Background: an optimization exercise with open tools, aiming at small area and a short achievable clock period. Do not read the settings as production practice. RTL that was checked went through simulation tests only; none was proved equivalent to the original. Not every run is shown, and edits may drop behaviour that the tests do not exercise. The RTL of runs 5 to 8 was laid out without a check of its function. The flow treats the clock pin as an ideal source, which a real chip does not have.

[flow/flow/run.sh]
#!/bin/bash
# Own layout flow: the standard flow (standard.sh), with these synthesis changes:
#  - no full/half-adder extraction (ADDER_MAP_FILE empty), so ABC maps all logic;
#  - ABC area script replaced by flow/abc_area.script (delay-targeted mapping).
#  - ports buffered with the smallest buffer, buf_1 (BUFFER_PORTS_ARGS).
# Everything else, from floorplan to the final layout, is the standard flow, run
# from an unmodified copy of ORFS's scripts folder.
set -euo pipefail
W=$(pwd)
rm -rf "$W/myscripts"
cp -r "$FLOW_HOME/scripts" "$W/myscripts"
cp "$W/flow/abc_area.script" "$W/myscripts/abc_area.script"
export SCRIPTS_DIR="$W/myscripts"
export ADDER_MAP_FILE=
export ABC_AREA=1
export BUFFER_PORTS_ARGS="-buffer_cell sky130_fd_sc_hd__buf_1"
bash "$W/standard.sh" > "$W/standard.log" 2>&1
[flow/flow/abc_area.script]
strash
dch
map -D 4000
strash
dch
map -D 4000
topo
stime -c
buffer -c
upsize -c -D 4000
dnsize -c -D 4000
[flow/standard.sh]
#!/bin/bash
# synth_recipe.tcl (not shown) runs the flow's synth.tcl, then flattens the netlist and writes it again
# the make line also repeats each setting of config.mk as NAME=value (left out here)
make -C /OpenROAD-flow-scripts/flow DESIGN_CONFIG=/design/flow/config.mk WORK_HOME=/design/flow/orfs CLKGATE_MAP_FILE= SYNTH_SCRIPT=/design/flow/synth_recipe.tcl "${@:-finish}"
[flow/config.mk]
export PLATFORM = sky130hd
export DESIGN_NAME = CC_top
export DESIGN_NICKNAME = CC_top
export VERILOG_FILES = /design/flow/design.v
export SDC_FILE = /design/flow/constraint.sdc
export NUM_CORES = 4
export LEC_CHECK = 0
export ABC_AREA = 1
export CAP_MARGIN = 20
export CORE_MARGIN = 2
export CORE_UTILIZATION = 40
export SLEW_MARGIN = 20
[flow/constraint.sdc]
create_clock -name core_clock -period 18.0 [get_ports {clk}]
set_input_delay 3.6000 -clock core_clock [delete_from_list [all_inputs] [get_ports {clk}]]
set_output_delay 3.6000 -clock core_clock [all_outputs]
set_load 0.01 [all_outputs]
[flow/design.v]
module CC_top(
	input  wire              clk,
	input  wire signed [3:0] in_n0,
	input  wire signed [3:0] in_n1,
	input  wire signed [3:0] in_n2,
	input  wire signed [3:0] in_n3,
	input  wire        [2:0] opt,
	output reg  signed [8:0] out_n
);
reg signed [3:0] r_n0, r_n1, r_n2, r_n3;
reg        [2:0] r_opt;
wire signed [8:0] cc_out;
CC cc_0(
	.in_n0(r_n0),
	.in_n1(r_n1),
	.in_n2(r_n2),
	.in_n3(r_n3),
	.opt(r_opt),
	.out_n(cc_out)
);
always @(posedge clk) begin
	r_n0  <= in_n0;
	r_n1  <= in_n1;
	r_n2  <= in_n2;
	r_n3  <= in_n3;
	r_opt <= opt;
	out_n <= cc_out;
end
endmodule

module CC(
	in_n0,
	in_n1,
	in_n2,
	in_n3,
	opt,
	out_n
);
input wire signed [3:0] in_n0, in_n1, in_n2, in_n3;
input wire [2:0] opt;
output wire signed [8:0] out_n;
wire t1 = ~opt[0];
wire t2 = ~in_n0[3];
wire t3 = ~in_n1[3];
wire t4 = ~in_n1[0];
wire t5 = in_n0[0] | t4;
wire t6 = (in_n0[1] & ~in_n1[1]) | (~(in_n0[1] ^ in_n1[1]) & t5);
wire t7 = (in_n0[2] & ~in_n1[2]) | (~(in_n0[2] ^ in_n1[2]) & t6);
wire t8 = (t2 & ~t3) | (~(t2 ^ t3) & t7);
wire t9 = t8 | t1;
wire t10 = ~t9;
wire t11 = ~in_n0[3];
wire t12 = ~in_n2[3];
wire t13 = ~in_n2[0];
wire t14 = in_n0[0] | t13;
wire t15 = (in_n0[1] & ~in_n2[1]) | (~(in_n0[1] ^ in_n2[1]) & t14);
wire t16 = (in_n0[2] & ~in_n2[2]) | (~(in_n0[2] ^ in_n2[2]) & t15);
wire t17 = (t11 & ~t12) | (~(t11 ^ t12) & t16);
wire t18 = t17 | t1;
wire t19 = ~t18;
wire t20 = ~in_n0[3];
wire t21 = ~in_n3[3];
wire t22 = ~in_n3[0];
wire t23 = in_n0[0] | t22;
wire t24 = (in_n0[1] & ~in_n3[1]) | (~(in_n0[1] ^ in_n3[1]) & t23);
wire t25 = (in_n0[2] & ~in_n3[2]) | (~(in_n0[2] ^ in_n3[2]) & t24);
wire t26 = (t20 & ~t21) | (~(t20 ^ t21) & t25);
wire t27 = t26 | t1;
wire t28 = ~t27;
wire t29 = ~in_n1[3];
wire t30 = ~in_n2[3];
wire t31 = ~in_n2[0];
wire t32 = in_n1[0] | t31;
wire t33 = (in_n1[1] & ~in_n2[1]) | (~(in_n1[1] ^ in_n2[1]) & t32);
wire t34 = (in_n1[2] & ~in_n2[2]) | (~(in_n1[2] ^ in_n2[2]) & t33);
wire t35 = (t29 & ~t30) | (~(t29 ^ t30) & t34);
wire t36 = t35 | t1;
wire t37 = ~t36;
wire t38 = ~in_n1[3];
wire t39 = ~in_n3[3];
wire t40 = ~in_n3[0];
wire t41 = in_n1[0] | t40;
wire t42 = (in_n1[1] & ~in_n3[1]) | (~(in_n1[1] ^ in_n3[1]) & t41);
wire t43 = (in_n1[2] & ~in_n3[2]) | (~(in_n1[2] ^ in_n3[2]) & t42);
wire t44 = (t38 & ~t39) | (~(t38 ^ t39) & t43);
wire t45 = t44 | t1;
wire t46 = ~t45;
wire t47 = ~in_n2[3];
wire t48 = ~in_n3[3];
wire t49 = ~in_n3[0];
wire t50 = in_n2[0] | t49;
wire t51 = (in_n2[1] & ~in_n3[1]) | (~(in_n2[1] ^ in_n3[1]) & t50);
wire t52 = (in_n2[2] & ~in_n3[2]) | (~(in_n2[2] ^ in_n3[2]) & t51);
wire t53 = (t47 & ~t48) | (~(t47 ^ t48) & t52);
wire t54 = t53 | t1;
wire t55 = ~t54;
wire t56 = ~(t10 | t19 | t28);
wire t57 = t10 & t19 & t28;
wire t58 = (t10 ^ t19 ^ t28) & ~(t10 & t19 & t28);
wire t59 = ((t10 & t19) | (t10 & t28) | (t19 & t28)) & ~(t10 & t19 & t28);
wire t60 = ~(t9 | t37 | t46);
wire t61 = t9 & t37 & t46;
wire t62 = (t9 ^ t37 ^ t46) & ~(t9 & t37 & t46);
wire t63 = ((t9 & t37) | (t9 & t46) | (t37 & t46)) & ~(t9 & t37 & t46);
wire t64 = ~(t18 | t36 | t55);
wire t65 = t18 & t36 & t55;
wire t66 = (t18 ^ t36 ^ t55) & ~(t18 & t36 & t55);
wire t67 = ((t18 & t36) | (t18 & t55) | (t36 & t55)) & ~(t18 & t36 & t55);
wire t68 = ~(t27 | t45 | t54);
wire t69 = t27 & t45 & t54;
wire t70 = (t27 ^ t45 ^ t54) & ~(t27 & t45 & t54);
wire t71 = ((t27 & t45) | (t27 & t54) | (t45 & t54)) & ~(t27 & t45 & t54);
wire t72 = (t56 & in_n0[0]) | (t60 & in_n1[0]) | (t64 & in_n2[0]) | (t68 & in_n3[0]);
wire t73 = (t56 & in_n0[1]) | (t60 & in_n1[1]) | (t64 & in_n2[1]) | (t68 & in_n3[1]);
wire t74 = (t56 & in_n0[2]) | (t60 & in_n1[2]) | (t64 & in_n2[2]) | (t68 & in_n3[2]);
wire t75 = (t56 & in_n0[3]) | (t60 & in_n1[3]) | (t64 & in_n2[3]) | (t68 & in_n3[3]);
wire t76 = (t58 & in_n0[0]) | (t62 & in_n1[0]) | (t66 & in_n2[0]) | (t70 & in_n3[0]);
wire t77 = (t58 & in_n0[1]) | (t62 & in_n1[1]) | (t66 & in_n2[1]) | (t70 & in_n3[1]);
wire t78 = (t58 & in_n0[2]) | (t62 & in_n1[2]) | (t66 & in_n2[2]) | (t70 & in_n3[2]);
wire t79 = (t58 & in_n0[3]) | (t62 & in_n1[3]) | (t66 & in_n2[3]) | (t70 & in_n3[3]);
wire t80 = (t59 & in_n0[0]) | (t63 & in_n1[0]) | (t67 & in_n2[0]) | (t71 & in_n3[0]);
wire t81 = (t59 & in_n0[1]) | (t63 & in_n1[1]) | (t67 & in_n2[1]) | (t71 & in_n3[1]);
wire t82 = (t59 & in_n0[2]) | (t63 & in_n1[2]) | (t67 & in_n2[2]) | (t71 & in_n3[2]);
wire t83 = (t59 & in_n0[3]) | (t63 & in_n1[3]) | (t67 & in_n2[3]) | (t71 & in_n3[3]);
wire t84 = (t57 & in_n0[0]) | (t61 & in_n1[0]) | (t65 & in_n2[0]) | (t69 & in_n3[0]);
wire t85 = (t57 & in_n0[1]) | (t61 & in_n1[1]) | (t65 & in_n2[1]) | (t69 & in_n3[1]);
wire t86 = (t57 & in_n0[2]) | (t61 & in_n1[2]) | (t65 & in_n2[2]) | (t69 & in_n3[2]);
wire t87 = (t57 & in_n0[3]) | (t61 & in_n1[3]) | (t65 & in_n2[3]) | (t69 & in_n3[3]);
wire t88 = ~in_n0[3];
wire t89 = ~in_n1[3];
wire t90 = ~in_n2[3];
wire t91 = ~in_n3[3];
wire t92 = in_n0[0] ^ in_n1[0] ^ in_n2[0];
wire t93 = (in_n0[0] & in_n1[0]) | (in_n0[0] & in_n2[0]) | (in_n1[0] & in_n2[0]);
wire t94 = in_n0[1] ^ in_n1[1] ^ in_n2[1];
wire t95 = (in_n0[1] & in_n1[1]) | (in_n0[1] & in_n2[1]) | (in_n1[1] & in_n2[1]);
wire t96 = in_n0[2] ^ in_n1[2] ^ in_n2[2];
wire t97 = (in_n0[2] & in_n1[2]) | (in_n0[2] & in_n2[2]) | (in_n1[2] & in_n2[2]);
wire t98 = t88 ^ t89 ^ t90;
wire t99 = (t88 & t89) | (t88 & t90) | (t89 & t90);
wire t100 = t93 ^ t94 ^ in_n3[1];
wire t101 = (t93 & t94) | (t93 & in_n3[1]) | (t94 & in_n3[1]);
wire t102 = t95 ^ t96 ^ in_n3[2];
wire t103 = (t95 & t96) | (t95 & in_n3[2]) | (t96 & in_n3[2]);
wire t104 = t97 ^ t98 ^ t91;
wire t105 = (t97 & t98) | (t97 & t91) | (t98 & t91);
wire t106 = t92 ^ in_n3[0];
wire t107 = t92 & in_n3[0];
wire t108 = t100 ^ t107;
wire t109 = t100 & t107;
wire t110 = t101 ^ t102 ^ t109;
wire t111 = (t101 & t102) | (t101 & t109) | (t102 & t109);
wire t112 = t103 ^ t104 ^ t111;
wire t113 = (t103 & t104) | (t103 & t111) | (t104 & t111);
wire t114 = t105 ^ t99 ^ t113;
wire t115 = (t105 & t99) | (t105 & t113) | (t99 & t113);
wire t116 = ~t115;
wire t117 = t108 | t106;
wire t118 = t116 & t117;
wire t119 = opt[1] & t110;
wire t120 = opt[1] & t112;
wire t121 = opt[1] & t114;
wire t122 = opt[1] & t116;
wire t123 = opt[1] & t118;
wire t124 = ~t119;
wire t125 = ~t120;
wire t126 = ~t121;
wire t127 = ~t122;
wire t128 = ~t123;
wire t129 = t76 ^ t124 ^ t128;
wire t130 = (t76 & t124) | (t76 & t128) | (t124 & t128);
wire t131 = t77 ^ t125 ^ t130;
wire t132 = (t77 & t125) | (t77 & t130) | (t125 & t130);
wire t133 = t78 ^ t126 ^ t132;
wire t134 = (t78 & t126) | (t78 & t132) | (t126 & t132);
wire t135 = t79 ^ t127 ^ t134;
wire t136 = (t79 & t127) | (t79 & t134) | (t127 & t134);
wire t137 = t79 ^ t127;
wire t138 = t137 ^ t136;
wire t139 = ~opt[2];
wire t140 = t139 & t80;
wire t141 = opt[2] ? t72 : t81;
wire t142 = opt[2] ? t73 : t82;
wire t143 = opt[2] ? t74 : t83;
wire t144 = opt[2] ? t75 : t83;
wire t145 = t139 & t84;
wire t146 = t139 & t85;
wire t147 = t139 & t86;
wire t148 = t139 & t87;
wire t149 = ~t144;
wire t150 = ~t148;
wire t151 = ~t127;
wire t152 = t141 ^ t146 ^ t124;
wire t153 = (t141 & t146) | (t141 & t124) | (t146 & t124);
wire t154 = t142 ^ t147 ^ t125;
wire t155 = (t142 & t147) | (t142 & t125) | (t147 & t125);
wire t156 = t143 ^ t150 ^ t126;
wire t157 = (t143 & t150) | (t143 & t126) | (t150 & t126);
wire t158 = t149 ^ t151;
wire t159 = ~t158;
wire t160 = t149 | t151;
wire t161 = t155 ^ t156;
wire t162 = ~t161;
wire t163 = t155 | t156;
wire t164 = t163 ^ t157 ^ t159;
wire t165 = (t163 & t157) | (t163 & t159) | (t157 & t159);
wire t166 = t140 ^ t145;
wire t167 = t140 & t145;
wire t168 = t152 ^ t128 ^ t167;
wire t169 = (t152 & t128) | (t152 & t167) | (t128 & t167);
wire t170 = t153 ^ t154 ^ t169;
wire t171 = (t153 & t154) | (t153 & t169) | (t154 & t169);
wire t172 = t162 ^ t171;
wire t173 = t162 & t171;
wire t174 = t164 ^ t173;
wire t175 = t164 & t173;
wire t176 = t165 ^ t160;
wire t177 = t176 ^ t175;
wire t178 = t129 & t166;
wire t179 = t129 & t168;
wire t180 = t129 & t170;
wire t181 = t129 & t172;
wire t182 = t129 & t174;
wire t183 = ~(t129 & t177);
wire t184 = t131 & t166;
wire t185 = t131 & t168;
wire t186 = t131 & t170;
wire t187 = t131 & t172;
wire t188 = t131 & t174;
wire t189 = ~(t131 & t177);
wire t190 = t133 & t166;
wire t191 = t133 & t168;
wire t192 = t133 & t170;
wire t193 = t133 & t172;
wire t194 = t133 & t174;
wire t195 = ~(t133 & t177);
wire t196 = t135 & t166;
wire t197 = t135 & t168;
wire t198 = t135 & t170;
wire t199 = t135 & t172;
wire t200 = t135 & t174;
wire t201 = ~(t135 & t177);
wire t202 = ~(t138 & t166);
wire t203 = ~(t138 & t168);
wire t204 = ~(t138 & t170);
wire t205 = ~(t138 & t172);
wire t206 = ~(t138 & t174);
wire t207 = opt[2] & t84;
wire t208 = opt[2] & t85;
wire t209 = opt[2] & t86;
wire t210 = opt[2] & t87;
wire t211 = ~t210;
wire t212 = opt[2] & t124;
wire t213 = opt[2] & t125;
wire t214 = opt[2] & t126;
wire t215 = opt[2] & t127;
wire t216 = ~t215;
wire t217 = opt[2] & t128;
wire t218 = t178 ^ t207 ^ t212;
wire t219 = (t178 & t207) | (t178 & t212) | (t207 & t212);
wire t220 = t179 ^ t184 ^ t208;
wire t221 = (t179 & t184) | (t179 & t208) | (t184 & t208);
wire t222 = t180 ^ t185 ^ t190;
wire t223 = (t180 & t185) | (t180 & t190) | (t185 & t190);
wire t224 = t181 ^ t186 ^ t191;
wire t225 = (t181 & t186) | (t181 & t191) | (t186 & t191);
wire t226 = t196 ^ t211 ^ t216;
wire t227 = (t196 & t211) | (t196 & t216) | (t211 & t216);
wire t228 = t182 ^ t187 ^ t192;
wire t229 = (t182 & t187) | (t182 & t192) | (t187 & t192);
wire t230 = t183 ^ t188 ^ t193;
wire t231 = (t183 & t188) | (t183 & t193) | (t188 & t193);
wire t232 = t198 ^ t203;
wire t233 = ~t232;
wire t234 = t198 | t203;
wire t235 = t189 ^ t194 ^ t199;
wire t236 = (t189 & t194) | (t189 & t199) | (t194 & t199);
wire t237 = t195 ^ t200 ^ t205;
wire t238 = (t195 & t200) | (t195 & t205) | (t200 & t205);
wire t239 = t219 ^ t220 ^ t213;
wire t240 = (t219 & t220) | (t219 & t213) | (t220 & t213);
wire t241 = t221 ^ t222 ^ t209;
wire t242 = (t221 & t222) | (t221 & t209) | (t222 & t209);
wire t243 = t223 ^ t224 ^ t226;
wire t244 = (t223 & t224) | (t223 & t226) | (t224 & t226);
wire t245 = t225 ^ t227 ^ t228;
wire t246 = (t225 & t227) | (t225 & t228) | (t227 & t228);
wire t247 = t229 ^ t230 ^ t233;
wire t248 = (t229 & t230) | (t229 & t233) | (t230 & t233);
wire t249 = t231 ^ t234 ^ t235;
wire t250 = (t231 & t234) | (t231 & t235) | (t234 & t235);
wire t251 = t238 ^ t201 ^ t206;
wire t252 = (t238 & t201) | (t238 & t206) | (t201 & t206);
wire t253 = t240 ^ t241 ^ t214;
wire t254 = (t240 & t241) | (t240 & t214) | (t241 & t214);
wire t255 = t244 ^ t245 ^ t197;
wire t256 = (t244 & t245) | (t244 & t197) | (t245 & t197);
wire t257 = t248 ^ t249 ^ t204;
wire t258 = (t248 & t249) | (t248 & t204) | (t249 & t204);
wire t259 = t250 ^ t236 ^ t237;
wire t260 = (t250 & t236) | (t250 & t237) | (t236 & t237);
wire t261 = t254 ^ t242 ^ t243;
wire t262 = (t254 & t242) | (t254 & t243) | (t242 & t243);
wire t263 = t256 ^ t246 ^ t247;
wire t264 = (t256 & t246) | (t256 & t247) | (t246 & t247);
wire t265 = t262 ^ t255 ^ t202;
wire t266 = (t262 & t255) | (t262 & t202) | (t255 & t202);
wire t267 = t218 ^ t217;
wire t268 = t218 & t217;
wire t269 = t239 ^ t268;
wire t270 = t239 & t268;
wire t271 = t253 ^ t270;
wire t272 = t253 & t270;
wire t273 = t261 ^ t272;
wire t274 = t261 & t272;
wire t275 = t265 ^ t274;
wire t276 = t265 & t274;
wire t277 = t266 ^ t263 ^ t276;
wire t278 = (t266 & t263) | (t266 & t276) | (t263 & t276);
wire t279 = t264 ^ t257 ^ t278;
wire t280 = (t264 & t257) | (t264 & t278) | (t257 & t278);
wire t281 = t258 ^ t259 ^ t280;
wire t282 = (t258 & t259) | (t258 & t280) | (t259 & t280);
wire t283 = t260 ^ t251;
wire t284 = t283 ^ t282;
assign out_n = {t284, t281, t279, t277, t275, t273, t271, t269, t267};
endmodule
==> results.sh, run 1 <==
export IMPL_largestClassByArea="multi-input combinational cells"
export IMPL_synth_cell_types=51
export IMPL_r2r_start="r_n3[1]"
export IMPL_wl_um=9430
export IMPL_place_ws_ns=12.89
export IMPL_start_util=0.413
export IMPL_clockRootBuffer="clkbuf_8"
export IMPL_io_pins=29
export IMPL_grt_ovfl_total=0
export IMPL_crit_arrival_ns=5.36
export IMPL_yosys_mux_area_fraction=0
export IMPL_grt_pass1_vias=3402
export IMPL_dieArea_um2=9230
export IMPL_dpl_hpwl_um=7650
export IMPL_synth_async_reset_ratio=0
export IMPL_synth_top_family_by_area="simple AND/OR/NAND/NOR gates"
export IMPL_synthFlopType="dfxtp_1"
export IMPL_cts_made_buffers=3
export IMPL_clockBufferDepth=2
export IMPL_synth_xor_area_share=0.111
export IMPL_r2r_cells=38
export IMPL_worst_path_largest_cell_delay_ns=0.60
export IMPL_seq_area_frac=0.155
export IMPL_layout_nets=619
export IMPL_crit_path_top_delay_cell="dfxtp_1"
export IMPL_cts_sinks=28
export IMPL_avgViaCountPerCell=5.21
export IMPL_multi_input_area_um2=2500
export IMPL_hold_class="reg -> reg"
export IMPL_place_congestion=0.982
export IMPL_synth_most_common_cell="nand2_1"
export IMPL_ys_ff_latch=28
export IMPL_fin_crit_sh=0.288
export IMPL_min_to="out_n[0]"
export IMPL_crit_end="out_n[7]"
export IMPL_grt_use_met2=0.338
export IMPL_ant_nets=0
export IMPL_worstSetupStartpointType="flop"
export IMPL_dr_pass1_iters=6
export IMPL_die_w_um=96.1
export IMPL_n_antenna_cell=0
export IMPL_multi_input_gates=466
export IMPL_clkTransAtPathRegs_ns=0.10
export IMPL_core_area_um2=8220
export IMPL_fillers=896
export IMPL_rr_endpoint="out_n[7]"
export IMPL_highest_layer="met4"
export IMPL_num_clock_buffers=3
export IMPL_dp_cells=699
export IMPL_cts_tree="yes"
export IMPL_wl_met2_um=3940
export IMPL_gr_usage_met1=0.305
export IMPL_path_buf_inv=6
export IMPL_path_max_fanout=7
export IMPL_grt_pass1_wl_um=15700
export IMPL_layout_commonest_cell="nand2_1"
export IMPL_worst_ep_required_time_ns=18.18
export IMPL_final_clk_cell_share=0.0114
export IMPL_path_class="reg -> reg"
export IMPL_syn_to_final_growth_pct=6.49
export IMPL_cts_resized=0
export IMPL_seq_cells=28
export IMPL_drc=0
export IMPL_yosysSeqAreaShare=0.165
export IMPL_drv_slew=0
export IMPL_netlist_top_cells_count="nand2_1 (167), nor2_1 (82), inv_1 (53), dfxtp_1 (28), nand3_1 (24)"
export IMPL_hp_start="r_opt[2]"
export IMPL_rsz0062_at_grt="no"
export IMPL_fin_worst_skew_ns=0.00692
export IMPL_final_cell_mix="nand2_1 (167), nor2_1 (82), inv_1 (53), buf_1 (28), dfxtp_1 (28)"
export IMPL_cts_hold_buf=0
export IMPL_largest_register="out_n"
export IMPL_tapCellCount=105
export IMPL_rrSetupSlack_ns=12.82
export IMPL_design_area_um2=3610
export IMPL_run_status="no timing/DRC/antenna violations"
export IMPL_synth_compound_area_share=0.208
export IMPL_stdcell_count=702
export IMPL_grt_busiest_layer="met2"
export IMPL_setup_viol=0
export IMPL_fp_row_count=33
export IMPL_netlist_area_leader_share=0.185
export IMPL_buffers_excl_clock=28
export IMPL_antenna_found_initial=0
export IMPL_synth_warnings=1
export IMPL_port_buffers=28
export IMPL_path_depth=38
export IMPL_final_nonclk_buf_share=0.0291
export IMPL_cp_top_family="simple AND/OR/NAND/NOR gates"
export IMPL_timing_hold_violations_final=0
export IMPL_fmax_mhz=193
export IMPL_wl_met1_um=4610
export IMPL_yosys_area_top_type="nand2_1"
export IMPL_use_met3=0.0478
export IMPL_dr_wl_met3_um=720
export IMPL_synthCells=577
export IMPL_synth_edf_count=0
export IMPL_layout_setup_ws_ns=12.82
export IMPL_synthAdderAreaFrac=0
export IMPL_multi_input_area_share=0.693
export IMPL_placed_area_um2=3570
export IMPL_worstMarginPinSlew_ns=0.528
export IMPL_post_cts_buffers=0
export IMPL_grt_usage=0.217
export IMPL_largest_reg_flops=9
export IMPL_syn_nets=597
export IMPL_clk_insertion_delay_late_ns=0.28
export IMPL_synth_area_um2=3390
export IMPL_hold_depth=2
export IMPL_crit_top_cell="nand2_1"
export IMPL_maxCapViolations=0
export IMPL_routedWlPerCell_um=13.4
export IMPL_maxSlewHeadroom=0.648
export IMPL_layout_min_cycle_time_ns=5.18
export IMPL_h_tree_depth=1
export IMPL_drt_iter0_markers=421
export IMPL_synth_simple_area_share=0.420
export IMPL_final_setup_tns_ns=0
export IMPL_synth_avg_cell_area_um2=5.88
export IMPL_drive_gt1_frac=0.109
export IMPL_cp_startpoint="r_n3[1]"
export IMPL_holdWs_ns=0.723
export IMPL_inv_count=72
export IMPL_synth_area_top_cells="nand2_1 (18%), dfxtp_1 (17%), nor2_1 (9.1%)"
export IMPL_critPathCaptureType="flop"
export IMPL_fp_dieH_um=96.1
export IMPL_vias=3660
export IMPL_grt_max_degree=15
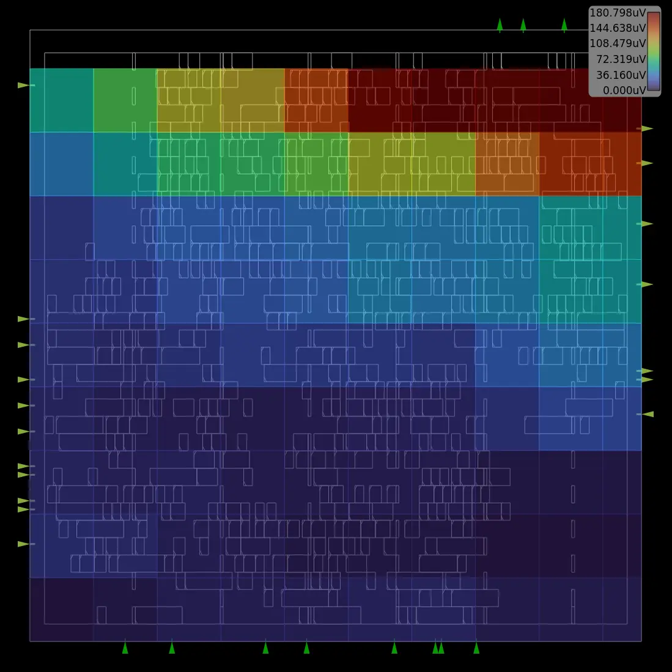
Run 1: supply voltage drop heat map

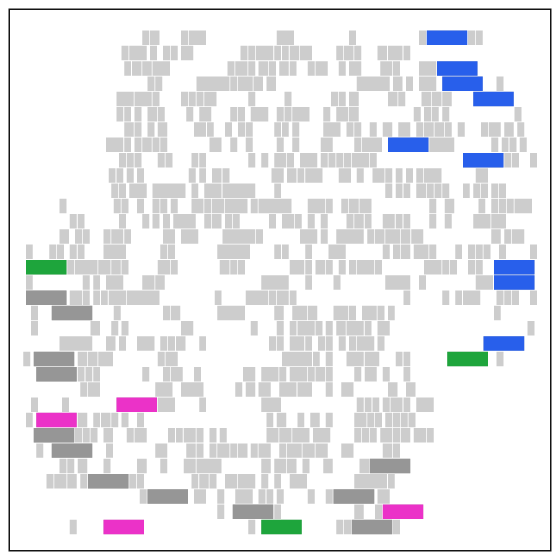
Run 1: where the registers sit
[r_n2] magenta | flops: 4
[r_opt] green | flops: 3
[out_n] blue | flops: 9
not colored: 12
Reg area: 561 um^2
Final Util: 0.439

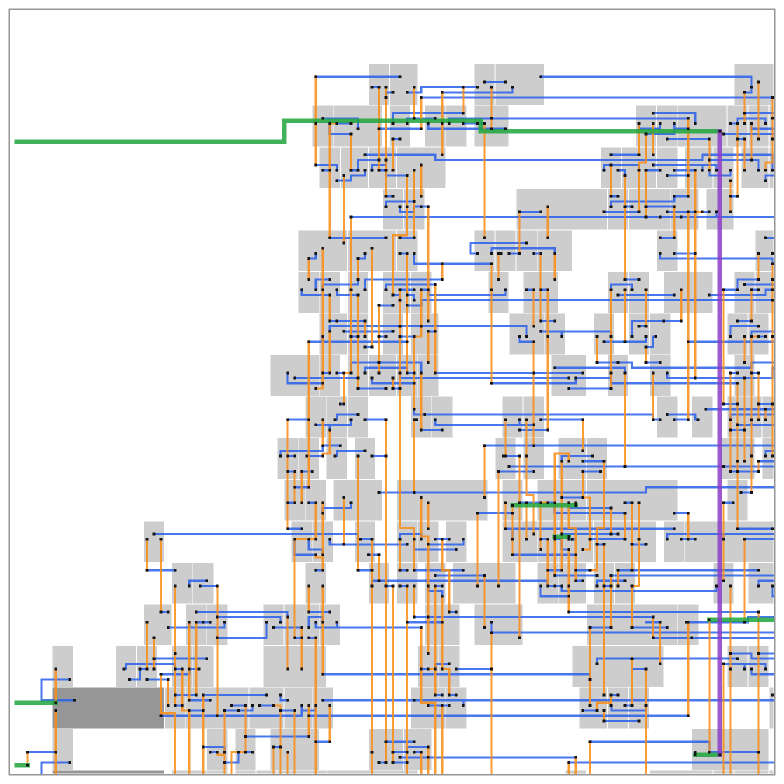
Run 1: layout detail
Region (0, 46) to (50, 96) um. Cells in gray, sequential cells in the stronger gray; small squares are vias.
[metal 4] purple
[metal 1] blue
[metal 2] orange
[metal 3] green
cells with their middle in the window: 168
sequential cells in the window: 1
netlist names of flops here include: r_opt (1)
most frequent: nand2_1 (60), nor2_1 (30), inv_1 (15)

Run 1, gate families picked out:
The bar under the picture is 20 um long.
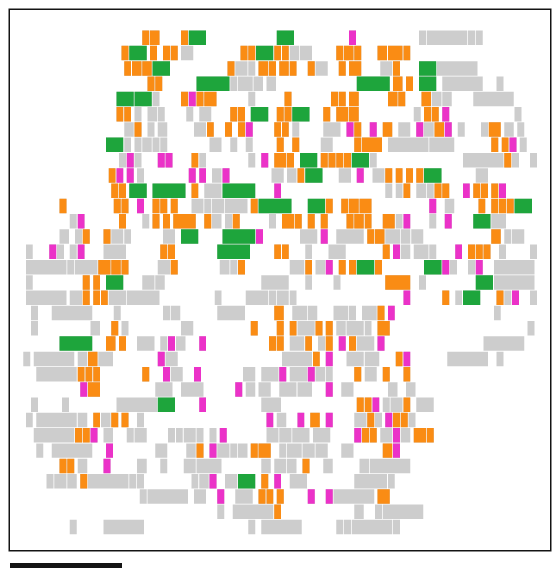

--- run 2 (diff from run 1) ---
--- a/flow/flow/run.sh
+++ b/flow/flow/run.sh
@@ -3,6 +3,10 @@
 #  - no full/half-adder extraction (ADDER_MAP_FILE empty), so ABC maps all logic;
 #  - ABC area script replaced by flow/abc_area.script (delay-targeted mapping).
 #  - ports buffered with the smallest buffer, buf_1 (BUFFER_PORTS_ARGS).
+#  - after clock tree synthesis, flow/post_cts.tcl delays the clock of the output
+#    registers by a short buffer chain (SKEW_CHAIN), trading the large slack of
+#    the register-to-output paths for slack on the paths through CC.
+#  - the same hook can ask the resizer for extra setup slack (REPAIR_SETUP_MARGIN).
 # Everything else, from floorplan to the final layout, is the standard flow, run
 # from an unmodified copy of ORFS's scripts folder.
 set -euo pipefail
@@ -14,4 +18,7 @@
 export ADDER_MAP_FILE=
 export ABC_AREA=1
 export BUFFER_PORTS_ARGS="-buffer_cell sky130_fd_sc_hd__buf_1"
+export POST_CTS_TCL="$W/flow/post_cts.tcl"
+export SKEW_CHAIN=""
+export REPAIR_SETUP_MARGIN="13"
 bash "$W/standard.sh" > "$W/standard.log" 2>&1
==> flow/flow/post_cts.tcl (new file) <==
# POST_CTS hook: delay the clock of the output registers (out_n) with a short
# chain of clock buffers. This trades slack on the register-to-output paths
# (which have plenty) for slack on the register-to-register paths through CC.
# Input registers and all IO constraints are untouched.
set chain [expr {[info exists ::env(SKEW_CHAIN)] ? $::env(SKEW_CHAIN) : ""}]
if {$chain ne ""} {
  set chain $::env(SKEW_CHAIN)
  set blk [ord::get_db_block]
  set db [ord::get_db]
  set sinks {}
  foreach inst [$blk getInsts] {
    if {[string match {out_n*} [$inst getName]] && [[$inst getMaster] isSequential]} {
      lappend sinks $inst
    }
  }
  puts "skew: [llength $sinks] output registers, chain $chain"
  set first [lindex $sinks 0]
  set oldnet [[$first findITerm CLK] getNet]
  # centroid of the sinks
  set sx 0; set sy 0
  foreach s $sinks { set loc [$s getLocation]; incr sx [lindex $loc 0]; incr sy [lindex $loc 1] }
  set cx [expr {$sx / [llength $sinks]}]; set cy [expr {$sy / [llength $sinks]}]
  set src $oldnet
  set k 0
  foreach m $chain {
    set master [$db findMaster sky130_fd_sc_hd__$m]
    set b [odb::dbInst_create $blk $master skew_buf_$k]
    $b setLocation $cx $cy
    $b setPlacementStatus PLACED
    set n [odb::dbNet_create $blk skew_clk_$k]
    $n setSigType CLOCK
    [$b findITerm A] connect $src
    [$b findITerm X] connect $n
    set src $n
    incr k
  }
  foreach s $sinks {
    set it [$s findITerm CLK]
    $it disconnect
    $it connect $src
  }
  # power pins of the new cells, by the design's stored global connections
  global_connect

  detailed_placement
}
estimate_parasitics -placement
# Optional: ask the resizer for more setup slack than the clock needs, so it
# speeds up the paths through CC (the clock and constraints stay as they are).
if {[info exists ::env(REPAIR_SETUP_MARGIN)] && $::env(REPAIR_SETUP_MARGIN) ne ""} {
  repair_timing -setup -setup_margin $::env(REPAIR_SETUP_MARGIN) -verbose
  detailed_placement
  estimate_parasitics -placement
}
report_clock_skew
repair_timing_helper -hold
detailed_placement
check_placement -verbose
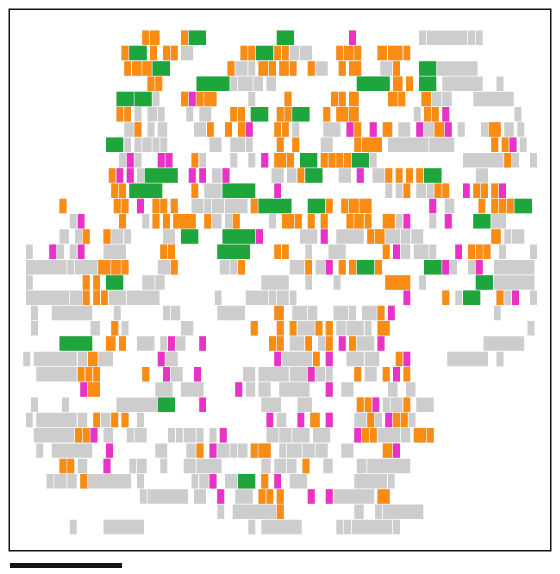
Run 2: gate families picked out
The bar under the picture is 20 um long.
[inverters] magenta | cells: 72
[XOR/XNOR gates] green | cells: 36
[NAND gates] orange | cells: 209
multi-input combinational area share: 0.692
final std cells w/o fill: 703

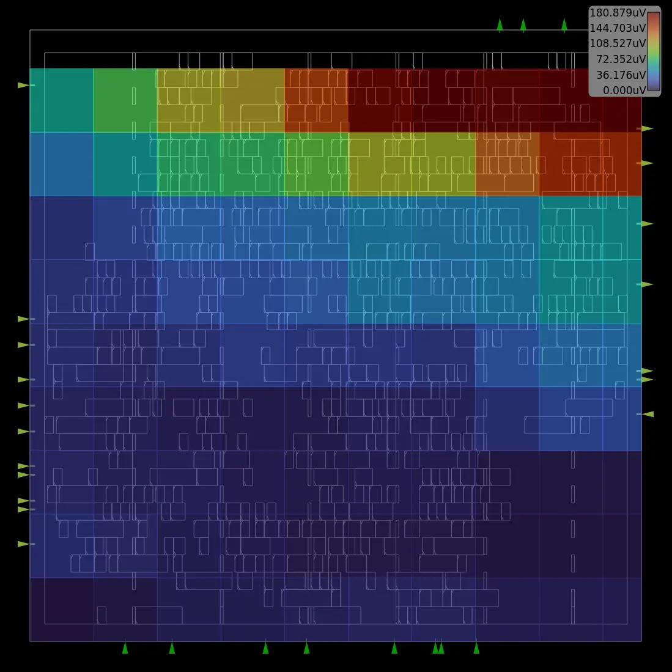
Run 2: supply voltage drop heat map

==> results.sh, run 2 <==
export IMPL_multi_input_gates=466
export IMPL_tapCellCount=105
export IMPL_largest_reg_flops=9
export IMPL_dp_cells=699
export IMPL_largestClassByArea="multi-input combinational cells"
export IMPL_worstMarginPinSlew_ns=0.497
export IMPL_path_buf_inv=4
export IMPL_io_pins=29
export IMPL_path_max_fanout=7
export IMPL_seq_cells=28
export IMPL_design_area_um2=3650
export IMPL_layout_commonest_cell="nand2_1"
export IMPL_gr_usage_met1=0.304
export IMPL_avgViaCountPerCell=5.22
export IMPL_grt_ovfl_total=0
export IMPL_synthCells=577
export IMPL_place_congestion=0.982
export IMPL_worst_ep_required_time_ns=18.19
export IMPL_dr_wl_met3_um=729
export IMPL_post_route_util=0.444
export IMPL_r2r_cells=35
export IMPL_crit_end="out_n[7]"
export IMPL_grt_max_degree=15
export IMPL_worst_path_largest_cell_delay_ns=0.48
export IMPL_synth_async_reset_ratio=0
export IMPL_synth_edf_count=0
export IMPL_final_setup_tns_ns=0
export IMPL_routedWlPerCell_um=13.6
export IMPL_setup_viol=0
export IMPL_synth_warnings=1
export IMPL_maxSlewHeadroom=0.667
export IMPL_synthAdderAreaFrac=0
export IMPL_critPathCaptureType="flop"
export IMPL_synth_xor_area_share=0.111
export IMPL_synth_cell_types=51
export IMPL_grt_busiest_layer="met2"
export IMPL_cp_top_family="simple AND/OR/NAND/NOR gates"
export IMPL_fp_dieH_um=96.1
export IMPL_highest_layer="met4"
export IMPL_port_buffers=28
export IMPL_grt_pass1_wl_um=15700
export IMPL_synth_compound_area_share=0.208
export IMPL_path_depth=35
export IMPL_ant_nets=0
export IMPL_synth_area_um2=3390
export IMPL_timing_hold_violations_final=0
export IMPL_grt_usage=0.217
export IMPL_seq_area_frac=0.155
export IMPL_place_ws_ns=12.89
export IMPL_netlist_area_leader_share=0.185
export IMPL_run_status="no timing/DRC/antenna violations"
export IMPL_layout_nets=620
export IMPL_hold_depth=2
export IMPL_ys_ff_latch=28
export IMPL_rr_endpoint="out_n[7]"
export IMPL_cts_sinks=28
export IMPL_holdWs_ns=0.725
export IMPL_antenna_found_initial=0
export IMPL_clk_insertion_delay_late_ns=0.28
export IMPL_final_cell_mix="nand2_1 (167), nor2_1 (82), inv_1 (53), buf_1 (28), nand3_1 (24)"
export IMPL_cp_startpoint="r_n3[0]"
export IMPL_inv_count=72
export IMPL_drv_slew=0
export IMPL_drt_iter0_markers=453
export IMPL_synth_area_top_cells="nand2_1 (18%), dfxtp_1 (17%), nor2_1 (9.1%)"
export IMPL_fin_worst_skew_ns=0.00735
export IMPL_netlist_top_cells_count="nand2_1 (167), nor2_1 (82), inv_1 (53), dfxtp_1 (28), nand3_1 (24)"
export IMPL_synth_avg_cell_area_um2=5.88
export IMPL_fin_crit_sh=0.286
export IMPL_die_w_um=96.1
export IMPL_use_met3=0.0470
export IMPL_cts_tree="yes"
export IMPL_syn_to_final_growth_pct=7.64
export IMPL_crit_path_top_delay_cell="dfxtp_1"
export IMPL_dieArea_um2=9230
export IMPL_dpl_hpwl_um=7650
export IMPL_synthFlopType="dfxtp_1"
export IMPL_yosysSeqAreaShare=0.165
export IMPL_fp_row_count=33
export IMPL_core_area_um2=8220
export IMPL_hp_start="r_opt[2]"
export IMPL_multi_input_area_um2=2530
export IMPL_yosys_mux_area_fraction=0
export IMPL_dr_pass1_iters=5
export IMPL_placed_area_um2=3570
export IMPL_crit_top_cell="nand2_1"
export IMPL_regArea_um2=567
export IMPL_wl_met1_um=4700
export IMPL_start_util=0.413
export IMPL_path_class="reg -> reg"
export IMPL_hold_class="reg -> reg"
export IMPL_min_to="out_n[0]"
export IMPL_wl_met2_um=3940
export IMPL_worstSetupStartpointType="flop"
export IMPL_synth_most_common_cell="nand2_1"
export IMPL_rrSetupSlack_ns=12.85
export IMPL_largest_register="out_n"
export IMPL_maxCapViolations=0
export IMPL_synth_simple_area_share=0.420
export IMPL_drc=0
export IMPL_syn_nets=597
export IMPL_yosys_area_top_type="nand2_1"
export IMPL_layout_min_cycle_time_ns=5.15
export IMPL_r2r_start="r_n3[0]"
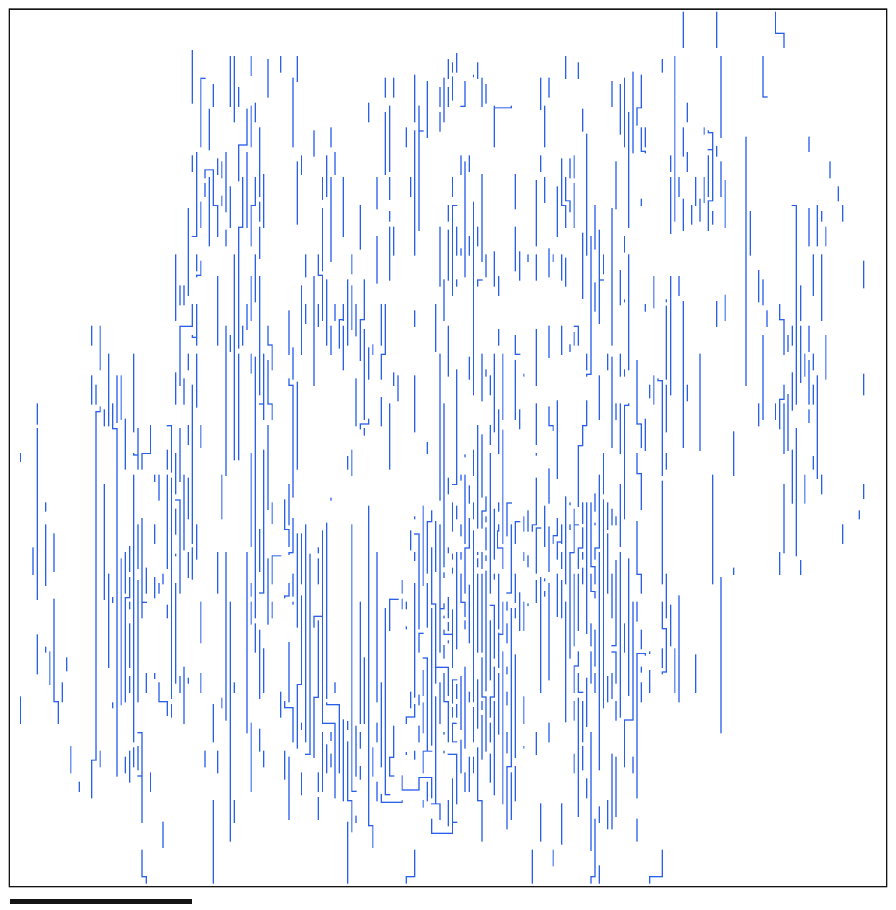
Run 2: the metal 2 layer
The bar under the picture is 20 um long.
longest straight run: 38.2 um
wire length on this layer: 3,940 um
main direction: vertical
final WL: 9550 um
vias: 3,672
met2 Usage GRT: 0.341

Run 2, layout detail:
Region (0, 46) to (50, 96) um. Cells in gray, sequential cells in the stronger gray; small squares are vias.
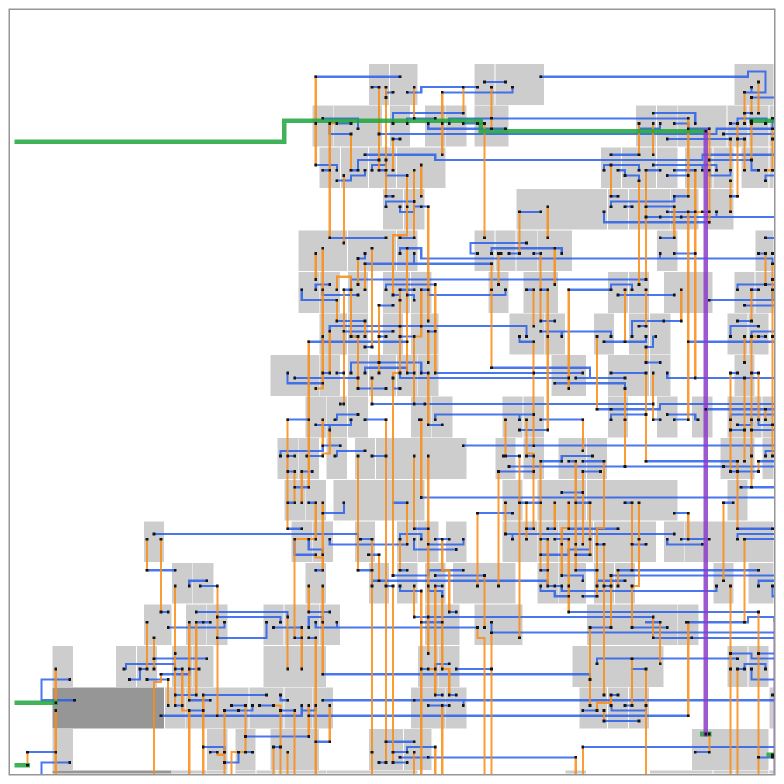

--- run 3 (diff from run 2) ---
--- a/flow/flow/run.sh
+++ b/flow/flow/run.sh
@@ -19,6 +19,6 @@
 export ABC_AREA=1
 export BUFFER_PORTS_ARGS="-buffer_cell sky130_fd_sc_hd__buf_1"
 export POST_CTS_TCL="$W/flow/post_cts.tcl"
-export SKEW_CHAIN=""
-export REPAIR_SETUP_MARGIN="13"
+export SKEW_CHAIN="clkbuf_1 clkbuf_1 clkbuf_4"
+export REPAIR_SETUP_MARGIN=""
 bash "$W/standard.sh" > "$W/standard.log" 2>&1
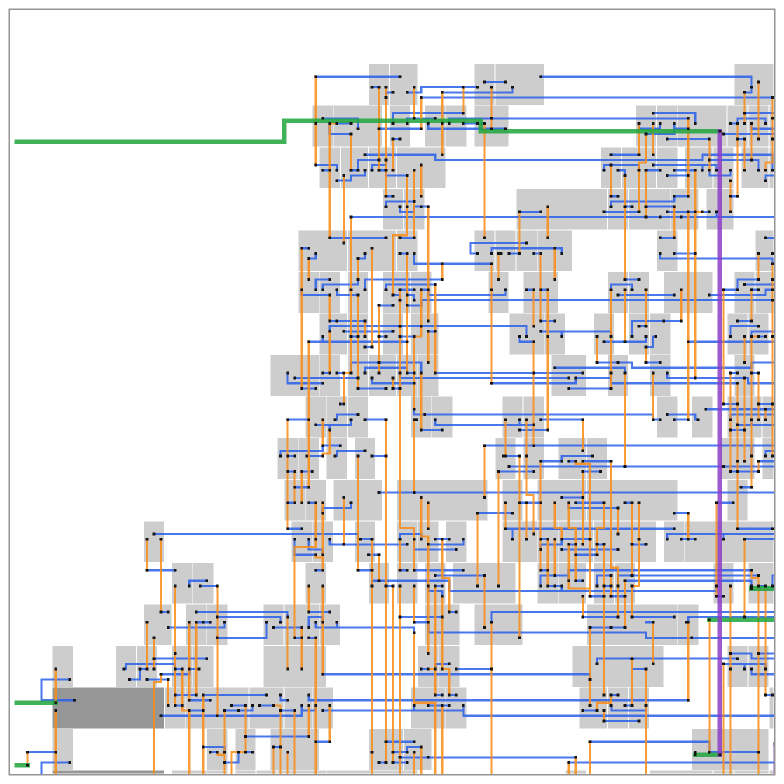
Run 3: layout detail
Region (0, 46) to (50, 96) um. Cells in gray, sequential cells in the stronger gray; small squares are vias.
[metal 4] purple
[metal 3] green
[metal 2] orange
[metal 1] blue
sequential cells in the window: 1
netlist names of flops here include: r_opt (1)
most frequent: nand2_1 (60), nor2_1 (30), inv_1 (15)
cells with their middle in the window: 168

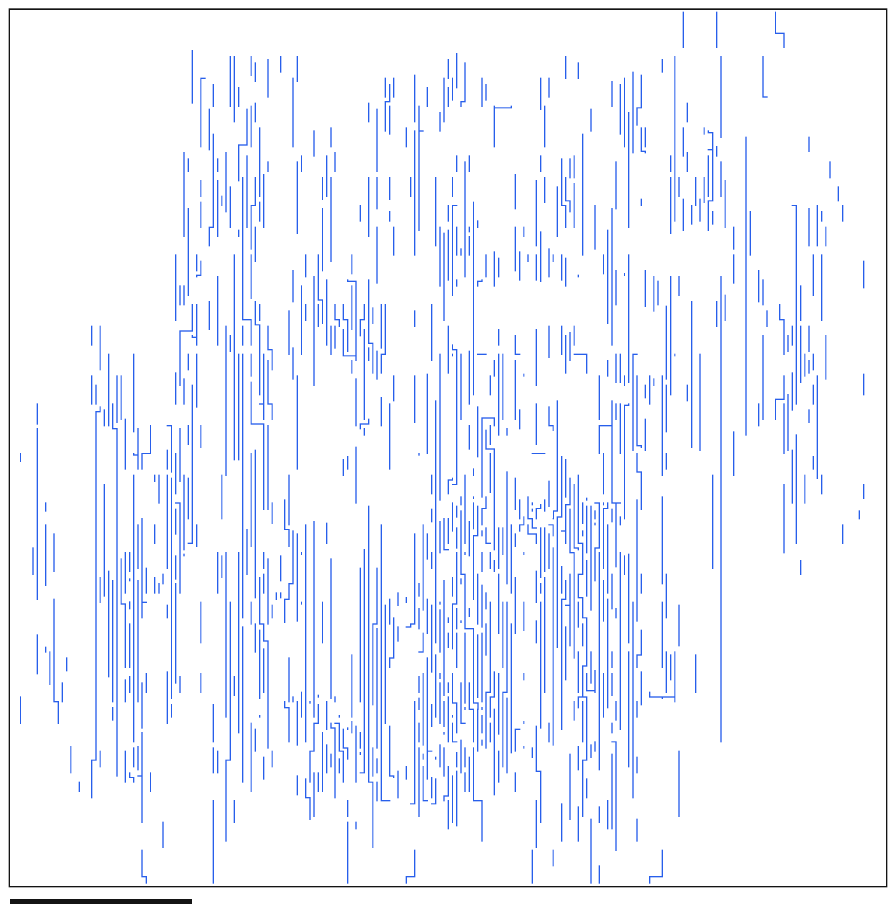
Run 3: the metal 2 layer
The bar under the picture is 20 um long.
nets with wire on the layer: 487
share of all routed wire: 42%
wire length on this layer: 4,020 um
vias: 3,696
final WL: 9520 um
met2 Usage GRT: 0.340

==> results.sh, run 3 <==
export IMPL_run_status="no timing/DRC/antenna violations"
export IMPL_wl_met1_um=4610
export IMPL_dpl_hpwl_um=7650
export IMPL_final_cell_mix="nand2_1 (167), nor2_1 (82), inv_1 (53), buf_1 (28), dfxtp_1 (28)"
export IMPL_largest_reg_flops=9
export IMPL_crit_top_cell="nand2_1"
export IMPL_port_buffers=28
export IMPL_fp_row_count=33
export IMPL_timing_hold_violations_final=0
export IMPL_gr_usage_met1=0.304
export IMPL_hold_depth=2
export IMPL_worst_ep_required_time_ns=18.49
export IMPL_cts_tree="yes"
export IMPL_dr_wl_met3_um=741
export IMPL_fp_dieH_um=96.1
export IMPL_fmax_mhz=204
export IMPL_largestClassByArea="multi-input combinational cells"
export IMPL_use_met3=0.0478
export IMPL_path_buf_inv=4
export IMPL_path_depth=38
export IMPL_synthCells=577
export IMPL_holdWs_ns=0.360
export IMPL_grt_max_degree=15
export IMPL_tapCellCount=105
export IMPL_placed_area_um2=3570
export IMPL_synthFlopType="dfxtp_1"
export IMPL_path_max_fanout=7
export IMPL_cp_top_family="simple AND/OR/NAND/NOR gates"
export IMPL_synth_xor_area_share=0.111
export IMPL_grt_pass1_wl_um=15700
export IMPL_synthAdderAreaFrac=0
export IMPL_clk_insertion_delay_late_ns=0.58
export IMPL_yosysSeqAreaShare=0.165
export IMPL_design_area_um2=3630
export IMPL_layout_setup_ws_ns=13.11
export IMPL_layout_nets=622
export IMPL_stdcell_count=705
export IMPL_synth_area_top_cells="nand2_1 (18%), dfxtp_1 (17%), nor2_1 (9.1%)"
export IMPL_path_class="reg -> reg"
export IMPL_dp_cells=699
export IMPL_multi_input_area_um2=2500
export IMPL_rsz0062_at_grt="no"
export IMPL_critPathCaptureType="flop"
export IMPL_r2r_start="r_n3[1]"
export IMPL_grt_usage=0.218
export IMPL_synth_warnings=1
export IMPL_maxSlewHeadroom=0.634
export IMPL_core_area_um2=8220
export IMPL_worstSetupStartpointType="flop"
export IMPL_worst_path_largest_cell_delay_ns=0.60
export IMPL_cp_startpoint="r_n3[1]"
export IMPL_largest_register="out_n"
export IMPL_clkTransAtPathRegs_ns=0.10
export IMPL_crit_arrival_ns=5.39
export IMPL_ys_ff_latch=28
export IMPL_multi_input_area_share=0.690
export IMPL_syn_to_final_growth_pct=6.94
export IMPL_routedWlPerCell_um=13.5
export IMPL_inv_count=72
export IMPL_drv_slew=0
export IMPL_start_util=0.413
export IMPL_seq_cells=28
export IMPL_syn_nets=597
export IMPL_synth_compound_area_share=0.208
export IMPL_place_congestion=0.982
export IMPL_regArea_um2=561
export IMPL_grt_pass1_vias=3426
export IMPL_avgViaCountPerCell=5.24
export IMPL_fin_crit_sh=0.272
export IMPL_wl_met2_um=4020
export IMPL_drc=0
export IMPL_crit_path_top_delay_cell="dfxtp_1"
export IMPL_grt_ovfl_total=0
export IMPL_synth_area_um2=3390
export IMPL_rr_endpoint="out_n[7]"
export IMPL_antenna_found_initial=0
export IMPL_layout_min_cycle_time_ns=4.89
export IMPL_layout_commonest_cell="nand2_1"
export IMPL_worstMarginPinSlew_ns=0.549
export IMPL_drt_iter0_markers=418
export IMPL_synth_async_reset_ratio=0
export IMPL_rrSetupSlack_ns=13.11
export IMPL_min_to="out_n[0]"
export IMPL_synth_simple_area_share=0.420
export IMPL_drive_gt1_frac=0.110
export IMPL_synth_top_family_by_area="simple AND/OR/NAND/NOR gates"
export IMPL_synth_edf_count=0
export IMPL_fillers=895
export IMPL_dr_pass1_iters=8
export IMPL_io_pins=29
export IMPL_ant_nets=0
export IMPL_fin_worst_skew_ns=0.336
export IMPL_yosys_mux_area_fraction=0
export IMPL_synth_avg_cell_area_um2=5.88
export IMPL_highest_layer="met4"
export IMPL_maxCapViolations=0
export IMPL_r2r_cells=38
export IMPL_setup_viol=0
export IMPL_dieArea_um2=9230
export IMPL_n_antenna_cell=0
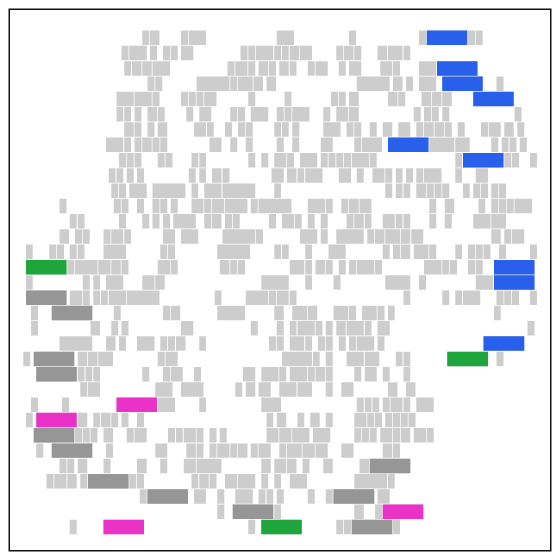
Run 3: where the registers sit
[r_n2] magenta | flops: 4
[out_n] blue | flops: 9
[r_opt] green | flops: 3
not colored: 12
Final Util: 0.441
sequential portion of the cell area: 0.155

Run 3, supply voltage drop heat map:
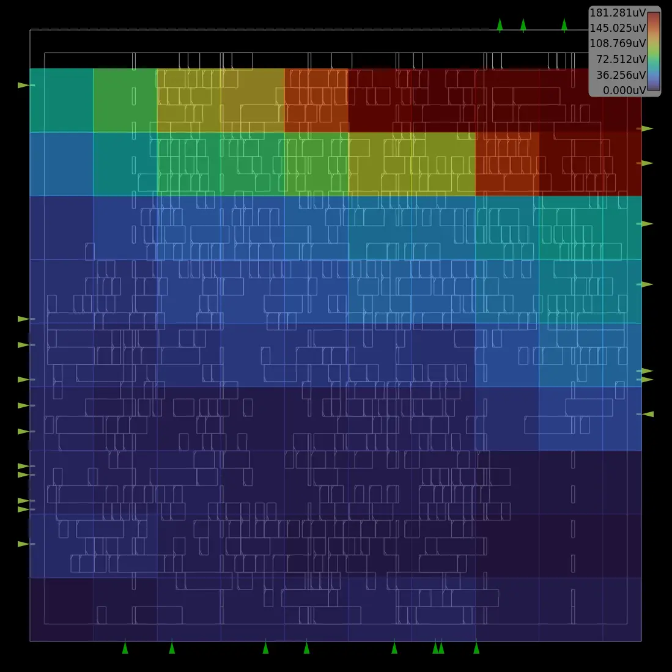

--- run 4 (diff from run 3) ---
==> flow/flow/run.sh (replaced) <==
#!/bin/bash
# Own layout flow: the standard flow (standard.sh), with these changes:
#  - synthesis: no full/half-adder extraction (ADDER_MAP_FILE empty), so ABC
#    maps all the logic, with flow/abc_area.script as its script;
#  - ports buffered with the smallest buffer, buf_1 (BUFFER_PORTS_ARGS);
#  - the resizer's timing repairs aim for SETUP_SLACK_MARGIN ns of setup slack,
#    more than the clock needs, to speed up the paths through CC (the clock and
#    the constraints stay as they are);
#  - after clock tree synthesis, flow/post_cts.tcl can delay the clock of the
#    output registers by a short buffer chain (SKEW_CHAIN), trading slack of the
#    register-to-output paths for slack on the paths through CC.
# Everything else is the standard flow, run from an unmodified copy of ORFS's
# scripts folder (only abc_area.script replaced). Tool logs: orfs/logs/.
set -euo pipefail
W=$(pwd)
rm -rf "$W/myscripts"
cp -r "$FLOW_HOME/scripts" "$W/myscripts"
cp "$W/flow/abc_area.script" "$W/myscripts/abc_area.script"
export SCRIPTS_DIR="$W/myscripts"
export ADDER_MAP_FILE=
export ABC_AREA=1
export BUFFER_PORTS_ARGS="-buffer_cell sky130_fd_sc_hd__buf_1"
export POST_CTS_TCL="$W/flow/post_cts.tcl"
export SKEW_CHAIN=""
export REPAIR_SETUP_MARGIN=""
export SETUP_SLACK_MARGIN="13.5"
bash "$W/standard.sh" > "$W/standard.log" 2>&1
==> flow/flow/abc_area.script (replaced) <==
strash
balance; rewrite; refactor; balance; rewrite; rewrite -z; balance; refactor -z; rewrite -z; balance
dch -f
amap
topo
stime -c
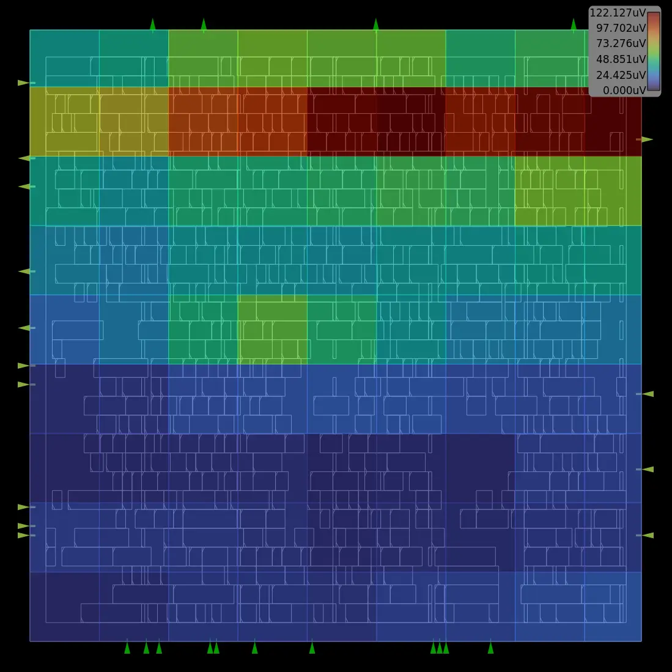
Run 4: supply voltage drop heat map

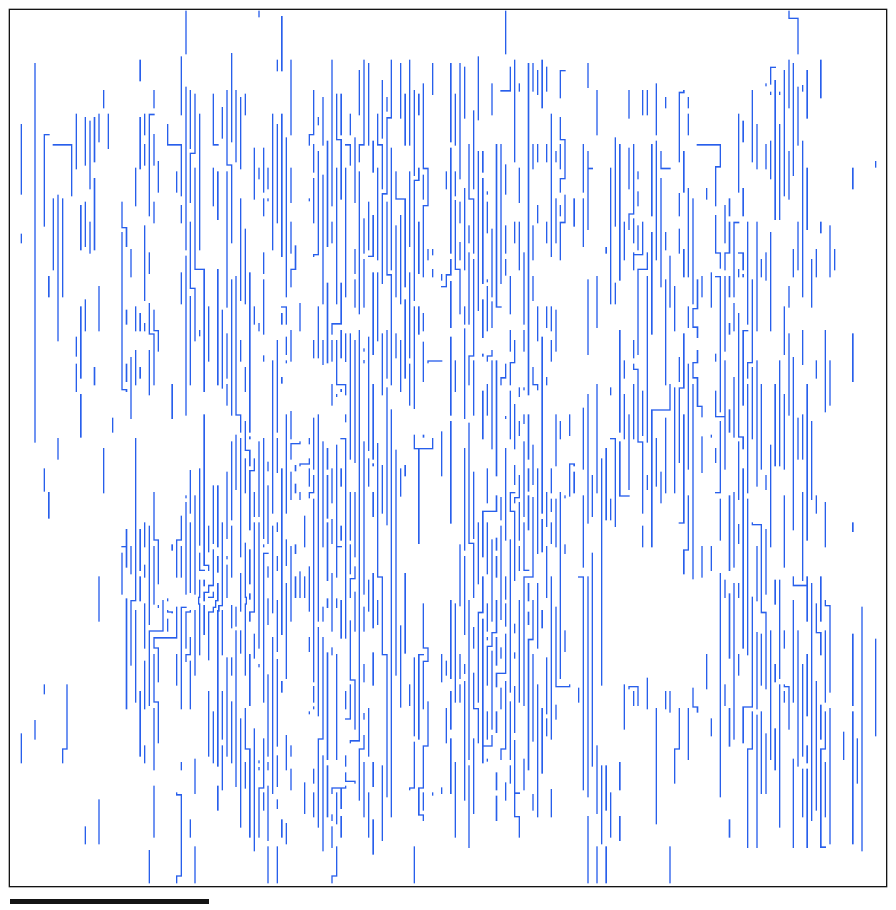
Run 4: the metal 2 layer
The bar under the picture is 20 um long.
nets with wire on the layer: 569
main direction: vertical
final WL: 11,800 um
met2 Usage GRT: 0.452
vias: 4,214

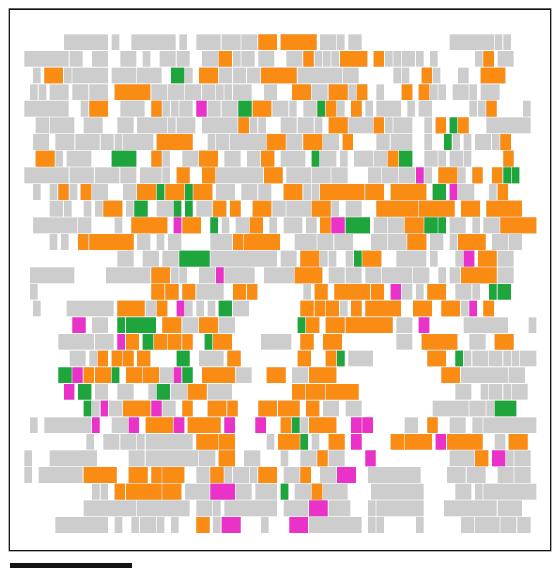
Run 4: gate families picked out
The bar under the picture is 20 um long.
[inverters] magenta | cells: 34
[inverting AOI/OAI gates] orange | cells: 171 | where: widely spread
[NAND gates] green | cells: 43
final std cells w/o fill: 717
most common cell after layout, fill and taps aside: nor2_1
multi-input combinational area share: 0.625

==> results.sh, run 4 <==
export IMPL_path_class="reg -> reg"
export IMPL_min_to="out_n[0]"
export IMPL_multi_input_area_um2=3070
export IMPL_avgViaCountPerCell=5.88
export IMPL_yosys_mux_area_fraction=0
export IMPL_dieArea_um2=7780
export IMPL_r2r_cells=45
export IMPL_worst_path_largest_cell_delay_ns=0.44
export IMPL_rsz0062_at_grt="yes"
export IMPL_timing_hold_violations_final=0
export IMPL_die_w_um=88.2
export IMPL_path_max_fanout=7
export IMPL_layout_setup_ws_ns=11.67
export IMPL_synth_cell_types=29
export IMPL_drc=0
export IMPL_fin_worst_skew_ns=0.00549
export IMPL_yosysSeqAreaShare=0.198
export IMPL_crit_top_cell="nor2_1"
export IMPL_largest_reg_flops=9
export IMPL_syn_to_final_growth_pct=73.1
export IMPL_fillers=553
export IMPL_use_met3=0.0606
export IMPL_synth_area_top_cells="nor2_1 (20%), dfxtp_1 (20%), a21oi_1 (11%)"
export IMPL_synth_edf_count=0
export IMPL_path_buf_inv=7
export IMPL_synth_warnings=1
export IMPL_clkTransAtPathRegs_ns=0.13
export IMPL_multi_input_gates=431
export IMPL_io_pins=29
export IMPL_placed_area_um2=3300
export IMPL_synthFlopType="dfxtp_1"
export IMPL_dr_wl_met3_um=948
export IMPL_regArea_um2=608
export IMPL_fp_dieH_um=88.2
export IMPL_critPathCaptureType="flop"
export IMPL_seq_area_frac=0.124
export IMPL_wl_met1_um=5160
export IMPL_dpl_hpwl_um=7290
export IMPL_fmax_mhz=158
export IMPL_drt_iter0_markers=429
export IMPL_grt_max_degree=17
export IMPL_dp_cells=617
export IMPL_run_status="no timing/DRC/antenna violations"
export IMPL_worstSetupStartpointType="flop"
export IMPL_highest_layer="met4"
export IMPL_synth_top_family_by_area="compound AO/OA/AOI/OAI gates"
export IMPL_crit_arrival_ns=6.58
export IMPL_grt_pass1_vias=3710
export IMPL_post_route_util=0.719
export IMPL_port_buffers=28
export IMPL_grt_usage=0.285
export IMPL_tapCellCount=96
export IMPL_rr_endpoint="out_n[7]"
export IMPL_final_cell_mix="nor2_1 (105), buf_4 (90), a21oi_1 (29), nor2_2 (28), buf_1 (28)"
export IMPL_routedWlPerCell_um=16.4
export IMPL_core_area_um2=6830
export IMPL_design_area_um2=4910
export IMPL_drive_gt1_frac=0.502
export IMPL_inv_count=34
export IMPL_crit_end="out_n[7]"
export IMPL_ys_ff_latch=28
export IMPL_rrSetupSlack_ns=11.67
export IMPL_place_congestion=0.996
export IMPL_cts_tree="yes"
export IMPL_cp_startpoint="r_n0[2]"
export IMPL_synthAdderAreaFrac=0
export IMPL_crit_path_top_delay_cell="nor4_4"
export IMPL_seq_cells=28
export IMPL_drv_slew=0
export IMPL_ant_nets=0
export IMPL_fin_crit_sh=0.352
export IMPL_netlist_top_cells_count="nor2_1 (150), a21oi_1 (63), o21ai_0 (44), nand2_1 (37), clkinv_1 (34)"
export IMPL_syn_nets=513
export IMPL_worstMarginPinSlew_ns=0.792
export IMPL_place_ws_ns=11.12
export IMPL_synthCells=493
export IMPL_setup_viol=0
export IMPL_fp_row_count=30
export IMPL_worst_ep_required_time_ns=18.24
export IMPL_grt_ovfl_total=0
export IMPL_path_depth=45
export IMPL_maxSlewHeadroom=0.466
export IMPL_antenna_found_initial=0
Run 4, layout detail:
Region (0, 38) to (50, 88) um. Cells in gray, sequential cells in the stronger gray; small squares are vias.
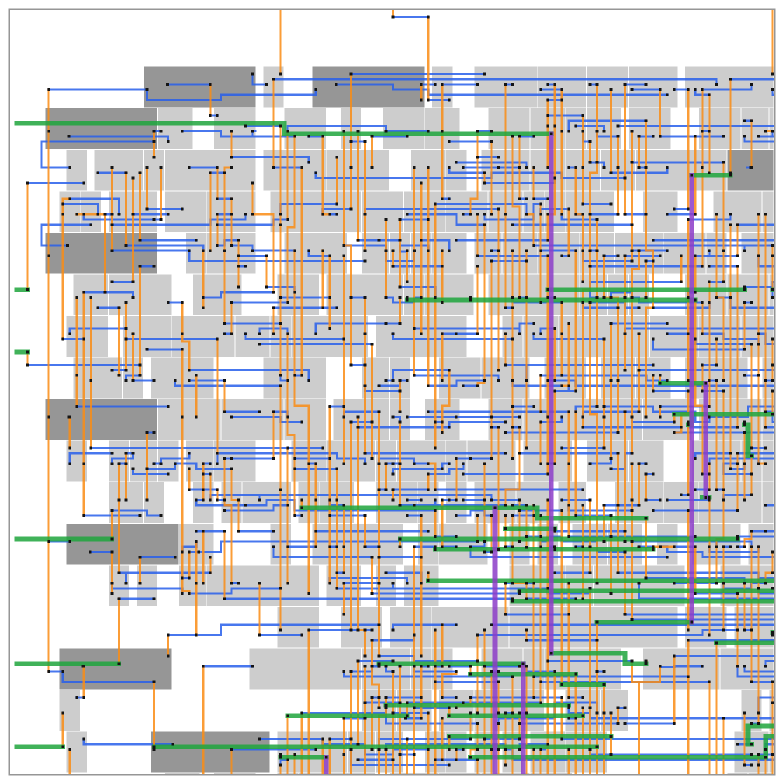

--- run 5 (changed files replaced; the others as in run 4) ---
removed: flow/flow/run.sh
removed: flow/flow/abc_area.script
removed: flow/flow/post_cts.tcl
removed: flow/standard.sh
==> flow/design.v <==
module CC_top(
	input  wire              clk,
	input  wire signed [3:0] in_n0,
	input  wire signed [3:0] in_n1,
	input  wire signed [3:0] in_n2,
	input  wire signed [3:0] in_n3,
	input  wire        [2:0] opt,
	output reg  signed [8:0] out_n
);
reg signed [3:0] r_n0, r_n1, r_n2, r_n3;
reg        [2:0] r_opt;
wire signed [8:0] cc_out;
CC cc_0(
	.in_n0(r_n0),
	.in_n1(r_n1),
	.in_n2(r_n2),
	.in_n3(r_n3),
	.opt(r_opt),
	.out_n(cc_out)
);
always @(posedge clk) begin
	r_n0  <= in_n0;
	r_n1  <= in_n1;
	r_n2  <= in_n2;
	r_n3  <= in_n3;
	r_opt <= opt;
	out_n <= cc_out;
end
endmodule

module CC(
	in_n0,
	in_n1,
	in_n2,
	in_n3,
	opt,
	out_n
);
input wire signed [3:0] in_n0, in_n1, in_n2, in_n3;
input wire [2:0] opt;
output wire signed [8:0] out_n;
wire signed [5:0] sum = in_n0 + in_n1 + in_n2 + in_n3;
wire signed [5:0] sum_adj = sum + {4'b0, sum[5], sum[5]};
wire signed [3:0] mean = opt[1] ? sum_adj[5:2] : 4'sd0;
wire signed [3:0] hi0 = (in_n0 > in_n1) ? in_n0 : in_n1;
wire signed [3:0] lo0 = (in_n0 > in_n1) ? in_n1 : in_n0;
wire signed [3:0] hi1 = (in_n2 > in_n3) ? in_n2 : in_n3;
wire signed [3:0] lo1 = (in_n2 > in_n3) ? in_n3 : in_n2;
wire signed [3:0] s_max  = (hi0 > hi1) ? hi0 : hi1;
wire signed [3:0] mid_a  = (hi0 > hi1) ? hi1 : hi0;
wire signed [3:0] s_min  = (lo0 > lo1) ? lo1 : lo0;
wire signed [3:0] mid_b  = (lo0 > lo1) ? lo0 : lo1;
wire signed [3:0] s_2nd  = (mid_a > mid_b) ? mid_a : mid_b;
wire signed [3:0] s_3rd  = (mid_a > mid_b) ? mid_b : mid_a;
wire signed [3:0] a = opt[0] ? s_max : in_n0;
wire signed [3:0] b = opt[0] ? s_2nd : in_n1;
wire signed [3:0] c = opt[0] ? s_min : in_n3;
wire signed [4:0] p = opt[0] ? (s_3rd + s_min) : (in_n2 + in_n3);
wire signed [8:0] x = b - mean;
wire signed [8:0] y = opt[2] ? ((a - mean) <<< 1) : (p - (mean <<< 1));
wire signed [8:0] z = opt[2] ? (c - mean) : 9'sd0;
assign out_n = x * y + z;
endmodule
==> flow/run.sh <==
#!/bin/bash
# synth_recipe.tcl (not shown) runs the flow's synth.tcl, then flattens the netlist and writes it again
# the make line also repeats each setting of config.mk as NAME=value (left out here)
make -C /OpenROAD-flow-scripts/flow DESIGN_CONFIG=/design/flow/config.mk WORK_HOME=/design/flow/orfs CLKGATE_MAP_FILE= SYNTH_SCRIPT=/design/flow/synth_recipe.tcl finish
==> flow/config.mk <==
export PLATFORM = sky130hd
export DESIGN_NAME = CC_top
export DESIGN_NICKNAME = CC_top
export VERILOG_FILES = /design/flow/design.v
export SDC_FILE = /design/flow/constraint.sdc
export NUM_CORES = 4
export LEC_CHECK = 0
export CAP_MARGIN = 20
export CORE_MARGIN = 2
export CORE_UTILIZATION = 40
export SLEW_MARGIN = 20
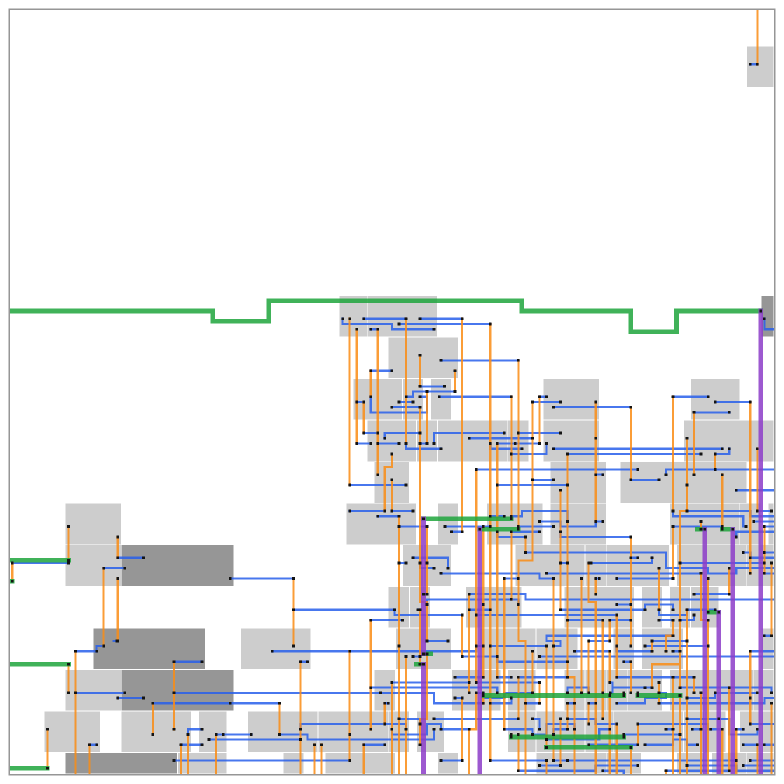
Run 5: layout detail
Region (1, 53) to (51, 103) um. Cells in gray, sequential cells in the stronger gray; small squares are vias.
[metal 2] orange
[metal 3] green
[metal 4] purple
[metal 1] blue
cells with their middle in the window: 83
most frequent: ha_1 (14), nor2_1 (11), inv_1 (10)
sequential cells in the window: 4
netlist names of flops here include: r_n0 (2), r_n1 (2)

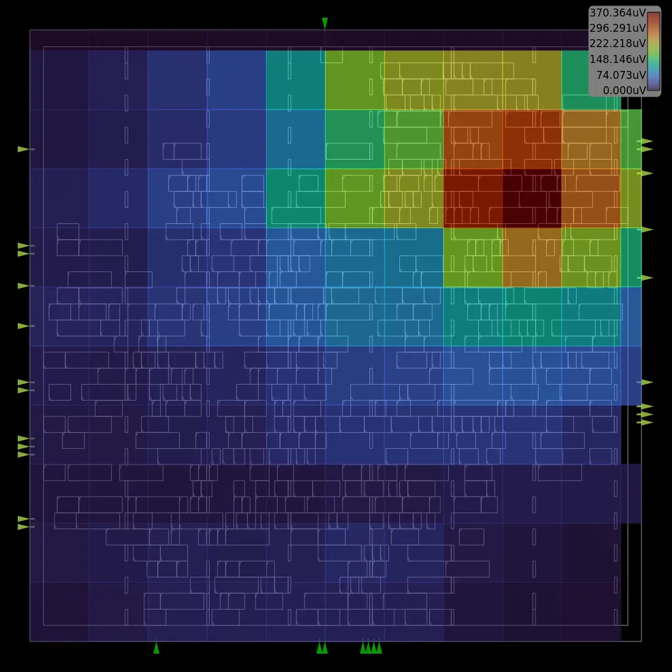
Run 5: supply voltage drop heat map

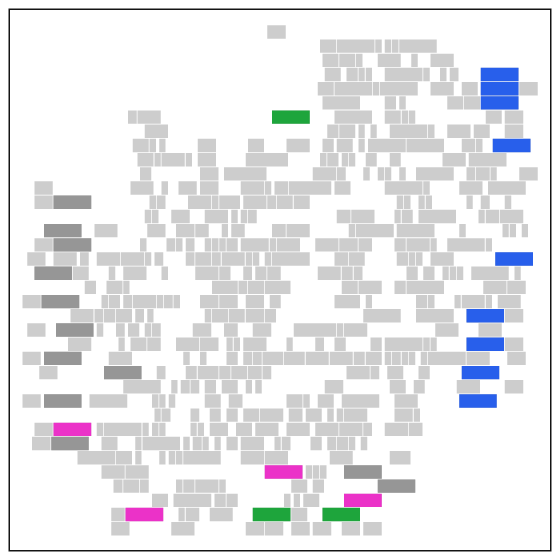
Run 5: where the registers sit
[out_n] blue | flops: 9
[r_n2] magenta | flops: 4
[r_opt] green | flops: 3
sequential portion of the cell area: 0.127

==> results.sh, run 5 <==
export IMPL_grt_ovfl_total=0
export IMPL_synth_edf_count=0
export IMPL_holdWs_ns=0.904
export IMPL_cts_sinks=28
export IMPL_fillers=930
export IMPL_wl_met2_um=4240
export IMPL_crit_path_top_delay_cell="a21oi_1"
export IMPL_dieArea_um2=10700
export IMPL_worst_ep_required_time_ns=18.22
export IMPL_crit_top_cell="inv_1"
export IMPL_synth_cell_types=50
export IMPL_yosys_mux_area_fraction=0.0860
export IMPL_netlist_top_cells_count="inv_1 (77), ha_1 (63), nor2_1 (43), fa_1 (33), dfxtp_1 (28)"
export IMPL_final_nonclk_buf_share=0.0635
export IMPL_synthCells=446
export IMPL_yosysSeqAreaShare=0.142
export IMPL_fin_crit_sh=0.621
export IMPL_final_cell_mix="inv_1 (77), ha_1 (63), nor2_1 (43), fa_1 (33)"
export IMPL_routedWlPerCell_um=14.1
export IMPL_run_status="no timing/DRC/antenna violations"
export IMPL_layout_nets=588
export IMPL_worst_path_largest_cell_delay_ns=0.70
export IMPL_netlist_area_leader_share=0.199
export IMPL_h_tree_depth=1
export IMPL_grt_pass1_wl_um=14700
export IMPL_final_clk_cell_share=0.00936
export IMPL_drc=0
export IMPL_synth_area_um2=3960
export IMPL_synthFlopType="dfxtp_1"
export IMPL_layout_commonest_cell="inv_1"
export IMPL_layout_min_cycle_time_ns=11.19
export IMPL_crit_arrival_ns=11.41
export IMPL_drt_iter0_markers=124
export IMPL_synth_compound_area_share=0.127
export IMPL_ant_nets=0
export IMPL_synth_simple_area_share=0.126
export IMPL_cp_top_family="adder cells"
export IMPL_tapCellCount=133
export IMPL_die_w_um=103
export IMPL_path_buf_inv=7
export IMPL_path_class="reg -> reg"
export IMPL_cts_made_buffers=3
export IMPL_grt_max_degree=23
export IMPL_drive_gt1_frac=0.0574
export IMPL_synth_avg_cell_area_um2=8.88
export IMPL_clockRootBuffer="clkbuf_8"
export IMPL_grt_use_met2=0.316
export IMPL_cts_hold_buf=0
export IMPL_crit_end="out_n[8]"
export IMPL_drv_slew=0
export IMPL_r2r_start="r_n1[3]"
export IMPL_r2r_cells=43
export IMPL_io_pins=29
export IMPL_post_route_util=0.456
export IMPL_ys_ff_latch=28
export IMPL_fp_row_count=36
export IMPL_place_congestion=0.873
export IMPL_largest_reg_flops=9
export IMPL_wl_um=8490
export IMPL_placed_area_um2=4370
export IMPL_syn_to_final_growth_pct=11.5
export IMPL_largestClassByArea="multi-input combinational cells"
export IMPL_yosys_area_top_type="ha_1"
export IMPL_synth_most_common_cell="inv_1"
export IMPL_dpl_hpwl_um=7400
export IMPL_hold_class="reg -> reg"
export IMPL_n_antenna_cell=0
export IMPL_design_area_um2=4410
export IMPL_core_area_um2=9680
export IMPL_dr_pass1_iters=5
export IMPL_seq_cells=28
export IMPL_largest_register="out_n"
export IMPL_inv_count=77
export IMPL_place_ws_ns=6.83
export IMPL_antenna_found_initial=0
export IMPL_use_met3=0.0276
export IMPL_cp_startpoint="r_n1[3]"
export IMPL_grt_pass1_vias=3150
export IMPL_synth_xor_area_share=0.0686
export IMPL_fmax_mhz=89.4
export IMPL_timing_hold_violations_final=0
export IMPL_gr_usage_met1=0.217
export IMPL_clockBufferDepth=2
export IMPL_fin_worst_skew_ns=0.00351
export IMPL_vias=3044
export IMPL_port_buffers=28
export IMPL_regArea_um2=561
export IMPL_highest_layer="met4"
export IMPL_path_depth=43
export IMPL_wl_met1_um=3680
export IMPL_final_setup_tns_ns=0
export IMPL_start_util=0.409
export IMPL_worstMarginPinSlew_ns=0.916
export IMPL_dr_wl_met3_um=304
export IMPL_synth_async_reset_ratio=0
export IMPL_rr_endpoint="out_n[8]"
export IMPL_synthAdderAreaFrac=0.369
export IMPL_fp_dieH_um=103
export IMPL_cts_resized=0
export IMPL_multi_input_gates=334
export IMPL_cts_tree="yes"
export IMPL_critPathCaptureType="flop"
export IMPL_clk_insertion_delay_late_ns=0.28
export IMPL_multi_input_area_share=0.697
export IMPL_multi_input_area_um2=3080
export IMPL_clkTransAtPathRegs_ns=0.10
export IMPL_grt_usage=0.177
export IMPL_maxCapViolations=0
Run 5, the metal 2 layer:
The bar under the picture is 20 um long.
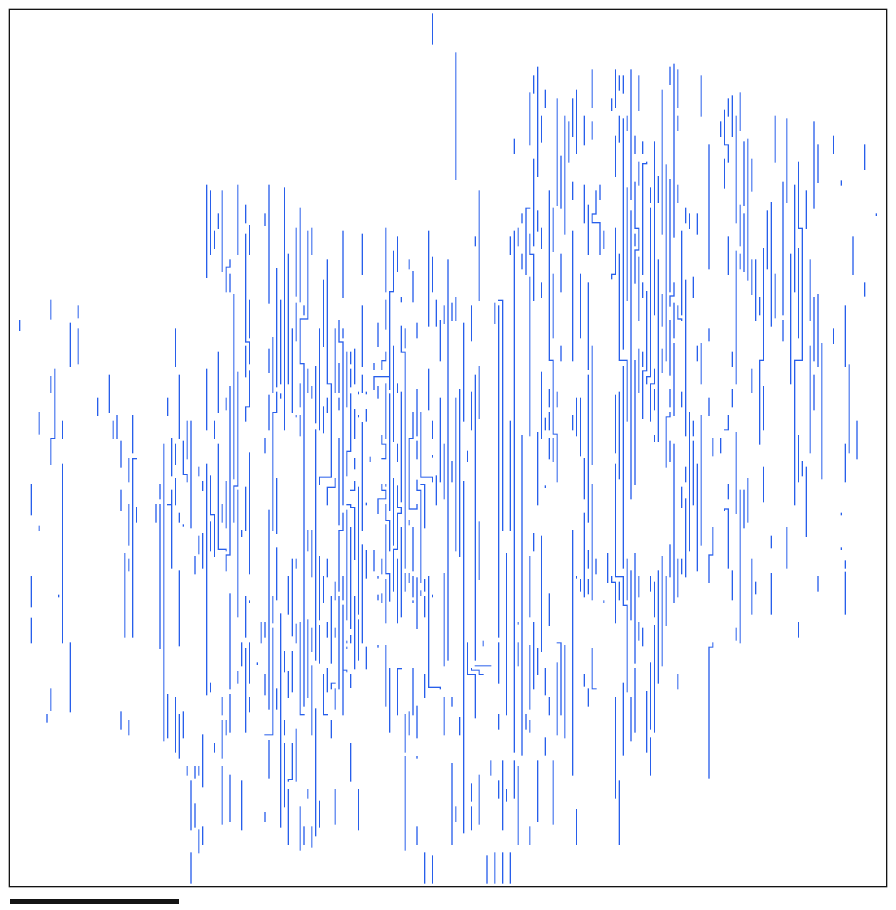

--- run 6 (changed files replaced; the others as in run 5) ---
==> flow/design.v <==
module CC_top(
	input  wire              clk,
	input  wire signed [3:0] in_n0,
	input  wire signed [3:0] in_n1,
	input  wire signed [3:0] in_n2,
	input  wire signed [3:0] in_n3,
	input  wire        [2:0] opt,
	output reg  signed [8:0] out_n
);
reg signed [3:0] r_n0, r_n1, r_n2, r_n3;
reg        [2:0] r_opt;
wire signed [8:0] cc_out;
CC cc_0(
	.in_n0(r_n0),
	.in_n1(r_n1),
	.in_n2(r_n2),
	.in_n3(r_n3),
	.opt(r_opt),
	.out_n(cc_out)
);
always @(posedge clk) begin
	r_n0  <= in_n0;
	r_n1  <= in_n1;
	r_n2  <= in_n2;
	r_n3  <= in_n3;
	r_opt <= opt;
	out_n <= cc_out;
end
endmodule

module CC(
	in_n0,
	in_n1, 
	in_n2, 
	in_n3, 
	opt,
	out_n
);
input wire signed [3:0] in_n0, in_n1, in_n2, in_n3;
input wire [2:0] opt;
output reg signed [8:0] out_n;
reg signed [5:0] n0, n1, n2, n3;				 
reg signed [8:0] ar_n0, ar_n1, ar_n2, ar_n3;	 
wire signed [3:0] sort_n0, sort_n1, sort_n2, sort_n3;  
wire signed [5:0] rm_n0, rm_n1, rm_n2, rm_n3;	 
Sort sort_0(
	in_n0, in_n1, in_n2, in_n3, 
	sort_n0, sort_n1, sort_n2,sort_n3	
);
Reduce_mean rm_0(
	n0, n1, n2, n3,
	rm_n0, rm_n1, rm_n2, rm_n3
);
always @(*) begin
	case (opt[0])
		1'b0: begin
			n0 <= in_n0;
			n1 <= in_n1;
			n2 <= in_n2;
			n3 <= in_n3;
		end
		1'b1: begin
			n0 <= sort_n0;
			n1 <= sort_n1;
			n2 <= sort_n2;
			n3 <= sort_n3;			
		end
	endcase
	case (opt[1])
		1'b0: begin
			ar_n0 <= n0;
			ar_n1 <= n1;
			ar_n2 <= n2;
			ar_n3 <= n3;	
		end
		1'b1: begin
			ar_n0 <= rm_n0;
			ar_n1 <= rm_n1;
			ar_n2 <= rm_n2;
			ar_n3 <= rm_n3;				
		end
	endcase	
	case (opt[2])
		1'b0: begin
			out_n <= (ar_n3 + ar_n2) * ar_n1;
		end
		1'b1: begin
			out_n <= (2 * ar_n1 * ar_n0) + ar_n3;
		end
	endcase	
end
endmodule
module Reduce_mean (
	n0, n1, n2, n3,
	rm_n0, rm_n1, rm_n2, rm_n3
);
input wire signed [5:0] n0, n1, n2, n3;	 
output reg signed [5:0] rm_n0, rm_n1, rm_n2, rm_n3;
reg signed [6:0] mean;	 
always @(*) begin
	mean = (n0 + n1 + n2 + n3);
	if (mean >= 0) begin
		mean = mean >>> 2;
	end else begin
		mean = -mean;
		mean = mean >>> 2;
		mean = -mean;
	end
	rm_n0 <= n0 - mean;
	rm_n1 <= n1 - mean;
	rm_n2 <= n2 - mean;
	rm_n3 <= n3 - mean;
end
endmodule
module Sort (
	in_n0, in_n1, in_n2, in_n3, 
	sort_n0, sort_n1, sort_n2, sort_n3	
);
input signed [3:0] in_n0, in_n1, in_n2, in_n3;
output signed [3:0] sort_n0, sort_n1, sort_n2, sort_n3;
wire [1:0] max_idx, min_idx;
wire [3:0] temp_max[0:1], temp_min[0:1], mux_num_out_0[0:2], mux_num_out_1[0:1];
wire [1:0] temp_max_idx[0:1], temp_min_idx[0:1], mux_idx_out_0[0:2], mux_idx_out_1[0:1];
max max_0(in_n0, in_n1, 2'b00, 2'b01, temp_max[0], temp_max_idx[0]);
max max_1(temp_max[0], in_n2, temp_max_idx[0], 2'b10, temp_max[1], temp_max_idx[1]);
max max_2(temp_max[1], in_n3, temp_max_idx[1], 2'b11, sort_n0, max_idx);
min min_0(in_n0, in_n1, 2'b00, 2'b01, temp_min[0], temp_min_idx[0]);
min min_1(temp_min[0], in_n2, temp_min_idx[0], 2'b10, temp_min[1], temp_min_idx[1]);
min min_2(temp_min[1], in_n3, temp_min_idx[1], 2'b11, sort_n3, min_idx);
mux_4_3 mux_4_3_0(
				{in_n0, in_n1, in_n2, in_n3}, 
				{2'b00, 2'b01, 2'b10, 2'b11},
				max_idx, 
				{mux_num_out_0[0], mux_num_out_0[1], mux_num_out_0[2]},
				{mux_idx_out_0[0], mux_idx_out_0[1], mux_idx_out_0[2]}
				); 
mux_3_2 mux_3_2_0(
				{mux_num_out_0[0], mux_num_out_0[1], mux_num_out_0[2]},
				{mux_idx_out_0[0], mux_idx_out_0[1], mux_idx_out_0[2]},
				min_idx, 
				{mux_num_out_1[0], mux_num_out_1[1]},
				{mux_idx_out_1[0], mux_idx_out_1[1]}
				);
compare compare_0(mux_num_out_1[0], mux_num_out_1[1], sort_n1, sort_n2);
endmodule
module mux_4_3 (
		num,
		idx,
		sel_idx,
		num_out,
		idx_out
	);
input wire [15:0] num;
input wire [7:0] idx;
input wire [1:0] sel_idx;
wire [3:0] temp_num [0:3];
wire [1:0] temp_idx [0:3];
output reg [11:0] num_out;  
output reg [5:0] idx_out;  
assign {temp_num[0], temp_num[1], temp_num[2], temp_num[3]} = num;
assign {temp_idx[0], temp_idx[1], temp_idx[2], temp_idx[3]} = idx;
always @(*) begin
	if (sel_idx == temp_idx[0]) begin
		num_out <= {temp_num[1], temp_num[2], temp_num[3]};
		idx_out <= {temp_idx[1], temp_idx[2], temp_idx[3]};
	end else if (sel_idx == temp_idx[1]) begin
		num_out <= {temp_num[0], temp_num[2], temp_num[3]};
		idx_out <= {temp_idx[0], temp_idx[2], temp_idx[3]};
	end else if (sel_idx == temp_idx[2]) begin
		num_out <= {temp_num[0], temp_num[1], temp_num[3]};
		idx_out <= {temp_idx[0], temp_idx[1], temp_idx[3]};
	end else begin
		num_out <= {temp_num[0], temp_num[1], temp_num[2]};
		idx_out <= {temp_idx[0], temp_idx[1], temp_idx[2]};
	end	
end
endmodule
module mux_3_2 (
		num,
		idx,
		sel_idx,
		num_out,
		idx_out
	);
input wire [11:0] num;
input wire [5:0] idx;
input wire [1:0] sel_idx;
wire [3:0] temp_num [0:2];
wire [1:0] temp_idx [0:2];
output reg [7:0] num_out;  
output reg [3:0] idx_out;  
assign {temp_num[0], temp_num[1], temp_num[2]} = num;
assign {temp_idx[0], temp_idx[1], temp_idx[2]} = idx;
always @(*) begin
	if (sel_idx == temp_idx[0]) begin
		num_out <= {temp_num[1], temp_num[2]};
		idx_out <= {temp_idx[1], temp_idx[2]};
	end else if (sel_idx == temp_idx[1]) begin
		num_out <= {temp_num[0], temp_num[2]};
		idx_out <= {temp_idx[0], temp_idx[2]};
	end else begin
		num_out <= {temp_num[0], temp_num[1]};
		idx_out <= {temp_idx[0], temp_idx[1]};
	end	
end
endmodule
module max (
	num_1,
	num_2,
	idx_1,
	idx_2,
	max_num,
	max_idx
	);
input signed [3:0] num_1, num_2;
input wire [1:0] idx_1, idx_2;
output reg signed [3:0] max_num;
output reg [1:0] max_idx;
always @(*) begin
	if (num_1 > num_2) begin
		max_num <= num_1;
		max_idx <= idx_1;
	end else begin
		max_num <= num_2;
		max_idx <= idx_2;	
	end
end
endmodule
module min (
	num_1,
	num_2,
	idx_1,
	idx_2,
	min_num,
	min_idx
	);
input signed [3:0] num_1, num_2;
input wire [1:0] idx_1, idx_2;
output reg signed [3:0] min_num;
output reg [1:0] min_idx;
always @(*) begin
	if (num_1 > num_2) begin
		min_num <= num_2;
		min_idx <= idx_2;
	end else begin
		min_num <= num_1;
		min_idx <= idx_1;	
	end
end
endmodule
module compare (
		num_1,
		num_2,
		max_num,
		min_num
	);
input wire signed [3:0] num_1, num_2;
output reg signed [3:0] max_num, min_num;
always @(*) begin
	if (num_1 > num_2) begin
		max_num <= num_1;
		min_num <= num_2;
	end else begin
		max_num <= num_2;
		min_num <= num_1;
	end
end
endmodule
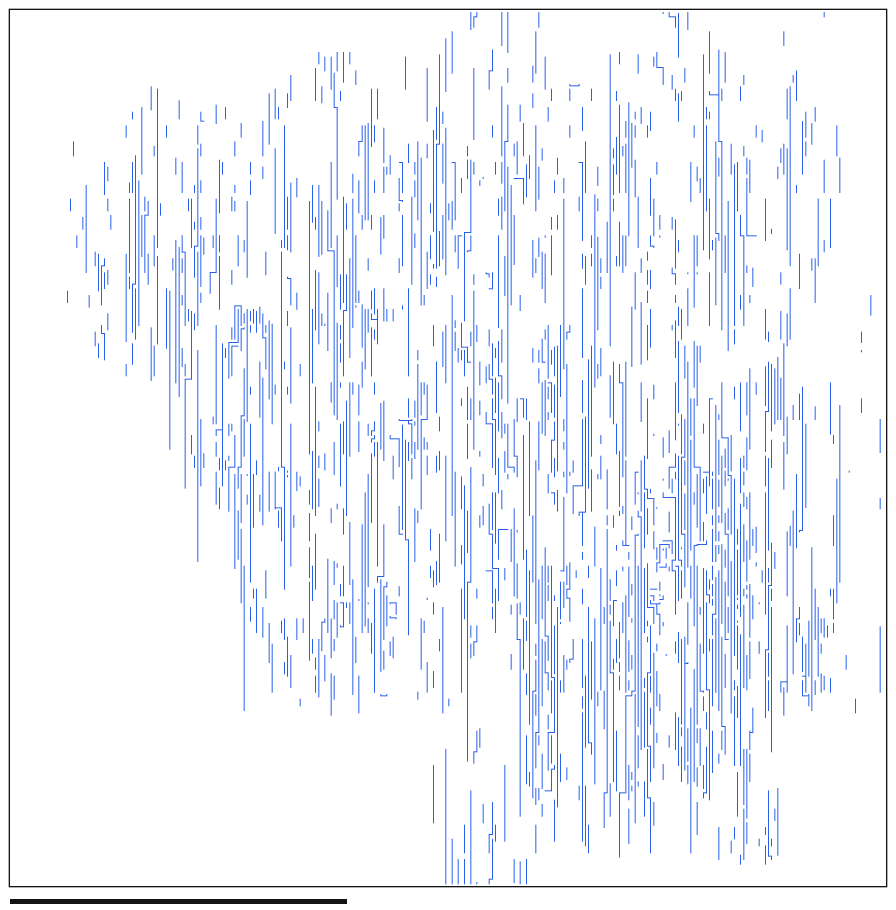
Run 6: the metal 2 layer
The bar under the picture is 50 um long.
share of all routed wire: 44%
nets with wire on the layer: 782
longest straight run: 43.2 um
main direction: vertical
wire length on this layer: 7,050 um
final WL: 15,900 um
met2 Usage GRT: 0.314
vias: 5,456

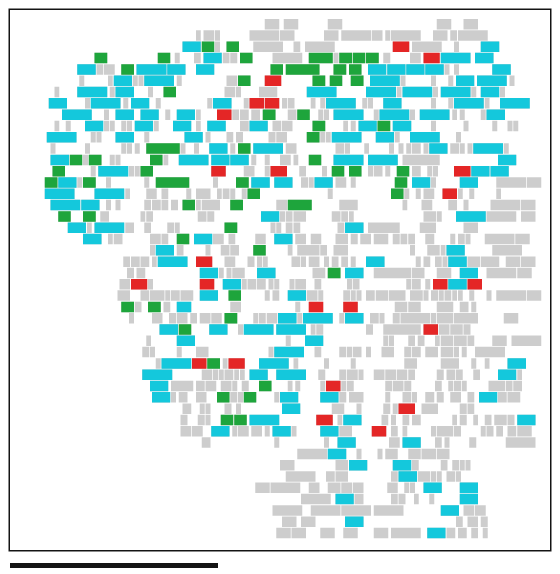
Run 6: gate families picked out
The bar under the picture is 50 um long.
multi-input combinational area share: 0.763
final std cells w/o fill: 1,028
most common cell after layout, fill and taps aside: inv_1

==> results.sh, run 6 <==
export IMPL_clkTransAtPathRegs_ns=0.07
export IMPL_synthFlopType="dfxtp_1"
export IMPL_hold_class="reg -> reg"
export IMPL_fp_row_count=46
export IMPL_cp_top_family="adder cells"
export IMPL_largest_register="out_n"
export IMPL_min_to="out_n[7]"
export IMPL_io_pins=29
export IMPL_design_area_um2=6950
export IMPL_yosys_mux_area_fraction=0.0399
export IMPL_hp_start="r_opt[2]"
export IMPL_final_cell_mix="inv_1 (106), ha_1 (100), nor2_1 (80), nand2_1 (61), xnor2_1 (46)"
export IMPL_die_w_um=130
export IMPL_cts_made_buffers=3
export IMPL_largest_reg_flops=9
export IMPL_routedWlPerCell_um=15.5
export IMPL_dr_pass1_iters=6
export IMPL_core_area_um2=15700
export IMPL_synth_most_common_cell="inv_1"
export IMPL_post_cts_buffers=0
export IMPL_fin_crit_sh=0.933
export IMPL_holdWs_ns=0.712
export IMPL_drt_iter0_markers=416
export IMPL_yosysSeqAreaShare=0.0884
export IMPL_layout_setup_ws_ns=1.20
export IMPL_multi_input_gates=637
export IMPL_synth_avg_cell_area_um2=7.97
export IMPL_place_ws_ns=0.817
export IMPL_final_clk_cell_share=0.0108
export IMPL_cp_startpoint="r_n1[1]"
export IMPL_synth_xor_area_share=0.0945
export IMPL_crit_top_cell="ha_1"
export IMPL_use_met3=0.0156
export IMPL_r2r_cells=65
export IMPL_inv_count=110
export IMPL_grt_pass1_wl_um=26300
export IMPL_cts_hold_buf=0
export IMPL_r2r_start="r_n1[1]"
export IMPL_syn_to_final_growth_pct=9.55
export IMPL_seq_cells=28
export IMPL_crit_end="out_n[8]"
export IMPL_dpl_hpwl_um=13200
export IMPL_avgViaCountPerCell=5.31
export IMPL_clockBufferDepth=2
export IMPL_hold_depth=1
export IMPL_wl_met2_um=7050
export IMPL_num_clock_buffers=3
export IMPL_netlist_top_cells_count="inv_1 (106), ha_1 (100), nor2_1 (81), nand2_1 (61), xnor2_1 (46)"
export IMPL_path_depth=65
export IMPL_synth_edf_count=0
export IMPL_yosys_area_top_type="ha_1"
export IMPL_fp_dieH_um=130
export IMPL_final_nonclk_buf_share=0.0468
export IMPL_synth_warnings=9
export IMPL_grt_max_degree=35
export IMPL_synth_area_top_cells="ha_1 (20%), fa_1 (13%), dfxtp_1 (8.8%)"
export IMPL_path_buf_inv=6
export IMPL_path_max_fanout=11
export IMPL_clockRootBuffer="clkbuf_16"
export IMPL_syn_nets=957
export IMPL_synthAdderAreaFrac=0.332
export IMPL_critPathCaptureType="flop"
export IMPL_worstSetupStartpointType="flop"
export IMPL_tapCellCount=216
export IMPL_dp_cells=1025
export IMPL_fmax_mhz=59.5
export IMPL_drive_gt1_frac=0.0603
export IMPL_dr_wl_met3_um=666
export IMPL_drv_slew=0
export IMPL_synthCells=795
export IMPL_maxCapViolations=0
export IMPL_grt_ovfl_total=0
export IMPL_cts_resized=0
export IMPL_cts_sinks=28
export IMPL_netlist_area_leader_share=0.197
export IMPL_worstMarginPinSlew_ns=0.826
export IMPL_placed_area_um2=6850
export IMPL_layout_min_cycle_time_ns=16.80
export IMPL_start_util=0.403
export IMPL_antenna_found_initial=0
export IMPL_cts_tree="yes"
export IMPL_rr_endpoint="out_n[8]"
export IMPL_gr_usage_met1=0.279
export IMPL_run_status="no timing/DRC/antenna violations"
export IMPL_synth_top_family_by_area="adder cells"
export IMPL_synth_area_um2=6340
export IMPL_fillers=1598
export IMPL_layout_nets=976
export IMPL_grt_usage=0.195
export IMPL_synth_async_reset_ratio=0
export IMPL_place_congestion=0.958
export IMPL_grt_pass1_vias=5288
export IMPL_grt_busiest_layer="met2"
export IMPL_worst_path_largest_cell_delay_ns=0.54
export IMPL_ys_ff_latch=28
export IMPL_highest_layer="met4"
export IMPL_worst_ep_required_time_ns=18.15
export IMPL_crit_path_top_delay_cell="or4_4"
export IMPL_clk_insertion_delay_late_ns=0.27
export IMPL_synth_compound_area_share=0.196
export IMPL_multi_input_area_um2=5300
export IMPL_path_class="reg -> reg"
export IMPL_wl_met1_um=7790
export IMPL_regArea_um2=561
export IMPL_crit_arrival_ns=16.96
export IMPL_fin_worst_skew_ns=0.00768
export IMPL_h_tree_depth=1
export IMPL_synth_cell_types=78
export IMPL_final_setup_tns_ns=0
export IMPL_synth_simple_area_share=0.170
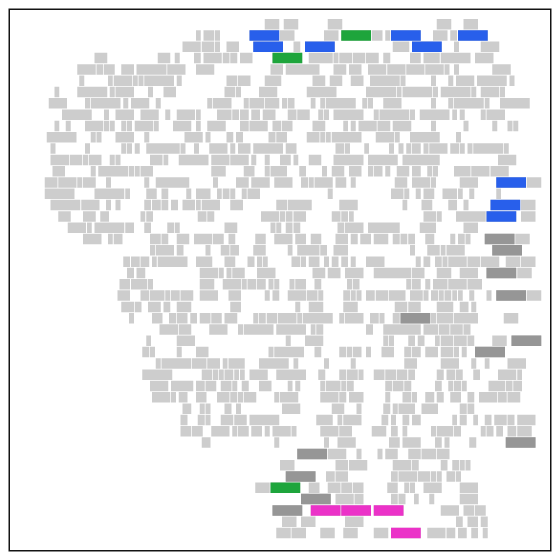
Run 6: where the registers sit
[r_opt] green | flops: 3
[r_n2] magenta | flops: 4
[out_n] blue | flops: 9
not colored: 12
Final Util: 0.442
sequential portion of the cell area: 0.0807

Run 6, supply voltage drop heat map:
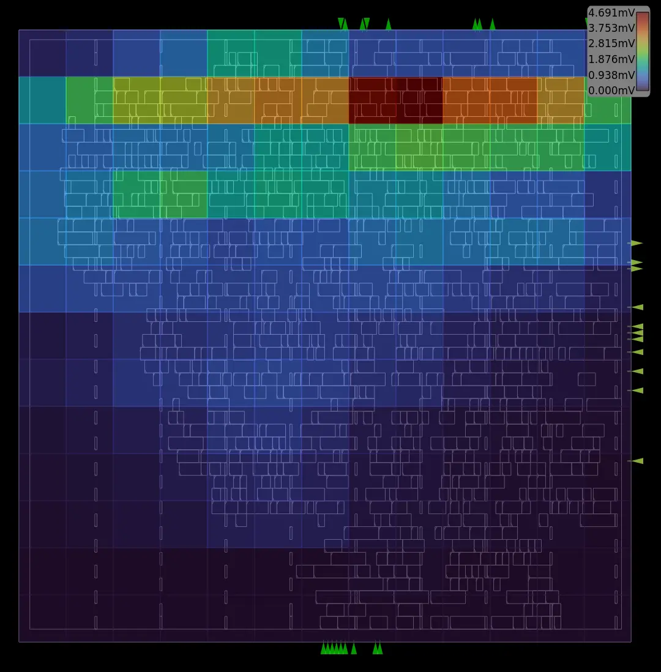

## Run 7: files that changed since run 6, shown whole
==> flow/design.v <==
module CC_top(
	input  wire              clk,
	input  wire signed [3:0] in_n0,
	input  wire signed [3:0] in_n1,
	input  wire signed [3:0] in_n2,
	input  wire signed [3:0] in_n3,
	input  wire        [2:0] opt,
	output reg  signed [8:0] out_n
);
reg signed [3:0] r_n0, r_n1, r_n2, r_n3;
reg        [2:0] r_opt;
wire signed [8:0] cc_out;
CC cc_0(
	.in_n0(r_n0),
	.in_n1(r_n1),
	.in_n2(r_n2),
	.in_n3(r_n3),
	.opt(r_opt),
	.out_n(cc_out)
);
always @(posedge clk) begin
	r_n0  <= in_n0;
	r_n1  <= in_n1;
	r_n2  <= in_n2;
	r_n3  <= in_n3;
	r_opt <= opt;
	out_n <= cc_out;
end
endmodule

module CC(
	in_n0,
	in_n1,
	in_n2,
	in_n3,
	opt,
	out_n
);
input wire signed [3:0] in_n0, in_n1, in_n2, in_n3;
input wire [2:0] opt;
output wire signed [8:0] out_n;
wire t1 = ~opt[0];
wire t2 = ~in_n0[3];
wire t3 = ~in_n1[3];
wire t4 = ~in_n1[0];
wire t5 = in_n0[0] | t4;
wire t6 = (in_n0[1] & ~in_n1[1]) | (~(in_n0[1] ^ in_n1[1]) & t5);
wire t7 = (in_n0[2] & ~in_n1[2]) | (~(in_n0[2] ^ in_n1[2]) & t6);
wire t8 = (t2 & ~t3) | (~(t2 ^ t3) & t7);
wire t9 = t8 | t1;
wire t10 = ~t9;
wire t11 = ~in_n0[3];
wire t12 = ~in_n2[3];
wire t13 = ~in_n2[0];
wire t14 = in_n0[0] | t13;
wire t15 = (in_n0[1] & ~in_n2[1]) | (~(in_n0[1] ^ in_n2[1]) & t14);
wire t16 = (in_n0[2] & ~in_n2[2]) | (~(in_n0[2] ^ in_n2[2]) & t15);
wire t17 = (t11 & ~t12) | (~(t11 ^ t12) & t16);
wire t18 = t17 | t1;
wire t19 = ~t18;
wire t20 = ~in_n0[3];
wire t21 = ~in_n3[3];
wire t22 = ~in_n3[0];
wire t23 = in_n0[0] | t22;
wire t24 = (in_n0[1] & ~in_n3[1]) | (~(in_n0[1] ^ in_n3[1]) & t23);
wire t25 = (in_n0[2] & ~in_n3[2]) | (~(in_n0[2] ^ in_n3[2]) & t24);
wire t26 = (t20 & ~t21) | (~(t20 ^ t21) & t25);
wire t27 = t26 | t1;
wire t28 = ~t27;
wire t29 = ~in_n1[3];
wire t30 = ~in_n2[3];
wire t31 = ~in_n2[0];
wire t32 = in_n1[0] | t31;
wire t33 = (in_n1[1] & ~in_n2[1]) | (~(in_n1[1] ^ in_n2[1]) & t32);
wire t34 = (in_n1[2] & ~in_n2[2]) | (~(in_n1[2] ^ in_n2[2]) & t33);
wire t35 = (t29 & ~t30) | (~(t29 ^ t30) & t34);
wire t36 = t35 | t1;
wire t37 = ~t36;
wire t38 = ~in_n1[3];
wire t39 = ~in_n3[3];
wire t40 = ~in_n3[0];
wire t41 = in_n1[0] | t40;
wire t42 = (in_n1[1] & ~in_n3[1]) | (~(in_n1[1] ^ in_n3[1]) & t41);
wire t43 = (in_n1[2] & ~in_n3[2]) | (~(in_n1[2] ^ in_n3[2]) & t42);
wire t44 = (t38 & ~t39) | (~(t38 ^ t39) & t43);
wire t45 = t44 | t1;
wire t46 = ~t45;
wire t47 = ~in_n2[3];
wire t48 = ~in_n3[3];
wire t49 = ~in_n3[0];
wire t50 = in_n2[0] | t49;
wire t51 = (in_n2[1] & ~in_n3[1]) | (~(in_n2[1] ^ in_n3[1]) & t50);
wire t52 = (in_n2[2] & ~in_n3[2]) | (~(in_n2[2] ^ in_n3[2]) & t51);
wire t53 = (t47 & ~t48) | (~(t47 ^ t48) & t52);
wire t54 = t53 | t1;
wire t55 = ~t54;
wire t56 = ~(t10 | t19 | t28);
wire t57 = t10 & t19 & t28;
wire t58 = (t10 ^ t19 ^ t28) & ~(t10 & t19 & t28);
wire t59 = ((t10 & t19) | (t10 & t28) | (t19 & t28)) & ~(t10 & t19 & t28);
wire t60 = ~(t9 | t37 | t46);
wire t61 = t9 & t37 & t46;
wire t62 = (t9 ^ t37 ^ t46) & ~(t9 & t37 & t46);
wire t63 = ((t9 & t37) | (t9 & t46) | (t37 & t46)) & ~(t9 & t37 & t46);
wire t64 = ~(t18 | t36 | t55);
wire t65 = t18 & t36 & t55;
wire t66 = (t18 ^ t36 ^ t55) & ~(t18 & t36 & t55);
wire t67 = ((t18 & t36) | (t18 & t55) | (t36 & t55)) & ~(t18 & t36 & t55);
wire t68 = ~(t27 | t45 | t54);
wire t69 = t27 & t45 & t54;
wire t70 = (t27 ^ t45 ^ t54) & ~(t27 & t45 & t54);
wire t71 = ((t27 & t45) | (t27 & t54) | (t45 & t54)) & ~(t27 & t45 & t54);
wire t72 = (t56 & in_n0[0]) | (t60 & in_n1[0]) | (t64 & in_n2[0]) | (t68 & in_n3[0]);
wire t73 = (t56 & in_n0[1]) | (t60 & in_n1[1]) | (t64 & in_n2[1]) | (t68 & in_n3[1]);
wire t74 = (t56 & in_n0[2]) | (t60 & in_n1[2]) | (t64 & in_n2[2]) | (t68 & in_n3[2]);
wire t75 = (t56 & in_n0[3]) | (t60 & in_n1[3]) | (t64 & in_n2[3]) | (t68 & in_n3[3]);
wire t76 = (t58 & in_n0[0]) | (t62 & in_n1[0]) | (t66 & in_n2[0]) | (t70 & in_n3[0]);
wire t77 = (t58 & in_n0[1]) | (t62 & in_n1[1]) | (t66 & in_n2[1]) | (t70 & in_n3[1]);
wire t78 = (t58 & in_n0[2]) | (t62 & in_n1[2]) | (t66 & in_n2[2]) | (t70 & in_n3[2]);
wire t79 = (t58 & in_n0[3]) | (t62 & in_n1[3]) | (t66 & in_n2[3]) | (t70 & in_n3[3]);
wire t80 = (t59 & in_n0[0]) | (t63 & in_n1[0]) | (t67 & in_n2[0]) | (t71 & in_n3[0]);
wire t81 = (t59 & in_n0[1]) | (t63 & in_n1[1]) | (t67 & in_n2[1]) | (t71 & in_n3[1]);
wire t82 = (t59 & in_n0[2]) | (t63 & in_n1[2]) | (t67 & in_n2[2]) | (t71 & in_n3[2]);
wire t83 = (t59 & in_n0[3]) | (t63 & in_n1[3]) | (t67 & in_n2[3]) | (t71 & in_n3[3]);
wire t84 = (t57 & in_n0[0]) | (t61 & in_n1[0]) | (t65 & in_n2[0]) | (t69 & in_n3[0]);
wire t85 = (t57 & in_n0[1]) | (t61 & in_n1[1]) | (t65 & in_n2[1]) | (t69 & in_n3[1]);
wire t86 = (t57 & in_n0[2]) | (t61 & in_n1[2]) | (t65 & in_n2[2]) | (t69 & in_n3[2]);
wire t87 = (t57 & in_n0[3]) | (t61 & in_n1[3]) | (t65 & in_n2[3]) | (t69 & in_n3[3]);
wire t88 = ~in_n0[3];
wire t89 = ~in_n1[3];
wire t90 = ~in_n2[3];
wire t91 = ~in_n3[3];
wire t92 = in_n0[0] ^ in_n1[0] ^ in_n2[0];
wire t93 = (in_n0[0] & in_n1[0]) | (in_n0[0] & in_n2[0]) | (in_n1[0] & in_n2[0]);
wire t94 = in_n0[1] ^ in_n1[1] ^ in_n2[1];
wire t95 = (in_n0[1] & in_n1[1]) | (in_n0[1] & in_n2[1]) | (in_n1[1] & in_n2[1]);
wire t96 = in_n0[2] ^ in_n1[2] ^ in_n2[2];
wire t97 = (in_n0[2] & in_n1[2]) | (in_n0[2] & in_n2[2]) | (in_n1[2] & in_n2[2]);
wire t98 = t88 ^ t89 ^ t90;
wire t99 = (t88 & t89) | (t88 & t90) | (t89 & t90);
wire t100 = t93 ^ t94 ^ in_n3[1];
wire t101 = (t93 & t94) | (t93 & in_n3[1]) | (t94 & in_n3[1]);
wire t102 = t95 ^ t96 ^ in_n3[2];
wire t103 = (t95 & t96) | (t95 & in_n3[2]) | (t96 & in_n3[2]);
wire t104 = t97 ^ t98 ^ t91;
wire t105 = (t97 & t98) | (t97 & t91) | (t98 & t91);
wire [5:0] s106 = {1'b1, t105, t103, t101, t100, t92} + {1'b0, t99, t104, t102, 1'b0, in_n3[0]};
wire t107 = s106[1] | s106[0];
wire t108 = s106[5] & t107;
wire [3:0] s109 = {s106[5], s106[4], s106[3], s106[2]} + {1'b0, 1'b0, 1'b0, t108};
wire t110 = opt[1] & s109[0];
wire t111 = opt[1] & s109[1];
wire t112 = opt[1] & s109[2];
wire t113 = opt[1] & s109[3];
wire t114 = ~t110;
wire t115 = ~t111;
wire t116 = ~t112;
wire t117 = ~t113;
wire [4:0] s118 = {t79, t79, t78, t77, t76} + {t117, t117, t116, t115, t114} + 1'b1;
wire t119 = ~opt[2];
wire t120 = t119 & t80;
wire t121 = opt[2] ? t72 : t81;
wire t122 = opt[2] ? t73 : t82;
wire t123 = opt[2] ? t74 : t83;
wire t124 = opt[2] ? t75 : t83;
wire t125 = t119 & t84;
wire t126 = t119 & t85;
wire t127 = t119 & t86;
wire t128 = t119 & t87;
wire t129 = ~t124;
wire t130 = ~t128;
wire t131 = ~t117;
wire t132 = t121 ^ t126 ^ t114;
wire t133 = (t121 & t126) | (t121 & t114) | (t126 & t114);
wire t134 = t122 ^ t127 ^ t115;
wire t135 = (t122 & t127) | (t122 & t115) | (t127 & t115);
wire t136 = t123 ^ t130 ^ t116;
wire t137 = (t123 & t130) | (t123 & t116) | (t130 & t116);
wire t138 = t129 ^ t131;
wire t139 = ~t138;
wire t140 = t129 | t131;
wire t141 = t135 ^ t136;
wire t142 = ~t141;
wire t143 = t135 | t136;
wire t144 = t143 ^ t137 ^ t139;
wire t145 = (t143 & t137) | (t143 & t139) | (t137 & t139);
wire [5:0] s146 = {t145, t144, t142, t133, t132, t120} + {t140, 1'b0, 1'b0, t134, 1'b1, t125};
wire t147 = s118[0] & s146[0];
wire t148 = s118[0] & s146[1];
wire t149 = s118[0] & s146[2];
wire t150 = s118[0] & s146[3];
wire t151 = s118[0] & s146[4];
wire t152 = ~(s118[0] & s146[5]);
wire t153 = s118[1] & s146[0];
wire t154 = s118[1] & s146[1];
wire t155 = s118[1] & s146[2];
wire t156 = s118[1] & s146[3];
wire t157 = s118[1] & s146[4];
wire t158 = ~(s118[1] & s146[5]);
wire t159 = s118[2] & s146[0];
wire t160 = s118[2] & s146[1];
wire t161 = s118[2] & s146[2];
wire t162 = s118[2] & s146[3];
wire t163 = s118[2] & s146[4];
wire t164 = ~(s118[2] & s146[5]);
wire t165 = s118[3] & s146[0];
wire t166 = s118[3] & s146[1];
wire t167 = s118[3] & s146[2];
wire t168 = s118[3] & s146[3];
wire t169 = s118[3] & s146[4];
wire t170 = ~(s118[3] & s146[5]);
wire t171 = ~(s118[4] & s146[0]);
wire t172 = ~(s118[4] & s146[1]);
wire t173 = ~(s118[4] & s146[2]);
wire t174 = ~(s118[4] & s146[3]);
wire t175 = ~(s118[4] & s146[4]);
wire t176 = opt[2] & t84;
wire t177 = opt[2] & t85;
wire t178 = opt[2] & t86;
wire t179 = opt[2] & t87;
wire t180 = ~t179;
wire t181 = opt[2] & t114;
wire t182 = opt[2] & t115;
wire t183 = opt[2] & t116;
wire t184 = opt[2] & t117;
wire t185 = ~t184;
wire t186 = t147 ^ t176 ^ t181;
wire t187 = (t147 & t176) | (t147 & t181) | (t176 & t181);
wire t188 = t148 ^ t153 ^ t177;
wire t189 = (t148 & t153) | (t148 & t177) | (t153 & t177);
wire t190 = t149 ^ t154 ^ t159;
wire t191 = (t149 & t154) | (t149 & t159) | (t154 & t159);
wire t192 = t150 ^ t155 ^ t160;
wire t193 = (t150 & t155) | (t150 & t160) | (t155 & t160);
wire t194 = t165 ^ t180 ^ t185;
wire t195 = (t165 & t180) | (t165 & t185) | (t180 & t185);
wire t196 = t151 ^ t156 ^ t161;
wire t197 = (t151 & t156) | (t151 & t161) | (t156 & t161);
wire t198 = t152 ^ t157 ^ t162;
wire t199 = (t152 & t157) | (t152 & t162) | (t157 & t162);
wire t200 = t167 ^ t172;
wire t201 = ~t200;
wire t202 = t167 | t172;
wire t203 = t158 ^ t163 ^ t168;
wire t204 = (t158 & t163) | (t158 & t168) | (t163 & t168);
wire t205 = t164 ^ t169 ^ t174;
wire t206 = (t164 & t169) | (t164 & t174) | (t169 & t174);
wire t207 = t187 ^ t188 ^ t182;
wire t208 = (t187 & t188) | (t187 & t182) | (t188 & t182);
wire t209 = t189 ^ t190 ^ t178;
wire t210 = (t189 & t190) | (t189 & t178) | (t190 & t178);
wire t211 = t191 ^ t192 ^ t194;
wire t212 = (t191 & t192) | (t191 & t194) | (t192 & t194);
wire t213 = t193 ^ t195 ^ t196;
wire t214 = (t193 & t195) | (t193 & t196) | (t195 & t196);
wire t215 = t197 ^ t198 ^ t201;
wire t216 = (t197 & t198) | (t197 & t201) | (t198 & t201);
wire t217 = t199 ^ t202 ^ t203;
wire t218 = (t199 & t202) | (t199 & t203) | (t202 & t203);
wire t219 = t206 ^ t170 ^ t175;
wire t220 = (t206 & t170) | (t206 & t175) | (t170 & t175);
wire t221 = t208 ^ t209 ^ t183;
wire t222 = (t208 & t209) | (t208 & t183) | (t209 & t183);
wire t223 = t212 ^ t213 ^ t166;
wire t224 = (t212 & t213) | (t212 & t166) | (t213 & t166);
wire t225 = t216 ^ t217 ^ t173;
wire t226 = (t216 & t217) | (t216 & t173) | (t217 & t173);
wire t227 = t218 ^ t204 ^ t205;
wire t228 = (t218 & t204) | (t218 & t205) | (t204 & t205);
wire t229 = t222 ^ t210 ^ t211;
wire t230 = (t222 & t210) | (t222 & t211) | (t210 & t211);
wire t231 = t224 ^ t214 ^ t215;
wire t232 = (t224 & t214) | (t224 & t215) | (t214 & t215);
wire t233 = t230 ^ t223 ^ t171;
wire t234 = (t230 & t223) | (t230 & t171) | (t223 & t171);
wire [8:0] s235 = {t228, t226, t232, t234, t233, t229, t221, t207, t186} + {t219, t227, t225, t231, 1'b0, 1'b0, 1'b0, 1'b0, opt[2]};
assign out_n = {s235[8], s235[7], s235[6], s235[5], s235[4], s235[3], s235[2], s235[1], s235[0]};
endmodule
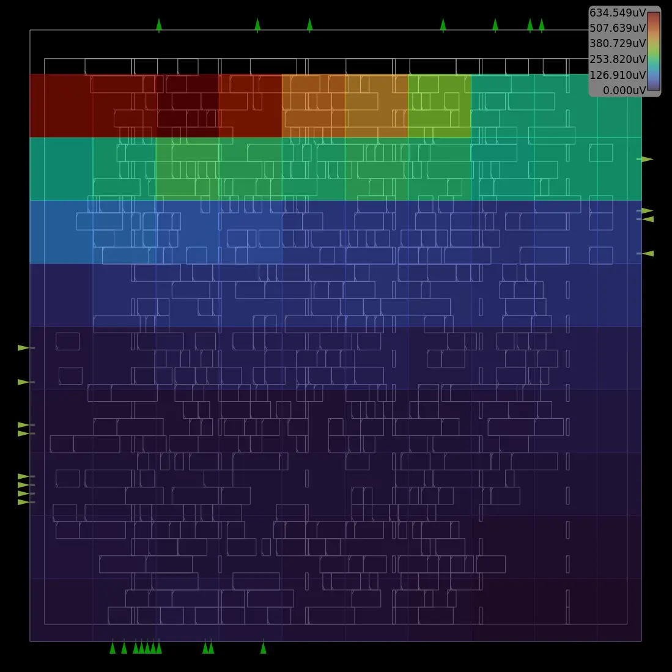
Run 7: supply voltage drop heat map

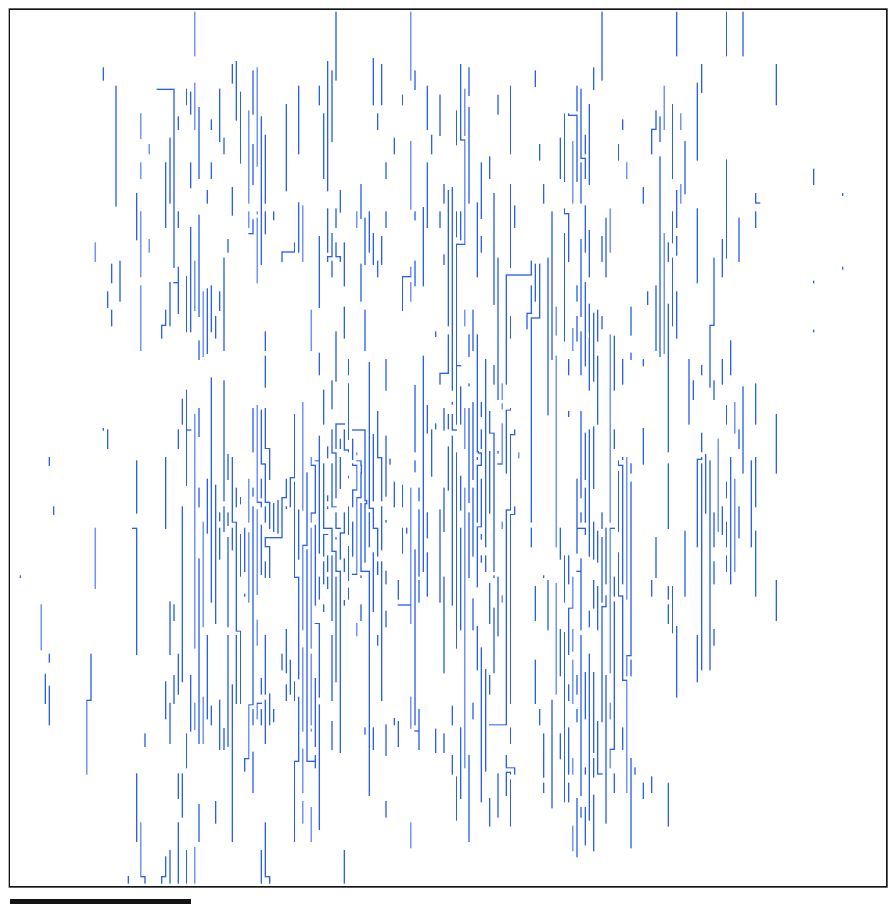
Run 7: the metal 2 layer
The bar under the picture is 20 um long.
wire length on this layer: 3,640 um
nets with wire on the layer: 401
share of all routed wire: 44%
main direction: vertical
met2 Usage GRT: 0.293
final WL: 8230 um
vias: 2,761

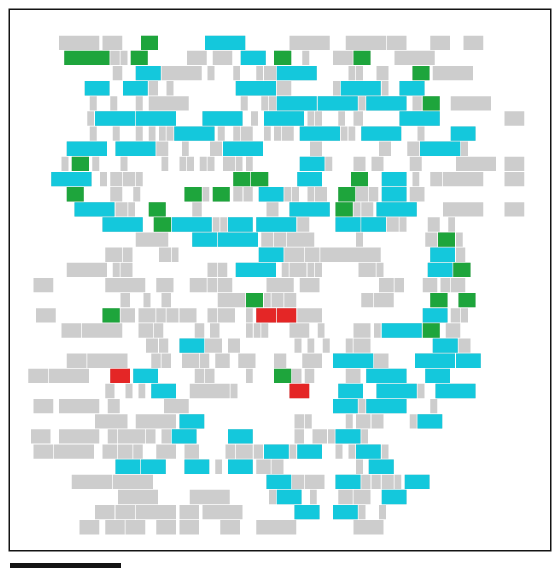
Run 7: gate families picked out
The bar under the picture is 20 um long.
[adder and majority cells] cyan | cells: 82
[multiplexers] red | cells: 4
[XOR/XNOR gates] green | cells: 26
multi-input combinational area share: 0.676
final std cells w/o fill: 517

==> results.sh, run 7 <==
export IMPL_run_status="no timing/DRC/antenna violations"
export IMPL_fmax_mhz=122
export IMPL_seq_cells=28
export IMPL_layout_setup_ws_ns=9.82
export IMPL_clockBufferDepth=2
export IMPL_layout_min_cycle_time_ns=8.18
export IMPL_cp_top_family="adder cells"
export IMPL_fin_worst_skew_ns=0.0171
export IMPL_post_cts_buffers=0
export IMPL_synth_compound_area_share=0.138
export IMPL_synth_warnings=1
export IMPL_grt_usage=0.184
export IMPL_grt_ovfl_total=0
export IMPL_syn_nets=485
export IMPL_cts_sinks=28
export IMPL_r2r_cells=27
export IMPL_buffers_excl_clock=29
export IMPL_crit_top_cell="fa_1"
export IMPL_largest_reg_flops=9
export IMPL_netlist_top_cells_count="inv_1 (56), ha_1 (47), fa_1 (35), nand2_1 (29), dfxtp_1 (28)"
export IMPL_rr_endpoint="out_n[8]"
export IMPL_post_route_util=0.474
export IMPL_path_buf_inv=3
export IMPL_synth_area_top_cells="fa_1 (20%), ha_1 (17%), dfxtp_1 (16%)"
export IMPL_layout_nets=515
export IMPL_fp_dieH_um=97.0
export IMPL_final_clk_cell_share=0.0181
export IMPL_grt_max_degree=22
export IMPL_cts_made_buffers=3
export IMPL_regArea_um2=561
export IMPL_die_w_um=97.0
export IMPL_cp_startpoint="r_n1[2]"
export IMPL_synth_most_common_cell="inv_1"
export IMPL_io_pins=29
export IMPL_placed_area_um2=3860
export IMPL_avgViaCountPerCell=5.34
export IMPL_dr_wl_met3_um=552
export IMPL_synth_area_um2=3460
export IMPL_worst_ep_required_time_ns=18.19
export IMPL_fillers=794
export IMPL_start_util=0.417
export IMPL_synth_avg_cell_area_um2=9.04
export IMPL_hold_depth=1
export IMPL_ys_ff_latch=28
export IMPL_final_cell_mix="inv_1 (56), ha_1 (47), fa_1 (35), nand2_1 (29)"
export IMPL_highest_layer="met4"
export IMPL_wl_met2_um=3640
export IMPL_port_buffers=28
export IMPL_n_antenna_cell=0
export IMPL_drt_iter0_markers=224
export IMPL_final_nonclk_buf_share=0.0732
export IMPL_h_tree_depth=1
export IMPL_drive_gt1_frac=0.0437
export IMPL_place_congestion=0.891
export IMPL_dr_pass1_iters=8
export IMPL_cts_hold_buf=0
export IMPL_multi_input_area_um2=2660
export IMPL_clockRootBuffer="clkbuf_8"
export IMPL_path_class="reg -> reg"
export IMPL_routedWlPerCell_um=15.9
export IMPL_clkTransAtPathRegs_ns=0.12
export IMPL_netlist_area_leader_share=0.202
export IMPL_synth_xor_area_share=0.0698
export IMPL_inv_count=58
export IMPL_hp_start="r_opt[2]"
export IMPL_cts_tree="yes"
export IMPL_maxSlewHeadroom=0.541
export IMPL_grt_pass1_wl_um=14100
export IMPL_largestClassByArea="multi-input combinational cells"
export IMPL_layout_commonest_cell="inv_1"
export IMPL_crit_path_top_delay_cell="fa_1"
export IMPL_critPathCaptureType="flop"
export IMPL_wl_met1_um=3950
export IMPL_num_clock_buffers=3
export IMPL_tapCellCount=105
export IMPL_gr_usage_met1=0.269
export IMPL_path_depth=27
export IMPL_synthAdderAreaFrac=0.372
export IMPL_hold_class="reg -> reg"
export IMPL_final_setup_tns_ns=0
export IMPL_synth_cell_types=49
export IMPL_multi_input_gates=293
export IMPL_dp_cells=513
export IMPL_antenna_found_initial=0
export IMPL_dieArea_um2=9410
export IMPL_drc=0
export IMPL_holdWs_ns=0.964
export IMPL_rrSetupSlack_ns=9.82
export IMPL_seq_area_frac=0.142
export IMPL_fp_row_count=33
export IMPL_worst_path_largest_cell_delay_ns=0.58
export IMPL_synth_simple_area_share=0.177
export IMPL_yosysSeqAreaShare=0.162
export IMPL_synthFlopType="dfxtp_1"
export IMPL_crit_arrival_ns=8.37
export IMPL_synth_edf_count=0
export IMPL_worstMarginPinSlew_ns=0.688
export IMPL_synthCells=383
export IMPL_path_max_fanout=8
export IMPL_yosys_area_top_type="fa_1"
export IMPL_syn_to_final_growth_pct=13.7
export IMPL_timing_hold_violations_final=0
export IMPL_clk_insertion_delay_late_ns=0.29
export IMPL_core_area_um2=8300
export IMPL_maxCapViolations=0
export IMPL_dpl_hpwl_um=6590
export IMPL_yosys_mux_area_fraction=0.0116
export IMPL_r2r_start="r_n1[2]"
export IMPL_fin_crit_sh=0.454
export IMPL_crit_end="out_n[8]"
export IMPL_place_ws_ns=9.83
export IMPL_min_to="out_n[0]"
export IMPL_synth_top_family_by_area="adder cells"
export IMPL_worstSetupStartpointType="flop"
export IMPL_design_area_um2=3930
export IMPL_largest_register="out_n"
export IMPL_grt_pass1_vias=2833
export IMPL_rsz0062_at_grt="no"
export IMPL_drv_slew=0
export IMPL_cts_resized=0
export IMPL_setup_viol=0
export IMPL_grt_busiest_layer="met2"
export IMPL_use_met3=0.0253
export IMPL_synth_async_reset_ratio=0
export IMPL_ant_nets=0
Run 7, layout detail:
Region (0, 47) to (50, 97) um. Cells in gray, sequential cells in the stronger gray; small squares are vias.
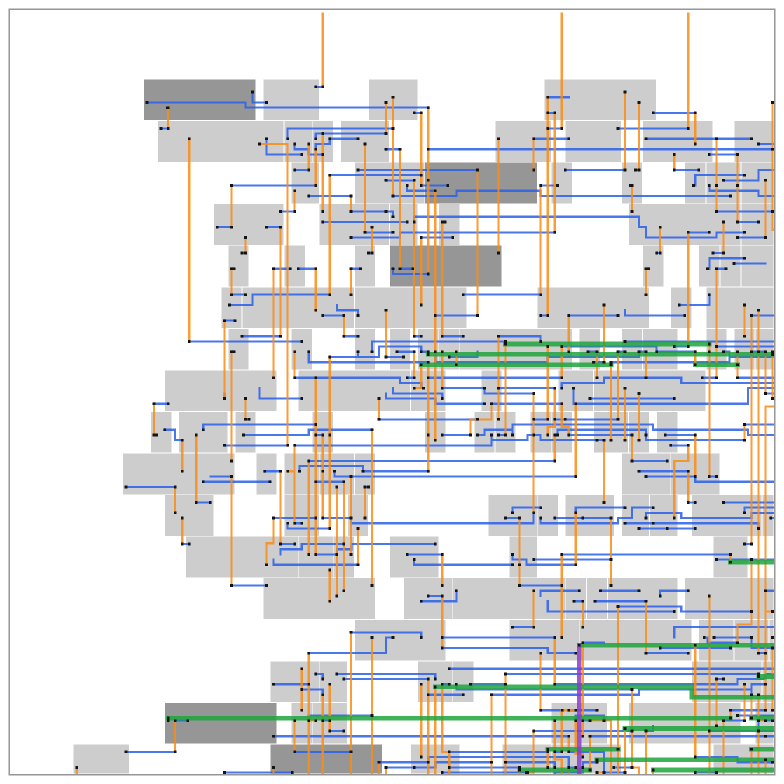

## Run 8: large edit since run 7, in outline
flow/design.v: 278 -> 331 lines; modules unchanged: 1
  CC: edited, 248 -> 301 lines
==> flow/flow/run.sh (new file) <==
#!/bin/bash
# Own layout flow: the standard flow (standard.sh), with these synthesis changes:
#  - no full/half-adder extraction (ADDER_MAP_FILE empty), so ABC maps all logic;
#  - ABC area script replaced by flow/abc_area.script (delay-targeted mapping).
# Everything else, from floorplan to the final layout, is the standard flow, run
# from an unmodified copy of ORFS's scripts folder.
set -euo pipefail
W=$(pwd)
rm -rf "$W/myscripts"
cp -r "$FLOW_HOME/scripts" "$W/myscripts"
cp "$W/flow/abc_area.script" "$W/myscripts/abc_area.script"
export SCRIPTS_DIR="$W/myscripts"
export ADDER_MAP_FILE=
export ABC_AREA=1
bash "$W/standard.sh" > "$W/standard.log" 2>&1
==> flow/flow/abc_area.script (new file) <==
strash
dch
map -D 4500
topo
stime -c
buffer -c
upsize -c -D 4500
dnsize -c -D 4500
==> flow/standard.sh (new file) <==
#!/bin/bash
# synth_recipe.tcl (not shown) runs the flow's synth.tcl, then flattens the netlist and writes it again
# the make line also repeats each setting of config.mk as NAME=value (left out here)
make -C /OpenROAD-flow-scripts/flow DESIGN_CONFIG=/design/flow/config.mk WORK_HOME=/design/flow/orfs CLKGATE_MAP_FILE= SYNTH_SCRIPT=/design/flow/synth_recipe.tcl "${@:-finish}"
--- a/flow/config.mk
+++ b/flow/config.mk
@@ -6,4 +6,5 @@
 export NUM_CORES = 4
 export LEC_CHECK = 0
+export ABC_AREA = 1
 export CAP_MARGIN = 20
 export CORE_MARGIN = 2
removed: flow/run.sh
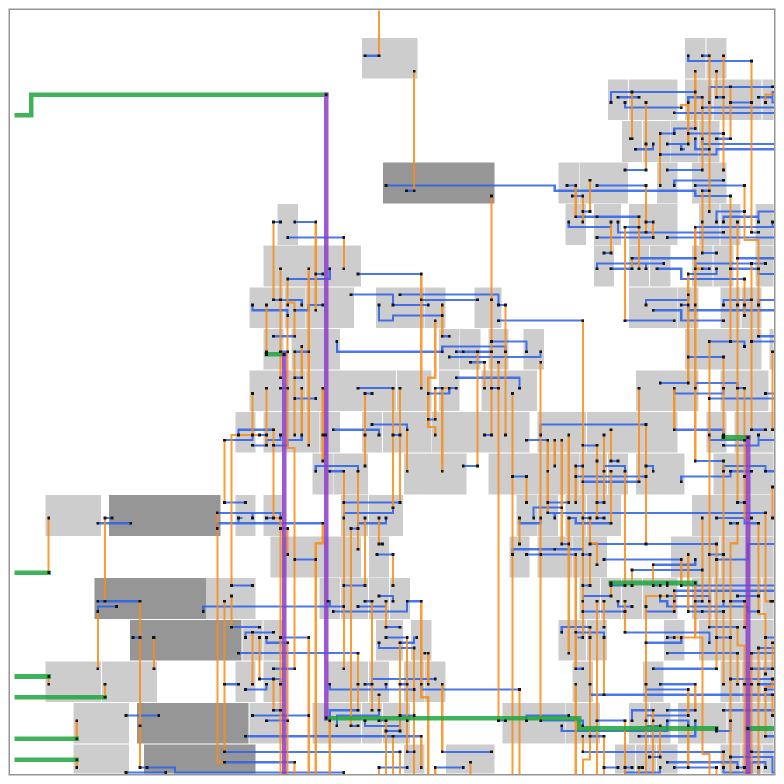
Run 8: layout detail
Region (0, 47) to (50, 97) um. Cells in gray, sequential cells in the stronger gray; small squares are vias.
[metal 4] purple
[metal 2] orange
[metal 3] green
[metal 1] blue
most frequent: nand2_1 (47), nor2_1 (18)
cells with their middle in the window: 152
sequential cells in the window: 6
netlist names of flops here include: r_n3 (3)

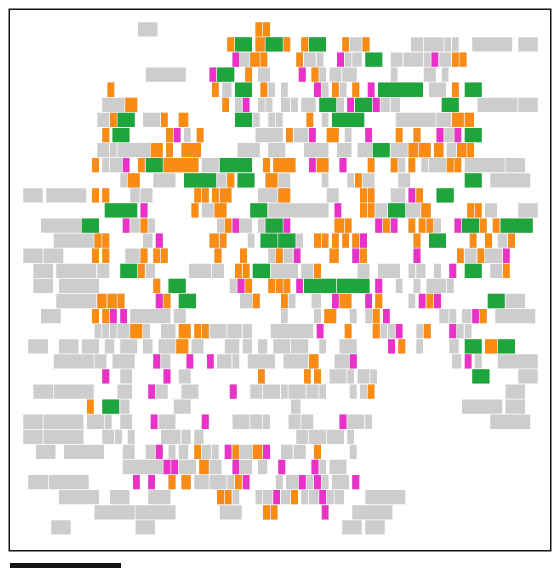
Run 8: gate families picked out
The bar under the picture is 20 um long.
final std cells w/o fill: 694
most common cell after layout, fill and taps aside: nand2_1

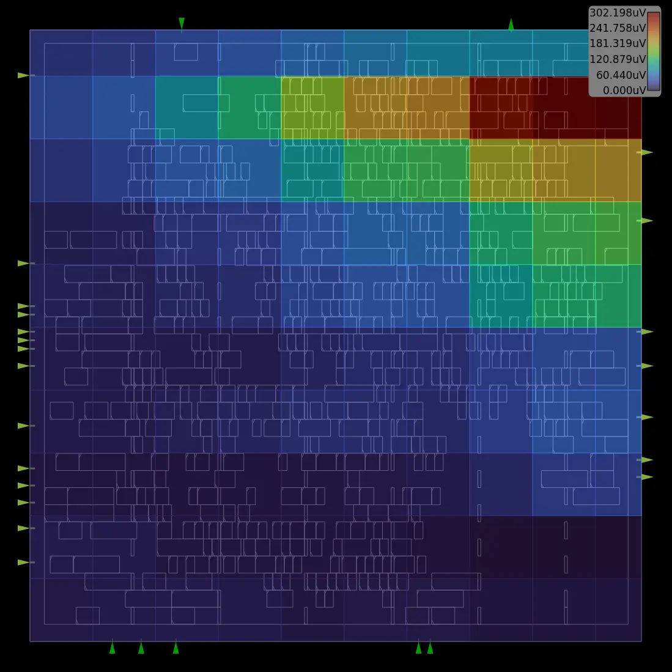
Run 8: supply voltage drop heat map

==> results.sh, run 8 <==
export IMPL_run_status="no timing/DRC/antenna violations"
export IMPL_r2r_cells=33
export IMPL_place_ws_ns=12.47
export IMPL_avgViaCountPerCell=5.30
export IMPL_crit_arrival_ns=5.82
export IMPL_vias=3676
export IMPL_path_depth=33
export IMPL_h_tree_depth=1
export IMPL_cts_hold_buf=0
export IMPL_io_pins=29
export IMPL_maxCapViolations=0
export IMPL_crit_path_top_delay_cell="xnor2_1"
export IMPL_placed_area_um2=3860
export IMPL_syn_to_final_growth_pct=12.9
export IMPL_fillers=890
export IMPL_wl_met1_um=4220
export IMPL_design_area_um2=3930
export IMPL_num_clock_buffers=3
export IMPL_largest_register="out_n"
export IMPL_hp_start="r_opt[1]"
export IMPL_crit_top_cell="nand2_1"
export IMPL_drv_slew=0

## static timing again, ports no longer ideal
The results above use ideal ports. As a check the final layouts listed here were re-extracted and re-timed, cells and wires unchanged. Step 1 (the two cells are an assumption about what drives the block):
set clk [get_ports {clk}]
set_driving_cell -lib_cell sky130_fd_sc_hd__clkbuf_16 $clk
set_driving_cell -lib_cell sky130_fd_sc_hd__buf_2 [delete_from_list [all_inputs] $clk]
Step 2, shift: input delay + t, output delay - t, t = (earliest + latest rising clock arrival at the registers) / 2. This alone moves slack from input paths to output paths. Slacks: ideal / step 1 / step 2; pairs: ideal / step 1.
run | t, ns | setup slack, ns | latest minus earliest clock arrival (ns)
run 1 | 0.308 | 12.819 / 12.819 / 12.819 | 0.008 / 0.009
run 2 | 0.310 | 12.850 / 12.850 / 12.850 | 0.008 / 0.009
run 3 | 0.449 | 13.105 / 13.105 / 13.105 | 0.336 / 0.336
run 4 | 0.324 | 11.667 / 11.667 / 11.667 | 0.005 / 0.005
run 5 | 0.309 | 6.814 / 6.814 / 6.814 | 0.004 / 0.003
run 6 | 0.302 | 1.199 / 1.199 / 1.199 | 0.007 / 0.008
run 7 | 0.317 | 9.821 / 9.821 / 9.821 | 0.017 / 0.017
run 8 | 0.332 | 12.387 / 12.387 / 12.387 | 0.008 / 0.007
In run 3 the clock reaches the registers at very different times; t lies between them, and the last value is a rough guide only.
